This design comes from an exercise in tuning for small area on the open sky130 flow, not from production work. At most, simulation tests tie the RTL to the original design; equivalence was not proved. Some runs may be left out. An edit can pass the tests and still lose a function that they never use. The RTL of run 2 was laid out without a check of its function.

==> run_1/met2.png <==
Cells faint in the background.
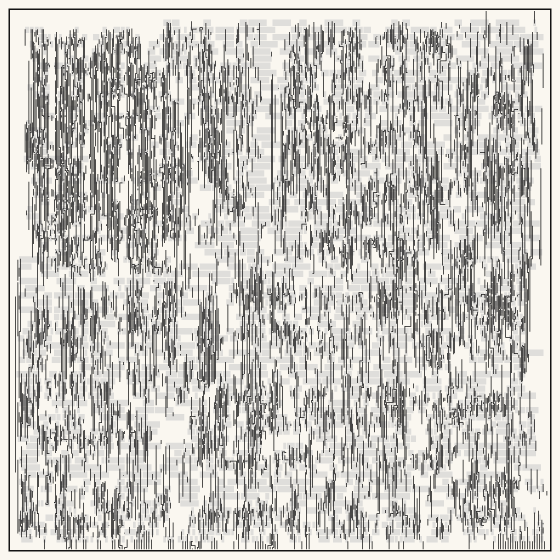
==> run_1/density.png <==
20 x 20 tiles, from dark purple (low) to yellow (high), 0 to 100% covered.
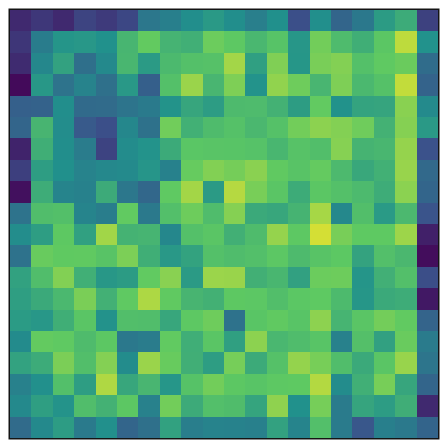
==> run_1/metal_stack.png <==
Scale bar: 50 um.
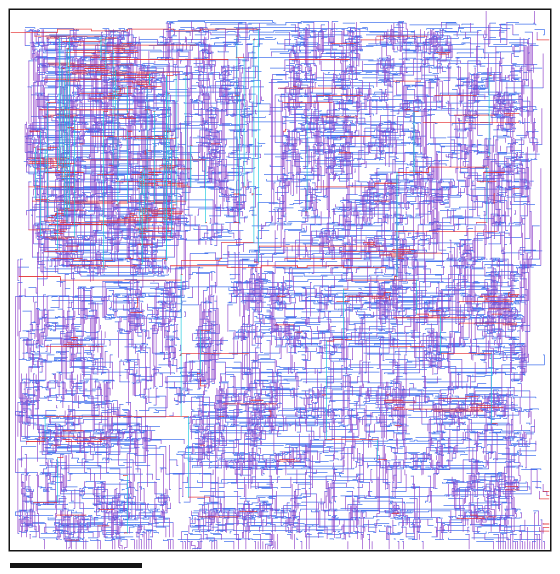
--- flow/config.mk ---
export PLATFORM = sky130hd
export DESIGN_NAME = cordic_sin_cos
export DESIGN_NICKNAME = cordic_sin_cos
export VERILOG_FILES = /design/flow/design.v
export SDC_FILE = /design/flow/constraint.sdc
export NUM_CORES = 4
export LEC_CHECK = 0
export CAP_MARGIN = 20
export CORE_MARGIN = 2
export CORE_UTILIZATION = 60
export SLEW_MARGIN = 20
--- flow/constraint.sdc ---
create_clock -name core_clock -period 6.0 [get_ports {clk}]
set_input_delay 1.2000 -clock core_clock [delete_from_list [all_inputs] [get_ports {clk}]]
set_output_delay 1.2000 -clock core_clock [all_outputs]
set_load 0.01 [all_outputs]
--- flow/design.v ---
module cordic_sin_cos (
    input clk, input rst_n,
    input signed [31:0] angle, input pre_vaild,
    output signed [31:0] sin, output signed [31:0] cos, output post_vaild);
wire [24:0] a = angle[24:0];
wire signed [8:0] at = a[24:16];
wire site1 = (at >= -9'sd90) && (at <= 9'sd90);
wire site2 = (at > 9'sd90);
wire amin = (a == 25'd21757952);
wire nz = |a[5:0];
wire s = ~site1;
wire d0 = site1 ? ~a[24] : (site2 | amin);
wire [16:0] k1 = site1 ? (d0 ? 17'd84992 : 17'd46080) : (site2 ? 17'd7168 : (amin ? 17'd31744 : 17'd123904));
wire ci1 = s & ~nz;
wire [16:0] h1 = k1 + (a[22:6] ^ {17{s}}) + ci1;
wire d1 = ~h1_q1[16];
wire signed [20:0] hs1 = {{4{h1_q1[16]}}, h1_q1};
wire [1:0] cm2;
assign cm2[0] = hs1 >= -21'sd27203;
assign cm2[1] = hs1 >= 21'sd27203;
wire d2 = cm2[{d1}];
wire [3:0] cm3;
assign cm3[0] = hs1 >= -21'sd41576;
assign cm3[1] = hs1 >= 21'sd12830;
assign cm3[2] = hs1 >= -21'sd12830;
assign cm3[3] = hs1 >= 21'sd41576;
wire d3 = cm3[{d2,d1}];
wire [2:0] ts4 = {d3,d2,d1};
wire [13:0] t4 = (ts4 == 3'd0) ? 14'd16104 : (ts4 == 3'd1) ? 14'd10850 : (ts4 == 3'd2) ? 14'd3742 : (ts4 == 3'd3) ? 14'd14872 : (ts4 == 3'd4) ? 14'd1512 : (ts4 == 3'd5) ? 14'd12642 : (ts4 == 3'd6) ? 14'd5534 : 14'd280;
wire [13:0] h4 = h1_q1[13:0] + t4;
wire d4 = ~h4[13];
wire signed [17:0] hs4 = {{4{h4[13]}}, h4};
wire [1:0] cm5;
assign cm5[0] = hs4 >= -18'sd3662;
assign cm5[1] = hs4 >= 18'sd3662;
wire d5 = cm5[{d4}];
wire [1:0] ts6 = {d5,d4};
wire [11:0] t6 = (ts6 == 2'd0) ? 12'd1399 : (ts6 == 2'd1) ? 12'd2267 : (ts6 == 2'd2) ? 12'd1829 : 12'd2697;
wire [11:0] h6 = h4[11:0] + t6;
wire d6 = ~h6_q2[11];
wire signed [15:0] hs6 = {{4{h6_q2[11]}}, h6_q2};
wire [1:0] cm7;
assign cm7[0] = hs6 >= -16'sd917;
assign cm7[1] = hs6 >= 16'sd917;
wire d7 = cm7[{d6}];
wire [1:0] ts8 = {d7,d6};
wire [9:0] t8 = (ts8 == 2'd0) ? 10'd351 : (ts8 == 2'd1) ? 10'd565 : (ts8 == 2'd2) ? 10'd459 : 10'd673;
wire [9:0] h8 = h6_q2[9:0] + t8;
wire d8 = ~h8[9];
wire signed [13:0] hs8 = {{4{h8[9]}}, h8};
wire [1:0] cm9;
assign cm9[0] = hs8 >= -14'sd229;
assign cm9[1] = hs8 >= 14'sd229;
wire d9 = cm9[{d8}];
wire [1:0] ts10 = {d9,d8};
wire [7:0] t10 = (ts10 == 2'd0) ? 8'd88 : (ts10 == 2'd1) ? 8'd142 : (ts10 == 2'd2) ? 8'd114 : 8'd168;
wire [7:0] h10 = h8[7:0] + t10;
wire d10 = ~h10_q3[7];
wire signed [11:0] hs10 = {{4{h10_q3[7]}}, h10_q3};
wire [1:0] cm11;
assign cm11[0] = hs10 >= -12'sd57;
assign cm11[1] = hs10 >= 12'sd57;
wire d11 = cm11[{d10}];
wire [1:0] ts12 = {d11,d10};
wire [5:0] t12 = (ts12 == 2'd0) ? 6'd22 : (ts12 == 2'd1) ? 6'd36 : (ts12 == 2'd2) ? 6'd28 : 6'd42;
wire [5:0] h12 = h10_q3[5:0] + t12;
wire d12 = ~h12[5];
wire signed [9:0] hs12 = {{4{h12[5]}}, h12};
wire [1:0] cm13;
assign cm13[0] = hs12 >= -10'sd14;
assign cm13[1] = hs12 >= 10'sd14;
wire d13 = cm13[{d12}];
wire [1:0] ts14 = {d13,d12};
wire [3:0] t14 = (ts14 == 2'd0) ? 4'd5 : (ts14 == 2'd1) ? 4'd9 : (ts14 == 2'd2) ? 4'd7 : 4'd11;
wire [3:0] h14 = h12[3:0] + t14;
wire d14 = ~h14[3];
wire signed [7:0] hs14 = {{4{h14[3]}}, h14};
wire [1:0] cm15;
assign cm15[0] = hs14 >= -8'sd4;
assign cm15[1] = hs14 >= 8'sd4;
wire d15 = cm15[{d14}];
wire [5:0] rs6 = {d5_q2,d4_q2,d3_q2,d2_q2,d1_q2,d0_q2};
wire [16:0] x6 = (rs6 == 6'd0) ? 17'd121846 : (rs6 == 6'd1) ? 17'd64869 : (rs6 == 6'd2) ? 17'd46361 : (rs6 == 6'd3) ? 17'd46301 : (rs6 == 6'd4) ? 17'd22389 : (rs6 == 6'd5) ? 17'd61579 : (rs6 == 6'd6) ? 17'd62696 : (rs6 == 6'd7) ? 17'd19035 : (rs6 == 6'd8) ? 17'd7028 : (rs6 == 6'd9) ? 17'd65146 : (rs6 == 6'd10) ? 17'd56333 : (rs6 == 6'd11) ? 17'd33464 : (rs6 == 6'd12) ? 17'd36858 : (rs6 == 6'd13) ? 17'd54174 : (rs6 == 6'd14) ? 17'd65454 : (rs6 == 6'd15) ? 17'd3018 : (rs6 == 6'd16) ? 17'd129996 : (rs6 == 6'd17) ? 17'd65514 : (rs6 == 6'd18) ? 17'd51766 : (rs6 == 6'd19) ? 17'd40168 : (rs6 == 6'd20) ? 17'd29882 : (rs6 == 6'd21) ? 17'd58313 : (rs6 == 6'd22) ? 17'd64581 : (rs6 == 6'd23) ? 17'd11082 : (rs6 == 6'd24) ? 17'd15085 : (rs6 == 6'd25) ? 17'd63764 : (rs6 == 6'd26) ? 17'd60061 : (rs6 == 6'd27) ? 17'd26189 : (rs6 == 6'd28) ? 17'd43317 : (rs6 == 6'd29) ? 17'd49165 : (rs6 == 6'd30) ? 17'd65321 : (rs6 == 6'd31) ? 17'd125918 : (rs6 == 6'd32) ? 17'd125916 : (rs6 == 6'd33) ? 17'd65319 : (rs6 == 6'd34) ? 17'd49163 : (rs6 == 6'd35) ? 17'd43317 : (rs6 == 6'd36) ? 17'd26191 : (rs6 == 6'd37) ? 17'd60061 : (rs6 == 6'd38) ? 17'd63764 : (rs6 == 6'd39) ? 17'd15085 : (rs6 == 6'd40) ? 17'd11082 : (rs6 == 6'd41) ? 17'd64580 : (rs6 == 6'd42) ? 17'd58313 : (rs6 == 6'd43) ? 17'd29882 : (rs6 == 6'd44) ? 17'd40170 : (rs6 == 6'd45) ? 17'd51768 : (rs6 == 6'd46) ? 17'd65516 : (rs6 == 6'd47) ? 17'd129998 : (rs6 == 6'd48) ? 17'd3018 : (rs6 == 6'd49) ? 17'd65454 : (rs6 == 6'd50) ? 17'd54174 : (rs6 == 6'd51) ? 17'd36858 : (rs6 == 6'd52) ? 17'd33466 : (rs6 == 6'd53) ? 17'd56335 : (rs6 == 6'd54) ? 17'd65147 : (rs6 == 6'd55) ? 17'd7030 : (rs6 == 6'd56) ? 17'd19037 : (rs6 == 6'd57) ? 17'd62698 : (rs6 == 6'd58) ? 17'd61581 : (rs6 == 6'd59) ? 17'd22389 : (rs6 == 6'd60) ? 17'd46303 : (rs6 == 6'd61) ? 17'd46365 : (rs6 == 6'd62) ? 17'd64873 : 17'd121850;
wire [16:0] yt6 = (rs6 == 6'd0) ? 17'd66203 : (rs6 == 6'd1) ? 17'd121850 : (rs6 == 6'd2) ? 17'd84773 : (rs6 == 6'd3) ? 17'd46365 : (rs6 == 6'd4) ? 17'd69493 : (rs6 == 6'd5) ? 17'd22389 : (rs6 == 6'd6) ? 17'd112037 : (rs6 == 6'd7) ? 17'd62698 : (rs6 == 6'd8) ? 17'd65927 : (rs6 == 6'd9) ? 17'd7030 : (rs6 == 6'd10) ? 17'd97607 : (rs6 == 6'd11) ? 17'd56335 : (rs6 == 6'd12) ? 17'd76898 : (rs6 == 6'd13) ? 17'd36858 : (rs6 == 6'd14) ? 17'd128054 : (rs6 == 6'd15) ? 17'd65454 : (rs6 == 6'd16) ? 17'd65558 : (rs6 == 6'd17) ? 17'd129998 : (rs6 == 6'd18) ? 17'd90904 : (rs6 == 6'd19) ? 17'd51768 : (rs6 == 6'd20) ? 17'd72759 : (rs6 == 6'd21) ? 17'd29882 : (rs6 == 6'd22) ? 17'd119989 : (rs6 == 6'd23) ? 17'd64580 : (rs6 == 6'd24) ? 17'd67308 : (rs6 == 6'd25) ? 17'd15085 : (rs6 == 6'd26) ? 17'd104882 : (rs6 == 6'd27) ? 17'd60061 : (rs6 == 6'd28) ? 17'd81907 : (rs6 == 6'd29) ? 17'd43317 : (rs6 == 6'd30) ? 17'd5154 : (rs6 == 6'd31) ? 17'd65319 : (rs6 == 6'd32) ? 17'd65753 : (rs6 == 6'd33) ? 17'd125918 : (rs6 == 6'd34) ? 17'd87757 : (rs6 == 6'd35) ? 17'd49165 : (rs6 == 6'd36) ? 17'd71011 : (rs6 == 6'd37) ? 17'd26189 : (rs6 == 6'd38) ? 17'd115987 : (rs6 == 6'd39) ? 17'd63764 : (rs6 == 6'd40) ? 17'd66491 : (rs6 == 6'd41) ? 17'd11082 : (rs6 == 6'd42) ? 17'd101189 : (rs6 == 6'd43) ? 17'd58313 : (rs6 == 6'd44) ? 17'd79304 : (rs6 == 6'd45) ? 17'd40168 : (rs6 == 6'd46) ? 17'd1074 : (rs6 == 6'd47) ? 17'd65514 : (rs6 == 6'd48) ? 17'd65618 : (rs6 == 6'd49) ? 17'd3018 : (rs6 == 6'd50) ? 17'd94214 : (rs6 == 6'd51) ? 17'd54174 : (rs6 == 6'd52) ? 17'd74737 : (rs6 == 6'd53) ? 17'd33464 : (rs6 == 6'd54) ? 17'd124043 : (rs6 == 6'd55) ? 17'd65146 : (rs6 == 6'd56) ? 17'd68374 : (rs6 == 6'd57) ? 17'd19035 : (rs6 == 6'd58) ? 17'd108682 : (rs6 == 6'd59) ? 17'd61579 : (rs6 == 6'd60) ? 17'd84707 : (rs6 == 6'd61) ? 17'd46301 : (rs6 == 6'd62) ? 17'd9222 : 17'd64869;
wire [16:0] y6 = yt6 ^ {17{~d6}};
wire [17:0] x7_c;
wire [16:0] x7;
assign x7_c[0] = d6;
wire [11:0] x7_l = {1'b0, x6[10], x6[9], x6[8], x6[7], x6[6], x6[5], x6[4], x6[3], x6[2], x6[1], x6[0]} + {1'b0, ~y6[16], ~y6[15], ~y6[14], ~y6[13], ~y6[12], ~y6[11], ~y6[10], ~y6[9], ~y6[8], ~y6[7], ~y6[6]} + d6;
assign x7[10:0] = x7_l[10:0];
assign x7_c[11] = x7_l[11];
wire x7_t = ~y6[16];
assign x7[11] = x6[11] ^ x7_t ^ x7_c[11];
wire x7_lc12 = x7_t ? (x6[11] | x7_c[11]) : (x6[11] & x7_c[11]);
assign x7[12] = x6[12] ^ x7_t ^ x7_lc12;
wire x7_lc13 = x7_t ? (x6[12] | x7_lc12) : (x6[12] & x7_lc12);
assign x7[13] = x6[13] ^ x7_t ^ x7_lc13;
wire x7_lc14 = x7_t ? (x6[13] | x7_lc13) : (x6[13] & x7_lc13);
assign x7[14] = x6[14] ^ x7_t ^ x7_lc14;
assign x7_c[15] = x7_t ? ((x6[11] | x6[12] | x6[13] | x6[14]) | x7_c[11]) : ((x6[11] & x6[12] & x6[13] & x6[14]) & x7_c[11]);
assign x7[15] = x6[15] ^ x7_t ^ x7_c[15];
wire x7_lc16 = x7_t ? (x6[15] | x7_c[15]) : (x6[15] & x7_c[15]);
assign x7[16] = x6[16] ^ x7_t ^ x7_lc16;
assign x7_c[17] = x7_t ? ((x6[15] | x6[16]) | x7_c[15]) : ((x6[15] & x6[16]) & x7_c[15]);
wire [17:0] yh7_c;
wire [16:0] yh7;
assign yh7_c[0] = 1'b0;
wire [11:0] yh7_l = {1'b0, y6[10], y6[9], y6[8], y6[7], y6[6], y6[5], y6[4], y6[3], y6[2], y6[1], y6[0]} + {1'b0, x6[16], x6[15], x6[14], x6[13], x6[12], x6[11], x6[10], x6[9], x6[8], x6[7], x6[6]} + 1'b0;
assign yh7[10:0] = yh7_l[10:0];
assign yh7_c[11] = yh7_l[11];
wire yh7_t = x6[16];
assign yh7[11] = y6[11] ^ yh7_t ^ yh7_c[11];
wire yh7_lc12 = yh7_t ? (y6[11] | yh7_c[11]) : (y6[11] & yh7_c[11]);
assign yh7[12] = y6[12] ^ yh7_t ^ yh7_lc12;
wire yh7_lc13 = yh7_t ? (y6[12] | yh7_lc12) : (y6[12] & yh7_lc12);
assign yh7[13] = y6[13] ^ yh7_t ^ yh7_lc13;
wire yh7_lc14 = yh7_t ? (y6[13] | yh7_lc13) : (y6[13] & yh7_lc13);
assign yh7[14] = y6[14] ^ yh7_t ^ yh7_lc14;
assign yh7_c[15] = yh7_t ? ((y6[11] | y6[12] | y6[13] | y6[14]) | yh7_c[11]) : ((y6[11] & y6[12] & y6[13] & y6[14]) & yh7_c[11]);
assign yh7[15] = y6[15] ^ yh7_t ^ yh7_c[15];
wire yh7_lc16 = yh7_t ? (y6[15] | yh7_c[15]) : (y6[15] & yh7_c[15]);
assign yh7[16] = y6[16] ^ yh7_t ^ yh7_lc16;
assign yh7_c[17] = yh7_t ? ((y6[15] | y6[16]) | yh7_c[15]) : ((y6[15] & y6[16]) & yh7_c[15]);
wire f6 = d6 ^ d7;
wire [16:0] y7 = yh7 ^ {17{f6}};
wire [17:0] x8_c;
wire [16:0] x8;
assign x8_c[0] = d7_q3;
wire [10:0] x8_l = {1'b0, x7_q3[9], x7_q3[8], x7_q3[7], x7_q3[6], x7_q3[5], x7_q3[4], x7_q3[3], x7_q3[2], x7_q3[1], x7_q3[0]} + {1'b0, ~y7_q3[16], ~y7_q3[15], ~y7_q3[14], ~y7_q3[13], ~y7_q3[12], ~y7_q3[11], ~y7_q3[10], ~y7_q3[9], ~y7_q3[8], ~y7_q3[7]} + d7_q3;
assign x8[9:0] = x8_l[9:0];
assign x8_c[10] = x8_l[10];
wire x8_t = ~y7_q3[16];
assign x8[10] = x7_q3[10] ^ x8_t ^ x8_c[10];
wire x8_lc11 = x8_t ? (x7_q3[10] | x8_c[10]) : (x7_q3[10] & x8_c[10]);
assign x8[11] = x7_q3[11] ^ x8_t ^ x8_lc11;
wire x8_lc12 = x8_t ? (x7_q3[11] | x8_lc11) : (x7_q3[11] & x8_lc11);
assign x8[12] = x7_q3[12] ^ x8_t ^ x8_lc12;
wire x8_lc13 = x8_t ? (x7_q3[12] | x8_lc12) : (x7_q3[12] & x8_lc12);
assign x8[13] = x7_q3[13] ^ x8_t ^ x8_lc13;
assign x8_c[14] = x8_t ? ((x7_q3[10] | x7_q3[11] | x7_q3[12] | x7_q3[13]) | x8_c[10]) : ((x7_q3[10] & x7_q3[11] & x7_q3[12] & x7_q3[13]) & x8_c[10]);
assign x8[14] = x7_q3[14] ^ x8_t ^ x8_c[14];
wire x8_lc15 = x8_t ? (x7_q3[14] | x8_c[14]) : (x7_q3[14] & x8_c[14]);
assign x8[15] = x7_q3[15] ^ x8_t ^ x8_lc15;
wire x8_lc16 = x8_t ? (x7_q3[15] | x8_lc15) : (x7_q3[15] & x8_lc15);
assign x8[16] = x7_q3[16] ^ x8_t ^ x8_lc16;
assign x8_c[17] = x8_t ? ((x7_q3[14] | x7_q3[15] | x7_q3[16]) | x8_c[14]) : ((x7_q3[14] & x7_q3[15] & x7_q3[16]) & x8_c[14]);
wire [17:0] yh8_c;
wire [16:0] yh8;
assign yh8_c[0] = 1'b0;
wire [10:0] yh8_l = {1'b0, y7_q3[9], y7_q3[8], y7_q3[7], y7_q3[6], y7_q3[5], y7_q3[4], y7_q3[3], y7_q3[2], y7_q3[1], y7_q3[0]} + {1'b0, x7_q3[16], x7_q3[15], x7_q3[14], x7_q3[13], x7_q3[12], x7_q3[11], x7_q3[10], x7_q3[9], x7_q3[8], x7_q3[7]} + 1'b0;
assign yh8[9:0] = yh8_l[9:0];
assign yh8_c[10] = yh8_l[10];
wire yh8_t = x7_q3[16];
assign yh8[10] = y7_q3[10] ^ yh8_t ^ yh8_c[10];
wire yh8_lc11 = yh8_t ? (y7_q3[10] | yh8_c[10]) : (y7_q3[10] & yh8_c[10]);
assign yh8[11] = y7_q3[11] ^ yh8_t ^ yh8_lc11;
wire yh8_lc12 = yh8_t ? (y7_q3[11] | yh8_lc11) : (y7_q3[11] & yh8_lc11);
assign yh8[12] = y7_q3[12] ^ yh8_t ^ yh8_lc12;
wire yh8_lc13 = yh8_t ? (y7_q3[12] | yh8_lc12) : (y7_q3[12] & yh8_lc12);
assign yh8[13] = y7_q3[13] ^ yh8_t ^ yh8_lc13;
assign yh8_c[14] = yh8_t ? ((y7_q3[10] | y7_q3[11] | y7_q3[12] | y7_q3[13]) | yh8_c[10]) : ((y7_q3[10] & y7_q3[11] & y7_q3[12] & y7_q3[13]) & yh8_c[10]);
assign yh8[14] = y7_q3[14] ^ yh8_t ^ yh8_c[14];
wire yh8_lc15 = yh8_t ? (y7_q3[14] | yh8_c[14]) : (y7_q3[14] & yh8_c[14]);
assign yh8[15] = y7_q3[15] ^ yh8_t ^ yh8_lc15;
wire yh8_lc16 = yh8_t ? (y7_q3[15] | yh8_lc15) : (y7_q3[15] & yh8_lc15);
assign yh8[16] = y7_q3[16] ^ yh8_t ^ yh8_lc16;
assign yh8_c[17] = yh8_t ? ((y7_q3[14] | y7_q3[15] | y7_q3[16]) | yh8_c[14]) : ((y7_q3[14] & y7_q3[15] & y7_q3[16]) & yh8_c[14]);
wire f7 = d7_q3 ^ d8_q3;
wire [16:0] y8 = yh8 ^ {17{f7}};
wire [17:0] x9_c;
wire [16:0] x9;
assign x9_c[0] = d8_q3;
wire [9:0] x9_l = {1'b0, x8[8], x8[7], x8[6], x8[5], x8[4], x8[3], x8[2], x8[1], x8[0]} + {1'b0, ~y8[16], ~y8[15], ~y8[14], ~y8[13], ~y8[12], ~y8[11], ~y8[10], ~y8[9], ~y8[8]} + d8_q3;
assign x9[8:0] = x9_l[8:0];
assign x9_c[9] = x9_l[9];
wire x9_t = ~y8[16];
assign x9[9] = x8[9] ^ x9_t ^ x9_c[9];
wire x9_lc10 = x9_t ? (x8[9] | x9_c[9]) : (x8[9] & x9_c[9]);
assign x9[10] = x8[10] ^ x9_t ^ x9_lc10;
wire x9_lc11 = x9_t ? (x8[10] | x9_lc10) : (x8[10] & x9_lc10);
assign x9[11] = x8[11] ^ x9_t ^ x9_lc11;
wire x9_lc12 = x9_t ? (x8[11] | x9_lc11) : (x8[11] & x9_lc11);
assign x9[12] = x8[12] ^ x9_t ^ x9_lc12;
assign x9_c[13] = x9_t ? ((x8[9] | x8[10] | x8[11] | x8[12]) | x9_c[9]) : ((x8[9] & x8[10] & x8[11] & x8[12]) & x9_c[9]);
assign x9[13] = x8[13] ^ x9_t ^ x9_c[13];
wire x9_lc14 = x9_t ? (x8[13] | x9_c[13]) : (x8[13] & x9_c[13]);
assign x9[14] = x8[14] ^ x9_t ^ x9_lc14;
wire x9_lc15 = x9_t ? (x8[14] | x9_lc14) : (x8[14] & x9_lc14);
assign x9[15] = x8[15] ^ x9_t ^ x9_lc15;
wire x9_lc16 = x9_t ? (x8[15] | x9_lc15) : (x8[15] & x9_lc15);
assign x9[16] = x8[16] ^ x9_t ^ x9_lc16;
assign x9_c[17] = x9_t ? ((x8[13] | x8[14] | x8[15] | x8[16]) | x9_c[13]) : ((x8[13] & x8[14] & x8[15] & x8[16]) & x9_c[13]);
wire [17:0] yh9_c;
wire [16:0] yh9;
assign yh9_c[0] = 1'b0;
wire [9:0] yh9_l = {1'b0, y8[8], y8[7], y8[6], y8[5], y8[4], y8[3], y8[2], y8[1], y8[0]} + {1'b0, x8[16], x8[15], x8[14], x8[13], x8[12], x8[11], x8[10], x8[9], x8[8]} + 1'b0;
assign yh9[8:0] = yh9_l[8:0];
assign yh9_c[9] = yh9_l[9];
wire yh9_t = x8[16];
assign yh9[9] = y8[9] ^ yh9_t ^ yh9_c[9];
wire yh9_lc10 = yh9_t ? (y8[9] | yh9_c[9]) : (y8[9] & yh9_c[9]);
assign yh9[10] = y8[10] ^ yh9_t ^ yh9_lc10;
wire yh9_lc11 = yh9_t ? (y8[10] | yh9_lc10) : (y8[10] & yh9_lc10);
assign yh9[11] = y8[11] ^ yh9_t ^ yh9_lc11;
wire yh9_lc12 = yh9_t ? (y8[11] | yh9_lc11) : (y8[11] & yh9_lc11);
assign yh9[12] = y8[12] ^ yh9_t ^ yh9_lc12;
assign yh9_c[13] = yh9_t ? ((y8[9] | y8[10] | y8[11] | y8[12]) | yh9_c[9]) : ((y8[9] & y8[10] & y8[11] & y8[12]) & yh9_c[9]);
assign yh9[13] = y8[13] ^ yh9_t ^ yh9_c[13];
wire yh9_lc14 = yh9_t ? (y8[13] | yh9_c[13]) : (y8[13] & yh9_c[13]);
assign yh9[14] = y8[14] ^ yh9_t ^ yh9_lc14;
wire yh9_lc15 = yh9_t ? (y8[14] | yh9_lc14) : (y8[14] & yh9_lc14);
assign yh9[15] = y8[15] ^ yh9_t ^ yh9_lc15;
wire yh9_lc16 = yh9_t ? (y8[15] | yh9_lc15) : (y8[15] & yh9_lc15);
assign yh9[16] = y8[16] ^ yh9_t ^ yh9_lc16;
assign yh9_c[17] = yh9_t ? ((y8[13] | y8[14] | y8[15] | y8[16]) | yh9_c[13]) : ((y8[13] & y8[14] & y8[15] & y8[16]) & yh9_c[13]);
wire f8 = d8_q3 ^ d9_q3;
wire [16:0] y9 = yh9 ^ {17{f8}};
wire [17:0] x10_c;
wire [16:0] x10;
assign x10_c[0] = d9_q4;
wire [8:0] x10_l = {1'b0, x9_q4[7], x9_q4[6], x9_q4[5], x9_q4[4], x9_q4[3], x9_q4[2], x9_q4[1], x9_q4[0]} + {1'b0, ~y9_q4[16], ~y9_q4[15], ~y9_q4[14], ~y9_q4[13], ~y9_q4[12], ~y9_q4[11], ~y9_q4[10], ~y9_q4[9]} + d9_q4;
assign x10[7:0] = x10_l[7:0];
assign x10_c[8] = x10_l[8];
wire x10_t = ~y9_q4[16];
assign x10[8] = x9_q4[8] ^ x10_t ^ x10_c[8];
wire x10_lc9 = x10_t ? (x9_q4[8] | x10_c[8]) : (x9_q4[8] & x10_c[8]);
assign x10[9] = x9_q4[9] ^ x10_t ^ x10_lc9;
wire x10_lc10 = x10_t ? (x9_q4[9] | x10_lc9) : (x9_q4[9] & x10_lc9);
assign x10[10] = x9_q4[10] ^ x10_t ^ x10_lc10;
wire x10_lc11 = x10_t ? (x9_q4[10] | x10_lc10) : (x9_q4[10] & x10_lc10);
assign x10[11] = x9_q4[11] ^ x10_t ^ x10_lc11;
assign x10_c[12] = x10_t ? ((x9_q4[8] | x9_q4[9] | x9_q4[10] | x9_q4[11]) | x10_c[8]) : ((x9_q4[8] & x9_q4[9] & x9_q4[10] & x9_q4[11]) & x10_c[8]);
assign x10[12] = x9_q4[12] ^ x10_t ^ x10_c[12];
wire x10_lc13 = x10_t ? (x9_q4[12] | x10_c[12]) : (x9_q4[12] & x10_c[12]);
assign x10[13] = x9_q4[13] ^ x10_t ^ x10_lc13;
wire x10_lc14 = x10_t ? (x9_q4[13] | x10_lc13) : (x9_q4[13] & x10_lc13);
assign x10[14] = x9_q4[14] ^ x10_t ^ x10_lc14;
wire x10_lc15 = x10_t ? (x9_q4[14] | x10_lc14) : (x9_q4[14] & x10_lc14);
assign x10[15] = x9_q4[15] ^ x10_t ^ x10_lc15;
assign x10_c[16] = x10_t ? ((x9_q4[12] | x9_q4[13] | x9_q4[14] | x9_q4[15]) | x10_c[12]) : ((x9_q4[12] & x9_q4[13] & x9_q4[14] & x9_q4[15]) & x10_c[12]);
assign x10[16] = x9_q4[16] ^ x10_t ^ x10_c[16];
assign x10_c[17] = x10_t ? ((x9_q4[16]) | x10_c[16]) : ((x9_q4[16]) & x10_c[16]);
wire [17:0] yh10_c;
wire [16:0] yh10;
assign yh10_c[0] = 1'b0;
wire [8:0] yh10_l = {1'b0, y9_q4[7], y9_q4[6], y9_q4[5], y9_q4[4], y9_q4[3], y9_q4[2], y9_q4[1], y9_q4[0]} + {1'b0, x9_q4[16], x9_q4[15], x9_q4[14], x9_q4[13], x9_q4[12], x9_q4[11], x9_q4[10], x9_q4[9]} + 1'b0;
assign yh10[7:0] = yh10_l[7:0];
assign yh10_c[8] = yh10_l[8];
wire yh10_t = x9_q4[16];
assign yh10[8] = y9_q4[8] ^ yh10_t ^ yh10_c[8];
wire yh10_lc9 = yh10_t ? (y9_q4[8] | yh10_c[8]) : (y9_q4[8] & yh10_c[8]);
assign yh10[9] = y9_q4[9] ^ yh10_t ^ yh10_lc9;
wire yh10_lc10 = yh10_t ? (y9_q4[9] | yh10_lc9) : (y9_q4[9] & yh10_lc9);
assign yh10[10] = y9_q4[10] ^ yh10_t ^ yh10_lc10;
wire yh10_lc11 = yh10_t ? (y9_q4[10] | yh10_lc10) : (y9_q4[10] & yh10_lc10);
assign yh10[11] = y9_q4[11] ^ yh10_t ^ yh10_lc11;
assign yh10_c[12] = yh10_t ? ((y9_q4[8] | y9_q4[9] | y9_q4[10] | y9_q4[11]) | yh10_c[8]) : ((y9_q4[8] & y9_q4[9] & y9_q4[10] & y9_q4[11]) & yh10_c[8]);
assign yh10[12] = y9_q4[12] ^ yh10_t ^ yh10_c[12];
wire yh10_lc13 = yh10_t ? (y9_q4[12] | yh10_c[12]) : (y9_q4[12] & yh10_c[12]);
assign yh10[13] = y9_q4[13] ^ yh10_t ^ yh10_lc13;
wire yh10_lc14 = yh10_t ? (y9_q4[13] | yh10_lc13) : (y9_q4[13] & yh10_lc13);
assign yh10[14] = y9_q4[14] ^ yh10_t ^ yh10_lc14;
wire yh10_lc15 = yh10_t ? (y9_q4[14] | yh10_lc14) : (y9_q4[14] & yh10_lc14);
assign yh10[15] = y9_q4[15] ^ yh10_t ^ yh10_lc15;
assign yh10_c[16] = yh10_t ? ((y9_q4[12] | y9_q4[13] | y9_q4[14] | y9_q4[15]) | yh10_c[12]) : ((y9_q4[12] & y9_q4[13] & y9_q4[14] & y9_q4[15]) & yh10_c[12]);
assign yh10[16] = y9_q4[16] ^ yh10_t ^ yh10_c[16];
assign yh10_c[17] = yh10_t ? ((y9_q4[16]) | yh10_c[16]) : ((y9_q4[16]) & yh10_c[16]);
wire f9 = d9_q4 ^ d10_q4;
wire [16:0] y10 = yh10 ^ {17{f9}};
wire [18:0] x11_c;
wire [17:0] x11;
assign x11_c[0] = d10_q4;
wire [7:0] x11_l = {1'b0, x10[6], x10[5], x10[4], x10[3], x10[2], x10[1], x10[0]} + {1'b0, ~y10[16], ~y10[15], ~y10[14], ~y10[13], ~y10[12], ~y10[11], ~y10[10]} + d10_q4;
assign x11[6:0] = x11_l[6:0];
assign x11_c[7] = x11_l[7];
wire x11_t = ~y10[16];
assign x11[7] = x10[7] ^ x11_t ^ x11_c[7];
wire x11_lc8 = x11_t ? (x10[7] | x11_c[7]) : (x10[7] & x11_c[7]);
assign x11[8] = x10[8] ^ x11_t ^ x11_lc8;
wire x11_lc9 = x11_t ? (x10[8] | x11_lc8) : (x10[8] & x11_lc8);
assign x11[9] = x10[9] ^ x11_t ^ x11_lc9;
wire x11_lc10 = x11_t ? (x10[9] | x11_lc9) : (x10[9] & x11_lc9);
assign x11[10] = x10[10] ^ x11_t ^ x11_lc10;
assign x11_c[11] = x11_t ? ((x10[7] | x10[8] | x10[9] | x10[10]) | x11_c[7]) : ((x10[7] & x10[8] & x10[9] & x10[10]) & x11_c[7]);
assign x11[11] = x10[11] ^ x11_t ^ x11_c[11];
wire x11_lc12 = x11_t ? (x10[11] | x11_c[11]) : (x10[11] & x11_c[11]);
assign x11[12] = x10[12] ^ x11_t ^ x11_lc12;
wire x11_lc13 = x11_t ? (x10[12] | x11_lc12) : (x10[12] & x11_lc12);
assign x11[13] = x10[13] ^ x11_t ^ x11_lc13;
wire x11_lc14 = x11_t ? (x10[13] | x11_lc13) : (x10[13] & x11_lc13);
assign x11[14] = x10[14] ^ x11_t ^ x11_lc14;
assign x11_c[15] = x11_t ? ((x10[11] | x10[12] | x10[13] | x10[14]) | x11_c[11]) : ((x10[11] & x10[12] & x10[13] & x10[14]) & x11_c[11]);
assign x11[15] = x10[15] ^ x11_t ^ x11_c[15];
wire x11_lc16 = x11_t ? (x10[15] | x11_c[15]) : (x10[15] & x11_c[15]);
assign x11[16] = x10[16] ^ x11_t ^ x11_lc16;
wire x11_lc17 = x11_t ? (x10[16] | x11_lc16) : (x10[16] & x11_lc16);
assign x11[17] = x10[16] ^ x11_t ^ x11_lc17;
assign x11_c[18] = x11_t ? ((x10[15] | x10[16] | x10[16]) | x11_c[15]) : ((x10[15] & x10[16] & x10[16]) & x11_c[15]);
wire [18:0] yh11_c;
wire [17:0] yh11;
assign yh11_c[0] = 1'b0;
wire [7:0] yh11_l = {1'b0, y10[6], y10[5], y10[4], y10[3], y10[2], y10[1], y10[0]} + {1'b0, x10[16], x10[15], x10[14], x10[13], x10[12], x10[11], x10[10]} + 1'b0;
assign yh11[6:0] = yh11_l[6:0];
assign yh11_c[7] = yh11_l[7];
wire yh11_t = x10[16];
assign yh11[7] = y10[7] ^ yh11_t ^ yh11_c[7];
wire yh11_lc8 = yh11_t ? (y10[7] | yh11_c[7]) : (y10[7] & yh11_c[7]);
assign yh11[8] = y10[8] ^ yh11_t ^ yh11_lc8;
wire yh11_lc9 = yh11_t ? (y10[8] | yh11_lc8) : (y10[8] & yh11_lc8);
assign yh11[9] = y10[9] ^ yh11_t ^ yh11_lc9;
wire yh11_lc10 = yh11_t ? (y10[9] | yh11_lc9) : (y10[9] & yh11_lc9);
assign yh11[10] = y10[10] ^ yh11_t ^ yh11_lc10;
assign yh11_c[11] = yh11_t ? ((y10[7] | y10[8] | y10[9] | y10[10]) | yh11_c[7]) : ((y10[7] & y10[8] & y10[9] & y10[10]) & yh11_c[7]);
assign yh11[11] = y10[11] ^ yh11_t ^ yh11_c[11];
wire yh11_lc12 = yh11_t ? (y10[11] | yh11_c[11]) : (y10[11] & yh11_c[11]);
assign yh11[12] = y10[12] ^ yh11_t ^ yh11_lc12;
wire yh11_lc13 = yh11_t ? (y10[12] | yh11_lc12) : (y10[12] & yh11_lc12);
assign yh11[13] = y10[13] ^ yh11_t ^ yh11_lc13;
wire yh11_lc14 = yh11_t ? (y10[13] | yh11_lc13) : (y10[13] & yh11_lc13);
assign yh11[14] = y10[14] ^ yh11_t ^ yh11_lc14;
assign yh11_c[15] = yh11_t ? ((y10[11] | y10[12] | y10[13] | y10[14]) | yh11_c[11]) : ((y10[11] & y10[12] & y10[13] & y10[14]) & yh11_c[11]);
assign yh11[15] = y10[15] ^ yh11_t ^ yh11_c[15];
wire yh11_lc16 = yh11_t ? (y10[15] | yh11_c[15]) : (y10[15] & yh11_c[15]);
assign yh11[16] = y10[16] ^ yh11_t ^ yh11_lc16;
wire yh11_lc17 = yh11_t ? (y10[16] | yh11_lc16) : (y10[16] & yh11_lc16);
assign yh11[17] = y10[16] ^ yh11_t ^ yh11_lc17;
assign yh11_c[18] = yh11_t ? ((y10[15] | y10[16] | y10[16]) | yh11_c[15]) : ((y10[15] & y10[16] & y10[16]) & yh11_c[15]);
wire f10 = d10_q4 ^ d11_q4;
wire [17:0] y11 = yh11 ^ {18{f10}};
wire [18:0] x12_c;
wire [17:0] x12;
assign x12_c[0] = d11_q5;
wire [7:0] x12_l = {1'b0, x11_q5[6], x11_q5[5], x11_q5[4], x11_q5[3], x11_q5[2], x11_q5[1], x11_q5[0]} + {1'b0, ~y11_q5[17], ~y11_q5[16], ~y11_q5[15], ~y11_q5[14], ~y11_q5[13], ~y11_q5[12], ~y11_q5[11]} + d11_q5;
assign x12[6:0] = x12_l[6:0];
assign x12_c[7] = x12_l[7];
wire x12_t = ~y11_q5[17];
assign x12[7] = x11_q5[7] ^ x12_t ^ x12_c[7];
wire x12_lc8 = x12_t ? (x11_q5[7] | x12_c[7]) : (x11_q5[7] & x12_c[7]);
assign x12[8] = x11_q5[8] ^ x12_t ^ x12_lc8;
wire x12_lc9 = x12_t ? (x11_q5[8] | x12_lc8) : (x11_q5[8] & x12_lc8);
assign x12[9] = x11_q5[9] ^ x12_t ^ x12_lc9;
wire x12_lc10 = x12_t ? (x11_q5[9] | x12_lc9) : (x11_q5[9] & x12_lc9);
assign x12[10] = x11_q5[10] ^ x12_t ^ x12_lc10;
assign x12_c[11] = x12_t ? ((x11_q5[7] | x11_q5[8] | x11_q5[9] | x11_q5[10]) | x12_c[7]) : ((x11_q5[7] & x11_q5[8] & x11_q5[9] & x11_q5[10]) & x12_c[7]);
assign x12[11] = x11_q5[11] ^ x12_t ^ x12_c[11];
wire x12_lc12 = x12_t ? (x11_q5[11] | x12_c[11]) : (x11_q5[11] & x12_c[11]);
assign x12[12] = x11_q5[12] ^ x12_t ^ x12_lc12;
wire x12_lc13 = x12_t ? (x11_q5[12] | x12_lc12) : (x11_q5[12] & x12_lc12);
assign x12[13] = x11_q5[13] ^ x12_t ^ x12_lc13;
wire x12_lc14 = x12_t ? (x11_q5[13] | x12_lc13) : (x11_q5[13] & x12_lc13);
assign x12[14] = x11_q5[14] ^ x12_t ^ x12_lc14;
assign x12_c[15] = x12_t ? ((x11_q5[11] | x11_q5[12] | x11_q5[13] | x11_q5[14]) | x12_c[11]) : ((x11_q5[11] & x11_q5[12] & x11_q5[13] & x11_q5[14]) & x12_c[11]);
assign x12[15] = x11_q5[15] ^ x12_t ^ x12_c[15];
wire x12_lc16 = x12_t ? (x11_q5[15] | x12_c[15]) : (x11_q5[15] & x12_c[15]);
assign x12[16] = x11_q5[16] ^ x12_t ^ x12_lc16;
wire x12_lc17 = x12_t ? (x11_q5[16] | x12_lc16) : (x11_q5[16] & x12_lc16);
assign x12[17] = x11_q5[17] ^ x12_t ^ x12_lc17;
assign x12_c[18] = x12_t ? ((x11_q5[15] | x11_q5[16] | x11_q5[17]) | x12_c[15]) : ((x11_q5[15] & x11_q5[16] & x11_q5[17]) & x12_c[15]);
wire [18:0] yh12_c;
wire [17:0] yh12;
assign yh12_c[0] = 1'b0;
wire [7:0] yh12_l = {1'b0, y11_q5[6], y11_q5[5], y11_q5[4], y11_q5[3], y11_q5[2], y11_q5[1], y11_q5[0]} + {1'b0, x11_q5[17], x11_q5[16], x11_q5[15], x11_q5[14], x11_q5[13], x11_q5[12], x11_q5[11]} + 1'b0;
assign yh12[6:0] = yh12_l[6:0];
assign yh12_c[7] = yh12_l[7];
wire yh12_t = x11_q5[17];
assign yh12[7] = y11_q5[7] ^ yh12_t ^ yh12_c[7];
wire yh12_lc8 = yh12_t ? (y11_q5[7] | yh12_c[7]) : (y11_q5[7] & yh12_c[7]);
assign yh12[8] = y11_q5[8] ^ yh12_t ^ yh12_lc8;
wire yh12_lc9 = yh12_t ? (y11_q5[8] | yh12_lc8) : (y11_q5[8] & yh12_lc8);
assign yh12[9] = y11_q5[9] ^ yh12_t ^ yh12_lc9;
wire yh12_lc10 = yh12_t ? (y11_q5[9] | yh12_lc9) : (y11_q5[9] & yh12_lc9);
assign yh12[10] = y11_q5[10] ^ yh12_t ^ yh12_lc10;
assign yh12_c[11] = yh12_t ? ((y11_q5[7] | y11_q5[8] | y11_q5[9] | y11_q5[10]) | yh12_c[7]) : ((y11_q5[7] & y11_q5[8] & y11_q5[9] & y11_q5[10]) & yh12_c[7]);
assign yh12[11] = y11_q5[11] ^ yh12_t ^ yh12_c[11];
wire yh12_lc12 = yh12_t ? (y11_q5[11] | yh12_c[11]) : (y11_q5[11] & yh12_c[11]);
assign yh12[12] = y11_q5[12] ^ yh12_t ^ yh12_lc12;
wire yh12_lc13 = yh12_t ? (y11_q5[12] | yh12_lc12) : (y11_q5[12] & yh12_lc12);
assign yh12[13] = y11_q5[13] ^ yh12_t ^ yh12_lc13;
wire yh12_lc14 = yh12_t ? (y11_q5[13] | yh12_lc13) : (y11_q5[13] & yh12_lc13);
assign yh12[14] = y11_q5[14] ^ yh12_t ^ yh12_lc14;
assign yh12_c[15] = yh12_t ? ((y11_q5[11] | y11_q5[12] | y11_q5[13] | y11_q5[14]) | yh12_c[11]) : ((y11_q5[11] & y11_q5[12] & y11_q5[13] & y11_q5[14]) & yh12_c[11]);
assign yh12[15] = y11_q5[15] ^ yh12_t ^ yh12_c[15];
wire yh12_lc16 = yh12_t ? (y11_q5[15] | yh12_c[15]) : (y11_q5[15] & yh12_c[15]);
assign yh12[16] = y11_q5[16] ^ yh12_t ^ yh12_lc16;
wire yh12_lc17 = yh12_t ? (y11_q5[16] | yh12_lc16) : (y11_q5[16] & yh12_lc16);
assign yh12[17] = y11_q5[17] ^ yh12_t ^ yh12_lc17;
assign yh12_c[18] = yh12_t ? ((y11_q5[15] | y11_q5[16] | y11_q5[17]) | yh12_c[15]) : ((y11_q5[15] & y11_q5[16] & y11_q5[17]) & yh12_c[15]);
wire f11 = d11_q5 ^ d12_q5;
wire [17:0] y12 = yh12 ^ {18{f11}};
wire [18:0] x13_c;
wire [17:0] x13;
assign x13_c[0] = d12_q5;
assign x13[0] = x12[0] ^ ~y12[12] ^ x13_c[0];
assign x13_c[1] = (x12[0] & ~y12[12]) | (x12[0] & x13_c[0]) | (~y12[12] & x13_c[0]);
assign x13[1] = x12[1] ^ ~y12[13] ^ x13_c[1];
assign x13_c[2] = (x12[1] & ~y12[13]) | (x12[1] & x13_c[1]) | (~y12[13] & x13_c[1]);
assign x13[2] = x12[2] ^ ~y12[14] ^ x13_c[2];
assign x13_c[3] = (x12[2] & ~y12[14]) | (x12[2] & x13_c[2]) | (~y12[14] & x13_c[2]);
assign x13[3] = x12[3] ^ ~y12[15] ^ x13_c[3];
assign x13_c[4] = (x12[3] & ~y12[15]) | (x12[3] & x13_c[3]) | (~y12[15] & x13_c[3]);
assign x13[4] = x12[4] ^ ~y12[16] ^ x13_c[4];
assign x13_c[5] = (x12[4] & ~y12[16]) | (x12[4] & x13_c[4]) | (~y12[16] & x13_c[4]);
assign x13[5] = x12[5] ^ ~y12[17] ^ x13_c[5];
assign x13_c[6] = (x12[5] & ~y12[17]) | (x12[5] & x13_c[5]) | (~y12[17] & x13_c[5]);
wire x13_t = ~y12[17];
assign x13[6] = x12[6] ^ x13_t ^ x13_c[6];
wire x13_lc7 = x13_t ? (x12[6] | x13_c[6]) : (x12[6] & x13_c[6]);
assign x13[7] = x12[7] ^ x13_t ^ x13_lc7;
wire x13_lc8 = x13_t ? (x12[7] | x13_lc7) : (x12[7] & x13_lc7);
assign x13[8] = x12[8] ^ x13_t ^ x13_lc8;
wire x13_lc9 = x13_t ? (x12[8] | x13_lc8) : (x12[8] & x13_lc8);
assign x13[9] = x12[9] ^ x13_t ^ x13_lc9;
assign x13_c[10] = x13_t ? ((x12[6] | x12[7] | x12[8] | x12[9]) | x13_c[6]) : ((x12[6] & x12[7] & x12[8] & x12[9]) & x13_c[6]);
assign x13[10] = x12[10] ^ x13_t ^ x13_c[10];
wire x13_lc11 = x13_t ? (x12[10] | x13_c[10]) : (x12[10] & x13_c[10]);
assign x13[11] = x12[11] ^ x13_t ^ x13_lc11;
wire x13_lc12 = x13_t ? (x12[11] | x13_lc11) : (x12[11] & x13_lc11);
assign x13[12] = x12[12] ^ x13_t ^ x13_lc12;
wire x13_lc13 = x13_t ? (x12[12] | x13_lc12) : (x12[12] & x13_lc12);
assign x13[13] = x12[13] ^ x13_t ^ x13_lc13;
assign x13_c[14] = x13_t ? ((x12[10] | x12[11] | x12[12] | x12[13]) | x13_c[10]) : ((x12[10] & x12[11] & x12[12] & x12[13]) & x13_c[10]);
assign x13[14] = x12[14] ^ x13_t ^ x13_c[14];
wire x13_lc15 = x13_t ? (x12[14] | x13_c[14]) : (x12[14] & x13_c[14]);
assign x13[15] = x12[15] ^ x13_t ^ x13_lc15;
wire x13_lc16 = x13_t ? (x12[15] | x13_lc15) : (x12[15] & x13_lc15);
assign x13[16] = x12[16] ^ x13_t ^ x13_lc16;
wire x13_lc17 = x13_t ? (x12[16] | x13_lc16) : (x12[16] & x13_lc16);
assign x13[17] = x12[17] ^ x13_t ^ x13_lc17;
assign x13_c[18] = x13_t ? ((x12[14] | x12[15] | x12[16] | x12[17]) | x13_c[14]) : ((x12[14] & x12[15] & x12[16] & x12[17]) & x13_c[14]);
wire [18:0] yh13_c;
wire [17:0] yh13;
assign yh13_c[0] = 1'b0;
assign yh13[0] = y12[0] ^ x12[12] ^ yh13_c[0];
assign yh13_c[1] = (y12[0] & x12[12]) | (y12[0] & yh13_c[0]) | (x12[12] & yh13_c[0]);
assign yh13[1] = y12[1] ^ x12[13] ^ yh13_c[1];
assign yh13_c[2] = (y12[1] & x12[13]) | (y12[1] & yh13_c[1]) | (x12[13] & yh13_c[1]);
assign yh13[2] = y12[2] ^ x12[14] ^ yh13_c[2];
assign yh13_c[3] = (y12[2] & x12[14]) | (y12[2] & yh13_c[2]) | (x12[14] & yh13_c[2]);
assign yh13[3] = y12[3] ^ x12[15] ^ yh13_c[3];
assign yh13_c[4] = (y12[3] & x12[15]) | (y12[3] & yh13_c[3]) | (x12[15] & yh13_c[3]);
assign yh13[4] = y12[4] ^ x12[16] ^ yh13_c[4];
assign yh13_c[5] = (y12[4] & x12[16]) | (y12[4] & yh13_c[4]) | (x12[16] & yh13_c[4]);
assign yh13[5] = y12[5] ^ x12[17] ^ yh13_c[5];
assign yh13_c[6] = (y12[5] & x12[17]) | (y12[5] & yh13_c[5]) | (x12[17] & yh13_c[5]);
wire yh13_t = x12[17];
assign yh13[6] = y12[6] ^ yh13_t ^ yh13_c[6];
wire yh13_lc7 = yh13_t ? (y12[6] | yh13_c[6]) : (y12[6] & yh13_c[6]);
assign yh13[7] = y12[7] ^ yh13_t ^ yh13_lc7;
wire yh13_lc8 = yh13_t ? (y12[7] | yh13_lc7) : (y12[7] & yh13_lc7);
assign yh13[8] = y12[8] ^ yh13_t ^ yh13_lc8;
wire yh13_lc9 = yh13_t ? (y12[8] | yh13_lc8) : (y12[8] & yh13_lc8);
assign yh13[9] = y12[9] ^ yh13_t ^ yh13_lc9;
assign yh13_c[10] = yh13_t ? ((y12[6] | y12[7] | y12[8] | y12[9]) | yh13_c[6]) : ((y12[6] & y12[7] & y12[8] & y12[9]) & yh13_c[6]);
assign yh13[10] = y12[10] ^ yh13_t ^ yh13_c[10];
wire yh13_lc11 = yh13_t ? (y12[10] | yh13_c[10]) : (y12[10] & yh13_c[10]);
assign yh13[11] = y12[11] ^ yh13_t ^ yh13_lc11;
wire yh13_lc12 = yh13_t ? (y12[11] | yh13_lc11) : (y12[11] & yh13_lc11);
assign yh13[12] = y12[12] ^ yh13_t ^ yh13_lc12;
wire yh13_lc13 = yh13_t ? (y12[12] | yh13_lc12) : (y12[12] & yh13_lc12);
assign yh13[13] = y12[13] ^ yh13_t ^ yh13_lc13;
assign yh13_c[14] = yh13_t ? ((y12[10] | y12[11] | y12[12] | y12[13]) | yh13_c[10]) : ((y12[10] & y12[11] & y12[12] & y12[13]) & yh13_c[10]);
assign yh13[14] = y12[14] ^ yh13_t ^ yh13_c[14];
wire yh13_lc15 = yh13_t ? (y12[14] | yh13_c[14]) : (y12[14] & yh13_c[14]);
assign yh13[15] = y12[15] ^ yh13_t ^ yh13_lc15;
wire yh13_lc16 = yh13_t ? (y12[15] | yh13_lc15) : (y12[15] & yh13_lc15);
assign yh13[16] = y12[16] ^ yh13_t ^ yh13_lc16;
wire yh13_lc17 = yh13_t ? (y12[16] | yh13_lc16) : (y12[16] & yh13_lc16);
assign yh13[17] = y12[17] ^ yh13_t ^ yh13_lc17;
assign yh13_c[18] = yh13_t ? ((y12[14] | y12[15] | y12[16] | y12[17]) | yh13_c[14]) : ((y12[14] & y12[15] & y12[16] & y12[17]) & yh13_c[14]);
wire f12 = d12_q5 ^ d13_q5;
wire [17:0] y13 = yh13 ^ {18{f12}};
wire [18:0] x14_c;
wire [17:0] x14;
assign x14_c[0] = d13_q6;
wire [5:0] x14_l = {1'b0, x13_q6[4], x13_q6[3], x13_q6[2], x13_q6[1], x13_q6[0]} + {1'b0, ~y13_q6[17], ~y13_q6[16], ~y13_q6[15], ~y13_q6[14], ~y13_q6[13]} + d13_q6;
assign x14[4:0] = x14_l[4:0];
assign x14_c[5] = x14_l[5];
wire x14_t = ~y13_q6[17];
assign x14[5] = x13_q6[5] ^ x14_t ^ x14_c[5];
wire x14_lc6 = x14_t ? (x13_q6[5] | x14_c[5]) : (x13_q6[5] & x14_c[5]);
assign x14[6] = x13_q6[6] ^ x14_t ^ x14_lc6;
wire x14_lc7 = x14_t ? (x13_q6[6] | x14_lc6) : (x13_q6[6] & x14_lc6);
assign x14[7] = x13_q6[7] ^ x14_t ^ x14_lc7;
wire x14_lc8 = x14_t ? (x13_q6[7] | x14_lc7) : (x13_q6[7] & x14_lc7);
assign x14[8] = x13_q6[8] ^ x14_t ^ x14_lc8;
assign x14_c[9] = x14_t ? ((x13_q6[5] | x13_q6[6] | x13_q6[7] | x13_q6[8]) | x14_c[5]) : ((x13_q6[5] & x13_q6[6] & x13_q6[7] & x13_q6[8]) & x14_c[5]);
assign x14[9] = x13_q6[9] ^ x14_t ^ x14_c[9];
wire x14_lc10 = x14_t ? (x13_q6[9] | x14_c[9]) : (x13_q6[9] & x14_c[9]);
assign x14[10] = x13_q6[10] ^ x14_t ^ x14_lc10;
wire x14_lc11 = x14_t ? (x13_q6[10] | x14_lc10) : (x13_q6[10] & x14_lc10);
assign x14[11] = x13_q6[11] ^ x14_t ^ x14_lc11;
wire x14_lc12 = x14_t ? (x13_q6[11] | x14_lc11) : (x13_q6[11] & x14_lc11);
assign x14[12] = x13_q6[12] ^ x14_t ^ x14_lc12;
assign x14_c[13] = x14_t ? ((x13_q6[9] | x13_q6[10] | x13_q6[11] | x13_q6[12]) | x14_c[9]) : ((x13_q6[9] & x13_q6[10] & x13_q6[11] & x13_q6[12]) & x14_c[9]);
assign x14[13] = x13_q6[13] ^ x14_t ^ x14_c[13];
wire x14_lc14 = x14_t ? (x13_q6[13] | x14_c[13]) : (x13_q6[13] & x14_c[13]);
assign x14[14] = x13_q6[14] ^ x14_t ^ x14_lc14;
wire x14_lc15 = x14_t ? (x13_q6[14] | x14_lc14) : (x13_q6[14] & x14_lc14);
assign x14[15] = x13_q6[15] ^ x14_t ^ x14_lc15;
wire x14_lc16 = x14_t ? (x13_q6[15] | x14_lc15) : (x13_q6[15] & x14_lc15);
assign x14[16] = x13_q6[16] ^ x14_t ^ x14_lc16;
assign x14_c[17] = x14_t ? ((x13_q6[13] | x13_q6[14] | x13_q6[15] | x13_q6[16]) | x14_c[13]) : ((x13_q6[13] & x13_q6[14] & x13_q6[15] & x13_q6[16]) & x14_c[13]);
assign x14[17] = x13_q6[17] ^ x14_t ^ x14_c[17];
assign x14_c[18] = x14_t ? ((x13_q6[17]) | x14_c[17]) : ((x13_q6[17]) & x14_c[17]);
wire [18:0] yh14_c;
wire [17:0] yh14;
assign yh14_c[0] = 1'b0;
wire [5:0] yh14_l = {1'b0, y13_q6[4], y13_q6[3], y13_q6[2], y13_q6[1], y13_q6[0]} + {1'b0, x13_q6[17], x13_q6[16], x13_q6[15], x13_q6[14], x13_q6[13]} + 1'b0;
assign yh14[4:0] = yh14_l[4:0];
assign yh14_c[5] = yh14_l[5];
wire yh14_t = x13_q6[17];
assign yh14[5] = y13_q6[5] ^ yh14_t ^ yh14_c[5];
wire yh14_lc6 = yh14_t ? (y13_q6[5] | yh14_c[5]) : (y13_q6[5] & yh14_c[5]);
assign yh14[6] = y13_q6[6] ^ yh14_t ^ yh14_lc6;
wire yh14_lc7 = yh14_t ? (y13_q6[6] | yh14_lc6) : (y13_q6[6] & yh14_lc6);
assign yh14[7] = y13_q6[7] ^ yh14_t ^ yh14_lc7;
wire yh14_lc8 = yh14_t ? (y13_q6[7] | yh14_lc7) : (y13_q6[7] & yh14_lc7);
assign yh14[8] = y13_q6[8] ^ yh14_t ^ yh14_lc8;
assign yh14_c[9] = yh14_t ? ((y13_q6[5] | y13_q6[6] | y13_q6[7] | y13_q6[8]) | yh14_c[5]) : ((y13_q6[5] & y13_q6[6] & y13_q6[7] & y13_q6[8]) & yh14_c[5]);
assign yh14[9] = y13_q6[9] ^ yh14_t ^ yh14_c[9];
wire yh14_lc10 = yh14_t ? (y13_q6[9] | yh14_c[9]) : (y13_q6[9] & yh14_c[9]);
assign yh14[10] = y13_q6[10] ^ yh14_t ^ yh14_lc10;
wire yh14_lc11 = yh14_t ? (y13_q6[10] | yh14_lc10) : (y13_q6[10] & yh14_lc10);
assign yh14[11] = y13_q6[11] ^ yh14_t ^ yh14_lc11;
wire yh14_lc12 = yh14_t ? (y13_q6[11] | yh14_lc11) : (y13_q6[11] & yh14_lc11);
assign yh14[12] = y13_q6[12] ^ yh14_t ^ yh14_lc12;
assign yh14_c[13] = yh14_t ? ((y13_q6[9] | y13_q6[10] | y13_q6[11] | y13_q6[12]) | yh14_c[9]) : ((y13_q6[9] & y13_q6[10] & y13_q6[11] & y13_q6[12]) & yh14_c[9]);
assign yh14[13] = y13_q6[13] ^ yh14_t ^ yh14_c[13];
wire yh14_lc14 = yh14_t ? (y13_q6[13] | yh14_c[13]) : (y13_q6[13] & yh14_c[13]);
assign yh14[14] = y13_q6[14] ^ yh14_t ^ yh14_lc14;
wire yh14_lc15 = yh14_t ? (y13_q6[14] | yh14_lc14) : (y13_q6[14] & yh14_lc14);
assign yh14[15] = y13_q6[15] ^ yh14_t ^ yh14_lc15;
wire yh14_lc16 = yh14_t ? (y13_q6[15] | yh14_lc15) : (y13_q6[15] & yh14_lc15);
assign yh14[16] = y13_q6[16] ^ yh14_t ^ yh14_lc16;
assign yh14_c[17] = yh14_t ? ((y13_q6[13] | y13_q6[14] | y13_q6[15] | y13_q6[16]) | yh14_c[13]) : ((y13_q6[13] & y13_q6[14] & y13_q6[15] & y13_q6[16]) & yh14_c[13]);
assign yh14[17] = y13_q6[17] ^ yh14_t ^ yh14_c[17];
assign yh14_c[18] = yh14_t ? ((y13_q6[17]) | yh14_c[17]) : ((y13_q6[17]) & yh14_c[17]);
wire f13 = d13_q6 ^ d14_q6;
wire [17:0] y14 = yh14 ^ {18{f13}};
wire [18:0] x15_c;
wire [17:0] x15;
assign x15_c[0] = d14_q6;
assign x15[0] = x14[0] ^ ~y14[14] ^ x15_c[0];
assign x15_c[1] = (x14[0] & ~y14[14]) | (x14[0] & x15_c[0]) | (~y14[14] & x15_c[0]);
assign x15[1] = x14[1] ^ ~y14[15] ^ x15_c[1];
assign x15_c[2] = (x14[1] & ~y14[15]) | (x14[1] & x15_c[1]) | (~y14[15] & x15_c[1]);
assign x15[2] = x14[2] ^ ~y14[16] ^ x15_c[2];
assign x15_c[3] = (x14[2] & ~y14[16]) | (x14[2] & x15_c[2]) | (~y14[16] & x15_c[2]);
assign x15[3] = x14[3] ^ ~y14[17] ^ x15_c[3];
assign x15_c[4] = (x14[3] & ~y14[17]) | (x14[3] & x15_c[3]) | (~y14[17] & x15_c[3]);
wire x15_t = ~y14[17];
assign x15[4] = x14[4] ^ x15_t ^ x15_c[4];
wire x15_lc5 = x15_t ? (x14[4] | x15_c[4]) : (x14[4] & x15_c[4]);
assign x15[5] = x14[5] ^ x15_t ^ x15_lc5;
wire x15_lc6 = x15_t ? (x14[5] | x15_lc5) : (x14[5] & x15_lc5);
assign x15[6] = x14[6] ^ x15_t ^ x15_lc6;
wire x15_lc7 = x15_t ? (x14[6] | x15_lc6) : (x14[6] & x15_lc6);
assign x15[7] = x14[7] ^ x15_t ^ x15_lc7;
assign x15_c[8] = x15_t ? ((x14[4] | x14[5] | x14[6] | x14[7]) | x15_c[4]) : ((x14[4] & x14[5] & x14[6] & x14[7]) & x15_c[4]);
assign x15[8] = x14[8] ^ x15_t ^ x15_c[8];
wire x15_lc9 = x15_t ? (x14[8] | x15_c[8]) : (x14[8] & x15_c[8]);
assign x15[9] = x14[9] ^ x15_t ^ x15_lc9;
wire x15_lc10 = x15_t ? (x14[9] | x15_lc9) : (x14[9] & x15_lc9);
assign x15[10] = x14[10] ^ x15_t ^ x15_lc10;
wire x15_lc11 = x15_t ? (x14[10] | x15_lc10) : (x14[10] & x15_lc10);
assign x15[11] = x14[11] ^ x15_t ^ x15_lc11;
assign x15_c[12] = x15_t ? ((x14[8] | x14[9] | x14[10] | x14[11]) | x15_c[8]) : ((x14[8] & x14[9] & x14[10] & x14[11]) & x15_c[8]);
assign x15[12] = x14[12] ^ x15_t ^ x15_c[12];
wire x15_lc13 = x15_t ? (x14[12] | x15_c[12]) : (x14[12] & x15_c[12]);
assign x15[13] = x14[13] ^ x15_t ^ x15_lc13;
wire x15_lc14 = x15_t ? (x14[13] | x15_lc13) : (x14[13] & x15_lc13);
assign x15[14] = x14[14] ^ x15_t ^ x15_lc14;
wire x15_lc15 = x15_t ? (x14[14] | x15_lc14) : (x14[14] & x15_lc14);
assign x15[15] = x14[15] ^ x15_t ^ x15_lc15;
assign x15_c[16] = x15_t ? ((x14[12] | x14[13] | x14[14] | x14[15]) | x15_c[12]) : ((x14[12] & x14[13] & x14[14] & x14[15]) & x15_c[12]);
assign x15[16] = x14[16] ^ x15_t ^ x15_c[16];
wire x15_lc17 = x15_t ? (x14[16] | x15_c[16]) : (x14[16] & x15_c[16]);
assign x15[17] = x14[17] ^ x15_t ^ x15_lc17;
assign x15_c[18] = x15_t ? ((x14[16] | x14[17]) | x15_c[16]) : ((x14[16] & x14[17]) & x15_c[16]);
wire [18:0] yh15_c;
wire [17:0] yh15;
assign yh15_c[0] = 1'b0;
assign yh15[0] = y14[0] ^ x14[14] ^ yh15_c[0];
assign yh15_c[1] = (y14[0] & x14[14]) | (y14[0] & yh15_c[0]) | (x14[14] & yh15_c[0]);
assign yh15[1] = y14[1] ^ x14[15] ^ yh15_c[1];
assign yh15_c[2] = (y14[1] & x14[15]) | (y14[1] & yh15_c[1]) | (x14[15] & yh15_c[1]);
assign yh15[2] = y14[2] ^ x14[16] ^ yh15_c[2];
assign yh15_c[3] = (y14[2] & x14[16]) | (y14[2] & yh15_c[2]) | (x14[16] & yh15_c[2]);
assign yh15[3] = y14[3] ^ x14[17] ^ yh15_c[3];
assign yh15_c[4] = (y14[3] & x14[17]) | (y14[3] & yh15_c[3]) | (x14[17] & yh15_c[3]);
wire yh15_t = x14[17];
assign yh15[4] = y14[4] ^ yh15_t ^ yh15_c[4];
wire yh15_lc5 = yh15_t ? (y14[4] | yh15_c[4]) : (y14[4] & yh15_c[4]);
assign yh15[5] = y14[5] ^ yh15_t ^ yh15_lc5;
wire yh15_lc6 = yh15_t ? (y14[5] | yh15_lc5) : (y14[5] & yh15_lc5);
assign yh15[6] = y14[6] ^ yh15_t ^ yh15_lc6;
wire yh15_lc7 = yh15_t ? (y14[6] | yh15_lc6) : (y14[6] & yh15_lc6);
assign yh15[7] = y14[7] ^ yh15_t ^ yh15_lc7;
assign yh15_c[8] = yh15_t ? ((y14[4] | y14[5] | y14[6] | y14[7]) | yh15_c[4]) : ((y14[4] & y14[5] & y14[6] & y14[7]) & yh15_c[4]);
assign yh15[8] = y14[8] ^ yh15_t ^ yh15_c[8];
wire yh15_lc9 = yh15_t ? (y14[8] | yh15_c[8]) : (y14[8] & yh15_c[8]);
assign yh15[9] = y14[9] ^ yh15_t ^ yh15_lc9;
wire yh15_lc10 = yh15_t ? (y14[9] | yh15_lc9) : (y14[9] & yh15_lc9);
assign yh15[10] = y14[10] ^ yh15_t ^ yh15_lc10;
wire yh15_lc11 = yh15_t ? (y14[10] | yh15_lc10) : (y14[10] & yh15_lc10);
assign yh15[11] = y14[11] ^ yh15_t ^ yh15_lc11;
assign yh15_c[12] = yh15_t ? ((y14[8] | y14[9] | y14[10] | y14[11]) | yh15_c[8]) : ((y14[8] & y14[9] & y14[10] & y14[11]) & yh15_c[8]);
assign yh15[12] = y14[12] ^ yh15_t ^ yh15_c[12];
wire yh15_lc13 = yh15_t ? (y14[12] | yh15_c[12]) : (y14[12] & yh15_c[12]);
assign yh15[13] = y14[13] ^ yh15_t ^ yh15_lc13;
wire yh15_lc14 = yh15_t ? (y14[13] | yh15_lc13) : (y14[13] & yh15_lc13);
assign yh15[14] = y14[14] ^ yh15_t ^ yh15_lc14;
wire yh15_lc15 = yh15_t ? (y14[14] | yh15_lc14) : (y14[14] & yh15_lc14);
assign yh15[15] = y14[15] ^ yh15_t ^ yh15_lc15;
assign yh15_c[16] = yh15_t ? ((y14[12] | y14[13] | y14[14] | y14[15]) | yh15_c[12]) : ((y14[12] & y14[13] & y14[14] & y14[15]) & yh15_c[12]);
assign yh15[16] = y14[16] ^ yh15_t ^ yh15_c[16];
wire yh15_lc17 = yh15_t ? (y14[16] | yh15_c[16]) : (y14[16] & yh15_c[16]);
assign yh15[17] = y14[17] ^ yh15_t ^ yh15_lc17;
assign yh15_c[18] = yh15_t ? ((y14[16] | y14[17]) | yh15_c[16]) : ((y14[16] & y14[17]) & yh15_c[16]);
wire f14 = ~d14_q6;
wire [17:0] y15 = yh15 ^ {18{f14}};
wire [17:0] x15n = x15 ^ {18{s_q6}};
wire signed [3:0] v15 = {y15_q7[17], y15_q7[17:15]};
wire signed [3:0] e15 = d15_q7 ? v15 : -v15;
wire signed [3:0] g15 = s_q7 ? (4'sd1 + e15) : -e15;
wire [4:0] c16_l = {1'b0, x15n_q7[3:0]} + {1'b0, g15[3:0]};
wire [13:0] c16_p = x15n_q7[17:4] + 14'd1;
wire [13:0] c16_m = x15n_q7[17:4] - 14'd1;
wire c16_inc = c16_l[4] & ~g15[3];
wire c16_dec = ~c16_l[4] & g15[3];
wire [17:0] c16 = {c16_inc ? c16_p : (c16_dec ? c16_m : x15n_q7[17:4]), c16_l[3:0]};
wire [2:0] xt15 = x15n_q7[17:15] ^ {3{s_q7}};
wire signed [3:0] u15 = {xt15[2], xt15};
wire signed [3:0] w15 = d15_q7 ? u15 : -u15;
wire [4:0] y16_l = {1'b0, y15_q7[3:0]} + {1'b0, w15[3:0]};
wire [13:0] y16_p = y15_q7[17:4] + 14'd1;
wire [13:0] y16_m = y15_q7[17:4] - 14'd1;
wire y16_inc = y16_l[4] & ~w15[3];
wire y16_dec = ~y16_l[4] & w15[3];
wire [17:0] y16 = {y16_inc ? y16_p : (y16_dec ? y16_m : y15_q7[17:4]), y16_l[3:0]};
reg [16:0] h1_q1;
always @(posedge clk) h1_q1 <= h1;
reg [11:0] h6_q2;
always @(posedge clk) h6_q2 <= h6;
reg [7:0] h10_q3;
always @(posedge clk) h10_q3 <= h10;
reg d5_q2;
always @(posedge clk) d5_q2 <= d5;
reg d4_q2;
always @(posedge clk) d4_q2 <= d4;
reg d3_q2;
always @(posedge clk) d3_q2 <= d3;
reg d2_q2;
always @(posedge clk) d2_q2 <= d2;
reg d1_q2;
always @(posedge clk) d1_q2 <= d1;
reg d0_q1;
always @(posedge clk) d0_q1 <= d0;
reg d0_q2;
always @(posedge clk) d0_q2 <= d0_q1;
reg [16:0] x7_q3;
always @(posedge clk) x7_q3 <= x7;
reg [16:0] y7_q3;
always @(posedge clk) y7_q3 <= y7;
reg d7_q3;
always @(posedge clk) d7_q3 <= d7;
reg d8_q3;
always @(posedge clk) d8_q3 <= d8;
reg d9_q3;
always @(posedge clk) d9_q3 <= d9;
reg [16:0] x9_q4;
always @(posedge clk) x9_q4 <= x9;
reg [16:0] y9_q4;
always @(posedge clk) y9_q4 <= y9;
reg d9_q4;
always @(posedge clk) d9_q4 <= d9_q3;
reg d10_q4;
always @(posedge clk) d10_q4 <= d10;
reg d11_q4;
always @(posedge clk) d11_q4 <= d11;
reg [17:0] x11_q5;
always @(posedge clk) x11_q5 <= x11;
reg [17:0] y11_q5;
always @(posedge clk) y11_q5 <= y11;
reg d11_q5;
always @(posedge clk) d11_q5 <= d11_q4;
reg d12_q4;
always @(posedge clk) d12_q4 <= d12;
reg d12_q5;
always @(posedge clk) d12_q5 <= d12_q4;
reg d13_q4;
always @(posedge clk) d13_q4 <= d13;
reg d13_q5;
always @(posedge clk) d13_q5 <= d13_q4;
reg [17:0] x13_q6;
always @(posedge clk) x13_q6 <= x13;
reg [17:0] y13_q6;
always @(posedge clk) y13_q6 <= y13;
reg d13_q6;
always @(posedge clk) d13_q6 <= d13_q5;
reg d14_q4;
always @(posedge clk) d14_q4 <= d14;
reg d14_q5;
always @(posedge clk) d14_q5 <= d14_q4;
reg d14_q6;
always @(posedge clk) d14_q6 <= d14_q5;
reg d15_q4;
always @(posedge clk) d15_q4 <= d15;
reg d15_q5;
always @(posedge clk) d15_q5 <= d15_q4;
reg d15_q6;
always @(posedge clk) d15_q6 <= d15_q5;
reg s_q1;
always @(posedge clk) s_q1 <= s;
reg s_q2;
always @(posedge clk) s_q2 <= s_q1;
reg s_q3;
always @(posedge clk) s_q3 <= s_q2;
reg s_q4;
always @(posedge clk) s_q4 <= s_q3;
reg s_q5;
always @(posedge clk) s_q5 <= s_q4;
reg s_q6;
always @(posedge clk) s_q6 <= s_q5;
reg s_q7;
always @(posedge clk) s_q7 <= s_q6;
reg [17:0] y15_q7;
always @(posedge clk) y15_q7 <= y15;
reg d15_q7;
always @(posedge clk) d15_q7 <= d15_q6;
reg [17:0] x15n_q7;
always @(posedge clk) x15n_q7 <= x15n;
reg [6:0] vr;
always @(posedge clk or negedge rst_n)
  if (!rst_n) vr <= 7'd0;
  else vr <= {vr[5:0], pre_vaild};
assign post_vaild = vr[6];
assign sin = {{14{y16[17]}}, y16};
assign cos = {{14{c16[17]}}, c16};
endmodule
--- flow/flow/run.sh ---
#!/bin/bash
set -euo pipefail
export BUFFER_PORTS_ARGS="-buffer_cell sky130_fd_sc_hd__buf_1"
export CTS_ARGS="-sink_clustering_enable -repair_clock_nets -dont_use_dummy_load -buf_list sky130_fd_sc_hd__clkbuf_8 -sink_clustering_size 20 -sink_clustering_max_diameter 65"
bash standard.sh > standard.log 2>&1
--- flow/standard.sh ---
#!/bin/bash
# synth_recipe.tcl (not shown) runs the flow's synth.tcl, then flattens the netlist and writes it again
# the make line also repeats each setting of config.mk as NAME=value (left out here)
make -C /OpenROAD-flow-scripts/flow DESIGN_CONFIG=/design/flow/config.mk WORK_HOME=/design/flow/orfs CLKGATE_MAP_FILE= SYNTH_SCRIPT=/design/flow/synth_recipe.tcl "${@:-finish}"
==> notes.md, run 1 <==
- Outcome: complete, no violations
- R2R setup slack: roughly 270 ps
- Pre-Repair DR Iteration Count: 6
- CTS tree: done
- Arrival time of the worst setup path: between 6000 and 7000 ps
- Final total negative setup slack: 0 ps
- Vias in the first global route: between 20000 and 25000
- Multi-input gate area: about 18000 sq um
- Met1 usage in global routing: between 30 and 40%
- Final WS setup: 274 ps
- Number of sinks driven by the clock tree: roughly 250
- Hold Path Cell Cnt: 0
- Number of standard-cell rows in the floorplan: 73
- Maximum clock skew at final layout: approximately 90 ps
- Final period utilization: a little over nine tenths
- Launching point of the worst reg2reg path: h1_q1[8]
- Via-to-Cell Ratio: a little under 6
- Required time at the endpoint of the critical path: 6450 ps
- Min-delay src: d13_q4
- Clock buffer count: 27
- Number of sequential storage elements: 253
- Antenna violations before repair: 0
- Number of signal-net buffers in the layout: ~190
- Global-route wire length before repair: 99.4 mm
- Cell area reported after detailed placement: 25200 sq um
- Post-Syn Nets: approximately 3300
- Share of flip-flops with an asynchronous set or reset: 2.77%
- Setup repair bufs after CTS: 0
- Post-layout min period: roughly 5700 ps
- Share of post-route cells with drive strength above 1: 6.86%
- Multi-input gate share of the layout cell area: roughly 70%
- Placed wire-length estimate: roughly 48 mm
- Largest cells by area after synthesis: sky130_fd_sc_hd__dfxtp_1 20%, sky130_fd_sc_hd__xnor2_1 16%, sky130_fd_sc_hd__ha_1 9.3%
- Max layer used: met4
- DIE AREA: roughly 42000 sq um
- Clock-cell share of area: about 1.4%
- Share of synthesized cell area in and, or, nand and nor gates: around 17%
- Max-area cell class: multi-input combinational cells
- Largest family of logic cells by synthesized area: XOR/XNOR gates
- CTS clk-pin slew, worst paths: 100 ps
- Most common cell after layout, fill and taps aside: sky130_fd_sc_hd__xnor2_1
- Yosys warnings: 1
- Cell area after synthesis: roughly 24000 sq um
- Worst-Margin Slew: ~930 ps
- Synth Register Bits: 253
- Count of nets after finishing: ~3300
- Most repeated cell in the gate-level netlist after synthesis: sky130_fd_sc_hd__xnor2_1
- Terminating pin of the worst hold path: d13_q5
- Slowest cell on the critical path: sky130_fd_sc_hd__o41a_1
- Root Buffer Master: sky130_fd_sc_hd__clkbuf_8
- Yosys top cell area share: 20.4%
- Number of top-level pins: 100
- Synthesized-area fraction occupied by adder cells: between 10% and 20%
- Area of all placed cells without fillers: 25800 sq um
- Number of input and output port buffers inserted: 92
- Most frequent cells in the layout: 436 x sky130_fd_sc_hd__xnor2_1, 239 x sky130_fd_sc_hd__dfxtp_1, 212 x sky130_fd_sc_hd__nor2_1, 200 x sky130_fd_sc_hd__nand2_1, 189 x sky130_fd_sc_hd__inv_1
## Picture notes: met2.png
share of all routed wire = 46%
wire length on this layer = 28.2 mm
longest straight run = 66.6 um
Via Count: 21200
grt met2 use: 47.2%

## Picture notes: density.png
mean over tiles = 60%
fullest tile = 94%
tiles over 75% full = 22%
emptiest ninth of the die = upper left
Initial Util: 60.9%
area of the core: 39700 sq um
final core occ: 65.0%

## Picture notes: metal_stack.png
met3 -> red  # wire length 2940 um
met2 -> purple  # wire length 28.2 mm
met4 -> cyan  # wire length 1880 um
met1 -> blue  # wire length 27.8 mm
wire length after detailed routing: 60.8 mm
overall global routing resource usage: 28.4%
routed wirelength normalized by instance count: 17.0 um

## Run 2: large edit since run 1, in outline
flow/design.v: 740 -> 743 lines; modules unchanged: 0
  cordic_sin_cos: edited, 740 -> 743 lines
==> flow/flow/run.sh (replaced) <==
#!/bin/bash
set -euo pipefail
export BUFFER_PORTS_ARGS="-buffer_cell sky130_fd_sc_hd__buf_1"
export CTS_ARGS="-sink_clustering_enable -repair_clock_nets -dont_use_dummy_load -buf_list sky130_fd_sc_hd__clkbuf_8 -sink_clustering_size 20 -sink_clustering_max_diameter 50"
bash standard.sh > standard.log 2>&1
--- a/flow/config.mk
+++ b/flow/config.mk
@@ -8,4 +8,4 @@
 export CAP_MARGIN = 20
 export CORE_MARGIN = 2
-export CORE_UTILIZATION = 60
+export CORE_UTILIZATION = 40
 export SLEW_MARGIN = 20
==> run_2/density.png <==
25 x 25 tiles, from dark purple (low) to yellow (high), 0 to 100% covered.
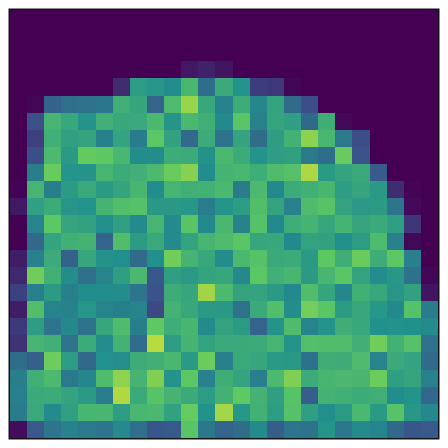
fullest tile = 89%
tiles over 75% full = 3.8%
emptiest ninth of the die = upper right
Initial Util: 40.4%
area of the core: 60400 sq um
final core occ: 44.2%

==> run 2 against run 1 <==
- cell area increased by 3.4%
- maximum frequency grew 0.87%
- utilization decreased by 21 points
- wire length is 0.66% lower
- hold slack got worse by 21 ps
- sequential share of layout area down 0.65 points
- first-iteration DRC count is 12% lower
- sequential cell count stayed put
- via count increased by 0.29%
- critical endpoint unchanged
==> notes.md, run 2 <==
- Outcome: complete, no violations
- Final total negative setup slack: 0 ps (unchanged)
- Largest cells by area after synthesis: sky130_fd_sc_hd__dfxtp_1 20%, sky130_fd_sc_hd__xnor2_1 15%, sky130_fd_sc_hd__ha_1 9.3%
- Clock-cell share of area: 1.75% (+0.31 points)
- Cell area reported after detailed placement: 25900 sq um (+2.8%)
- Final period utilization: 94.6% (-0.82 points)
- Antenna violations before repair: 1 (+1)
- Via-to-Cell Ratio: 5.41 (-8.7%)
- Yosys top cell area share: 20.2% (-0.17 points)
- Multi-input gate area: 18200 sq um (+1.9%)
- Pre-Repair DR Iteration Count: 6 (unchanged)
- Hold Path Cell Cnt: 0 (unchanged)
- Root Buffer Master: sky130_fd_sc_hd__clkbuf_8
- Synth Register Bits: 253 (unchanged)
- Area of all placed cells without fillers: 26700 sq um (+3.4%)
- Overall global routing resource usage: 18.7% (-9.7 points)
- Largest family of logic cells by synthesized area: compound AO/OA/AOI/OAI gates
- Routed wirelength normalized by instance count: 15.3 um (-9.5%)
- Number of signal-net buffers in the layout: 209 (+12%)
- R2R setup slack: 320 ps (+50 ps)
- Launching point of the worst reg2reg path: h1_q1[0]
- CTS tree: done
- Worst-Margin Slew: 943 ps (+8.77 ps)
- Share of post-route cells with drive strength above 1: 8.15% (+1.3 points)
- Synthesized-area fraction occupied by adder cells: 13.0% (-0.23 points)
- Yosys warnings: 1 (unchanged)
- Number of top-level pins: 100 (unchanged)
- Number of input and output port buffers inserted: 92 (unchanged)
- Share of flip-flops with an asynchronous set or reset: 2.77% (unchanged)
- Cell area after synthesis: 24400 sq um (+0.86%)
- Required time at the endpoint of the critical path: 6450 ps (about the same)
- Count of nets after finishing: 3416 (+2.8%)
- Global-route wire length before repair: 99.4 mm (unchanged)
- Number of sinks driven by the clock tree: 253 (unchanged)
- Max layer used: met4
- Terminating pin of the worst hold path: s_q2
- Most repeated cell in the gate-level netlist after synthesis: sky130_fd_sc_hd__xnor2_1
- Clock buffer count: 34 (+26%)
- Arrival time of the worst setup path: 6130 ps (-50 ps)
- Post-Syn Nets: 3313 (+1.7%)
- Vias in the first global route: 20100 (+0.33%)
- Share of synthesized cell area in and, or, nand and nor gates: 17.4% (+0.69 points)
- Met1 usage in global routing: 24.5% (-14 points)
- Number of sequential storage elements: 253 (unchanged)
- Placed wire-length estimate: 47.4 mm (-0.57%)
- Maximum clock skew at final layout: 66.4 ps (-24.8 ps)
- Final WS setup: 323 ps (+49.3 ps)
- Max-area cell class: multi-input combinational cells
- Most frequent cells in the layout: 419 x sky130_fd_sc_hd__xnor2_1, 240 x sky130_fd_sc_hd__dfxtp_1, 227 x sky130_fd_sc_hd__nor2_1, 205 x sky130_fd_sc_hd__nand2_1, 194 x sky130_fd_sc_hd__a21oi_1
==> run_2/met2.png <==
Cells faint in the background.
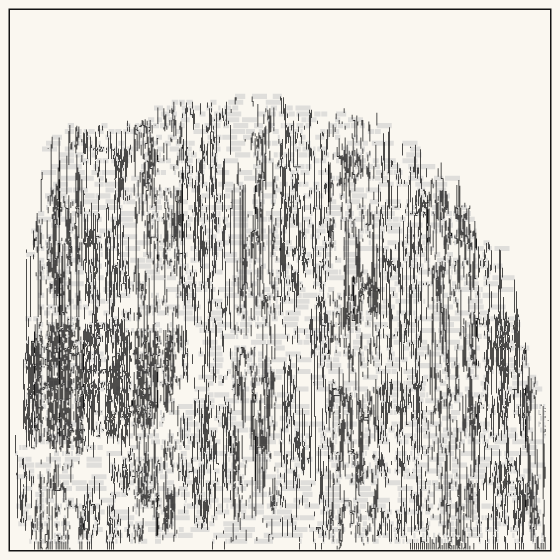
nets with wire on the layer = 2745
share of all routed wire = 47%
Via Count: 21300
wire length after detailed routing: 60.4 mm
grt met2 use: 31.8%

==> port drivers added, routing unchanged <==
In the flow no input, the clock included, has a driving cell. The finished layouts below were timed again as built, in two steps. Step 1 sets driving cells, clkbuf_16 on the clock port and buf_2 on the other inputs (assumed; they add their load-dependent delay and slew). Step 2, shift: input delay + t, output delay - t, t = (earliest + latest rising clock arrival at the registers) / 2. This alone moves slack from input paths to output paths. a / b / c = ideal ports / drivers / drivers and shift; a / b = the first two.
run | shift t [ns] | slack for setup (ns) | worst setup path after step 2
run 1 | 0.616 | 0.274 / 0.274 / 0.274 | register to register
run 2 | 0.612 | 0.323 / 0.323 / 0.323 | register to register
After both steps setup and hold are still met in every run listed.
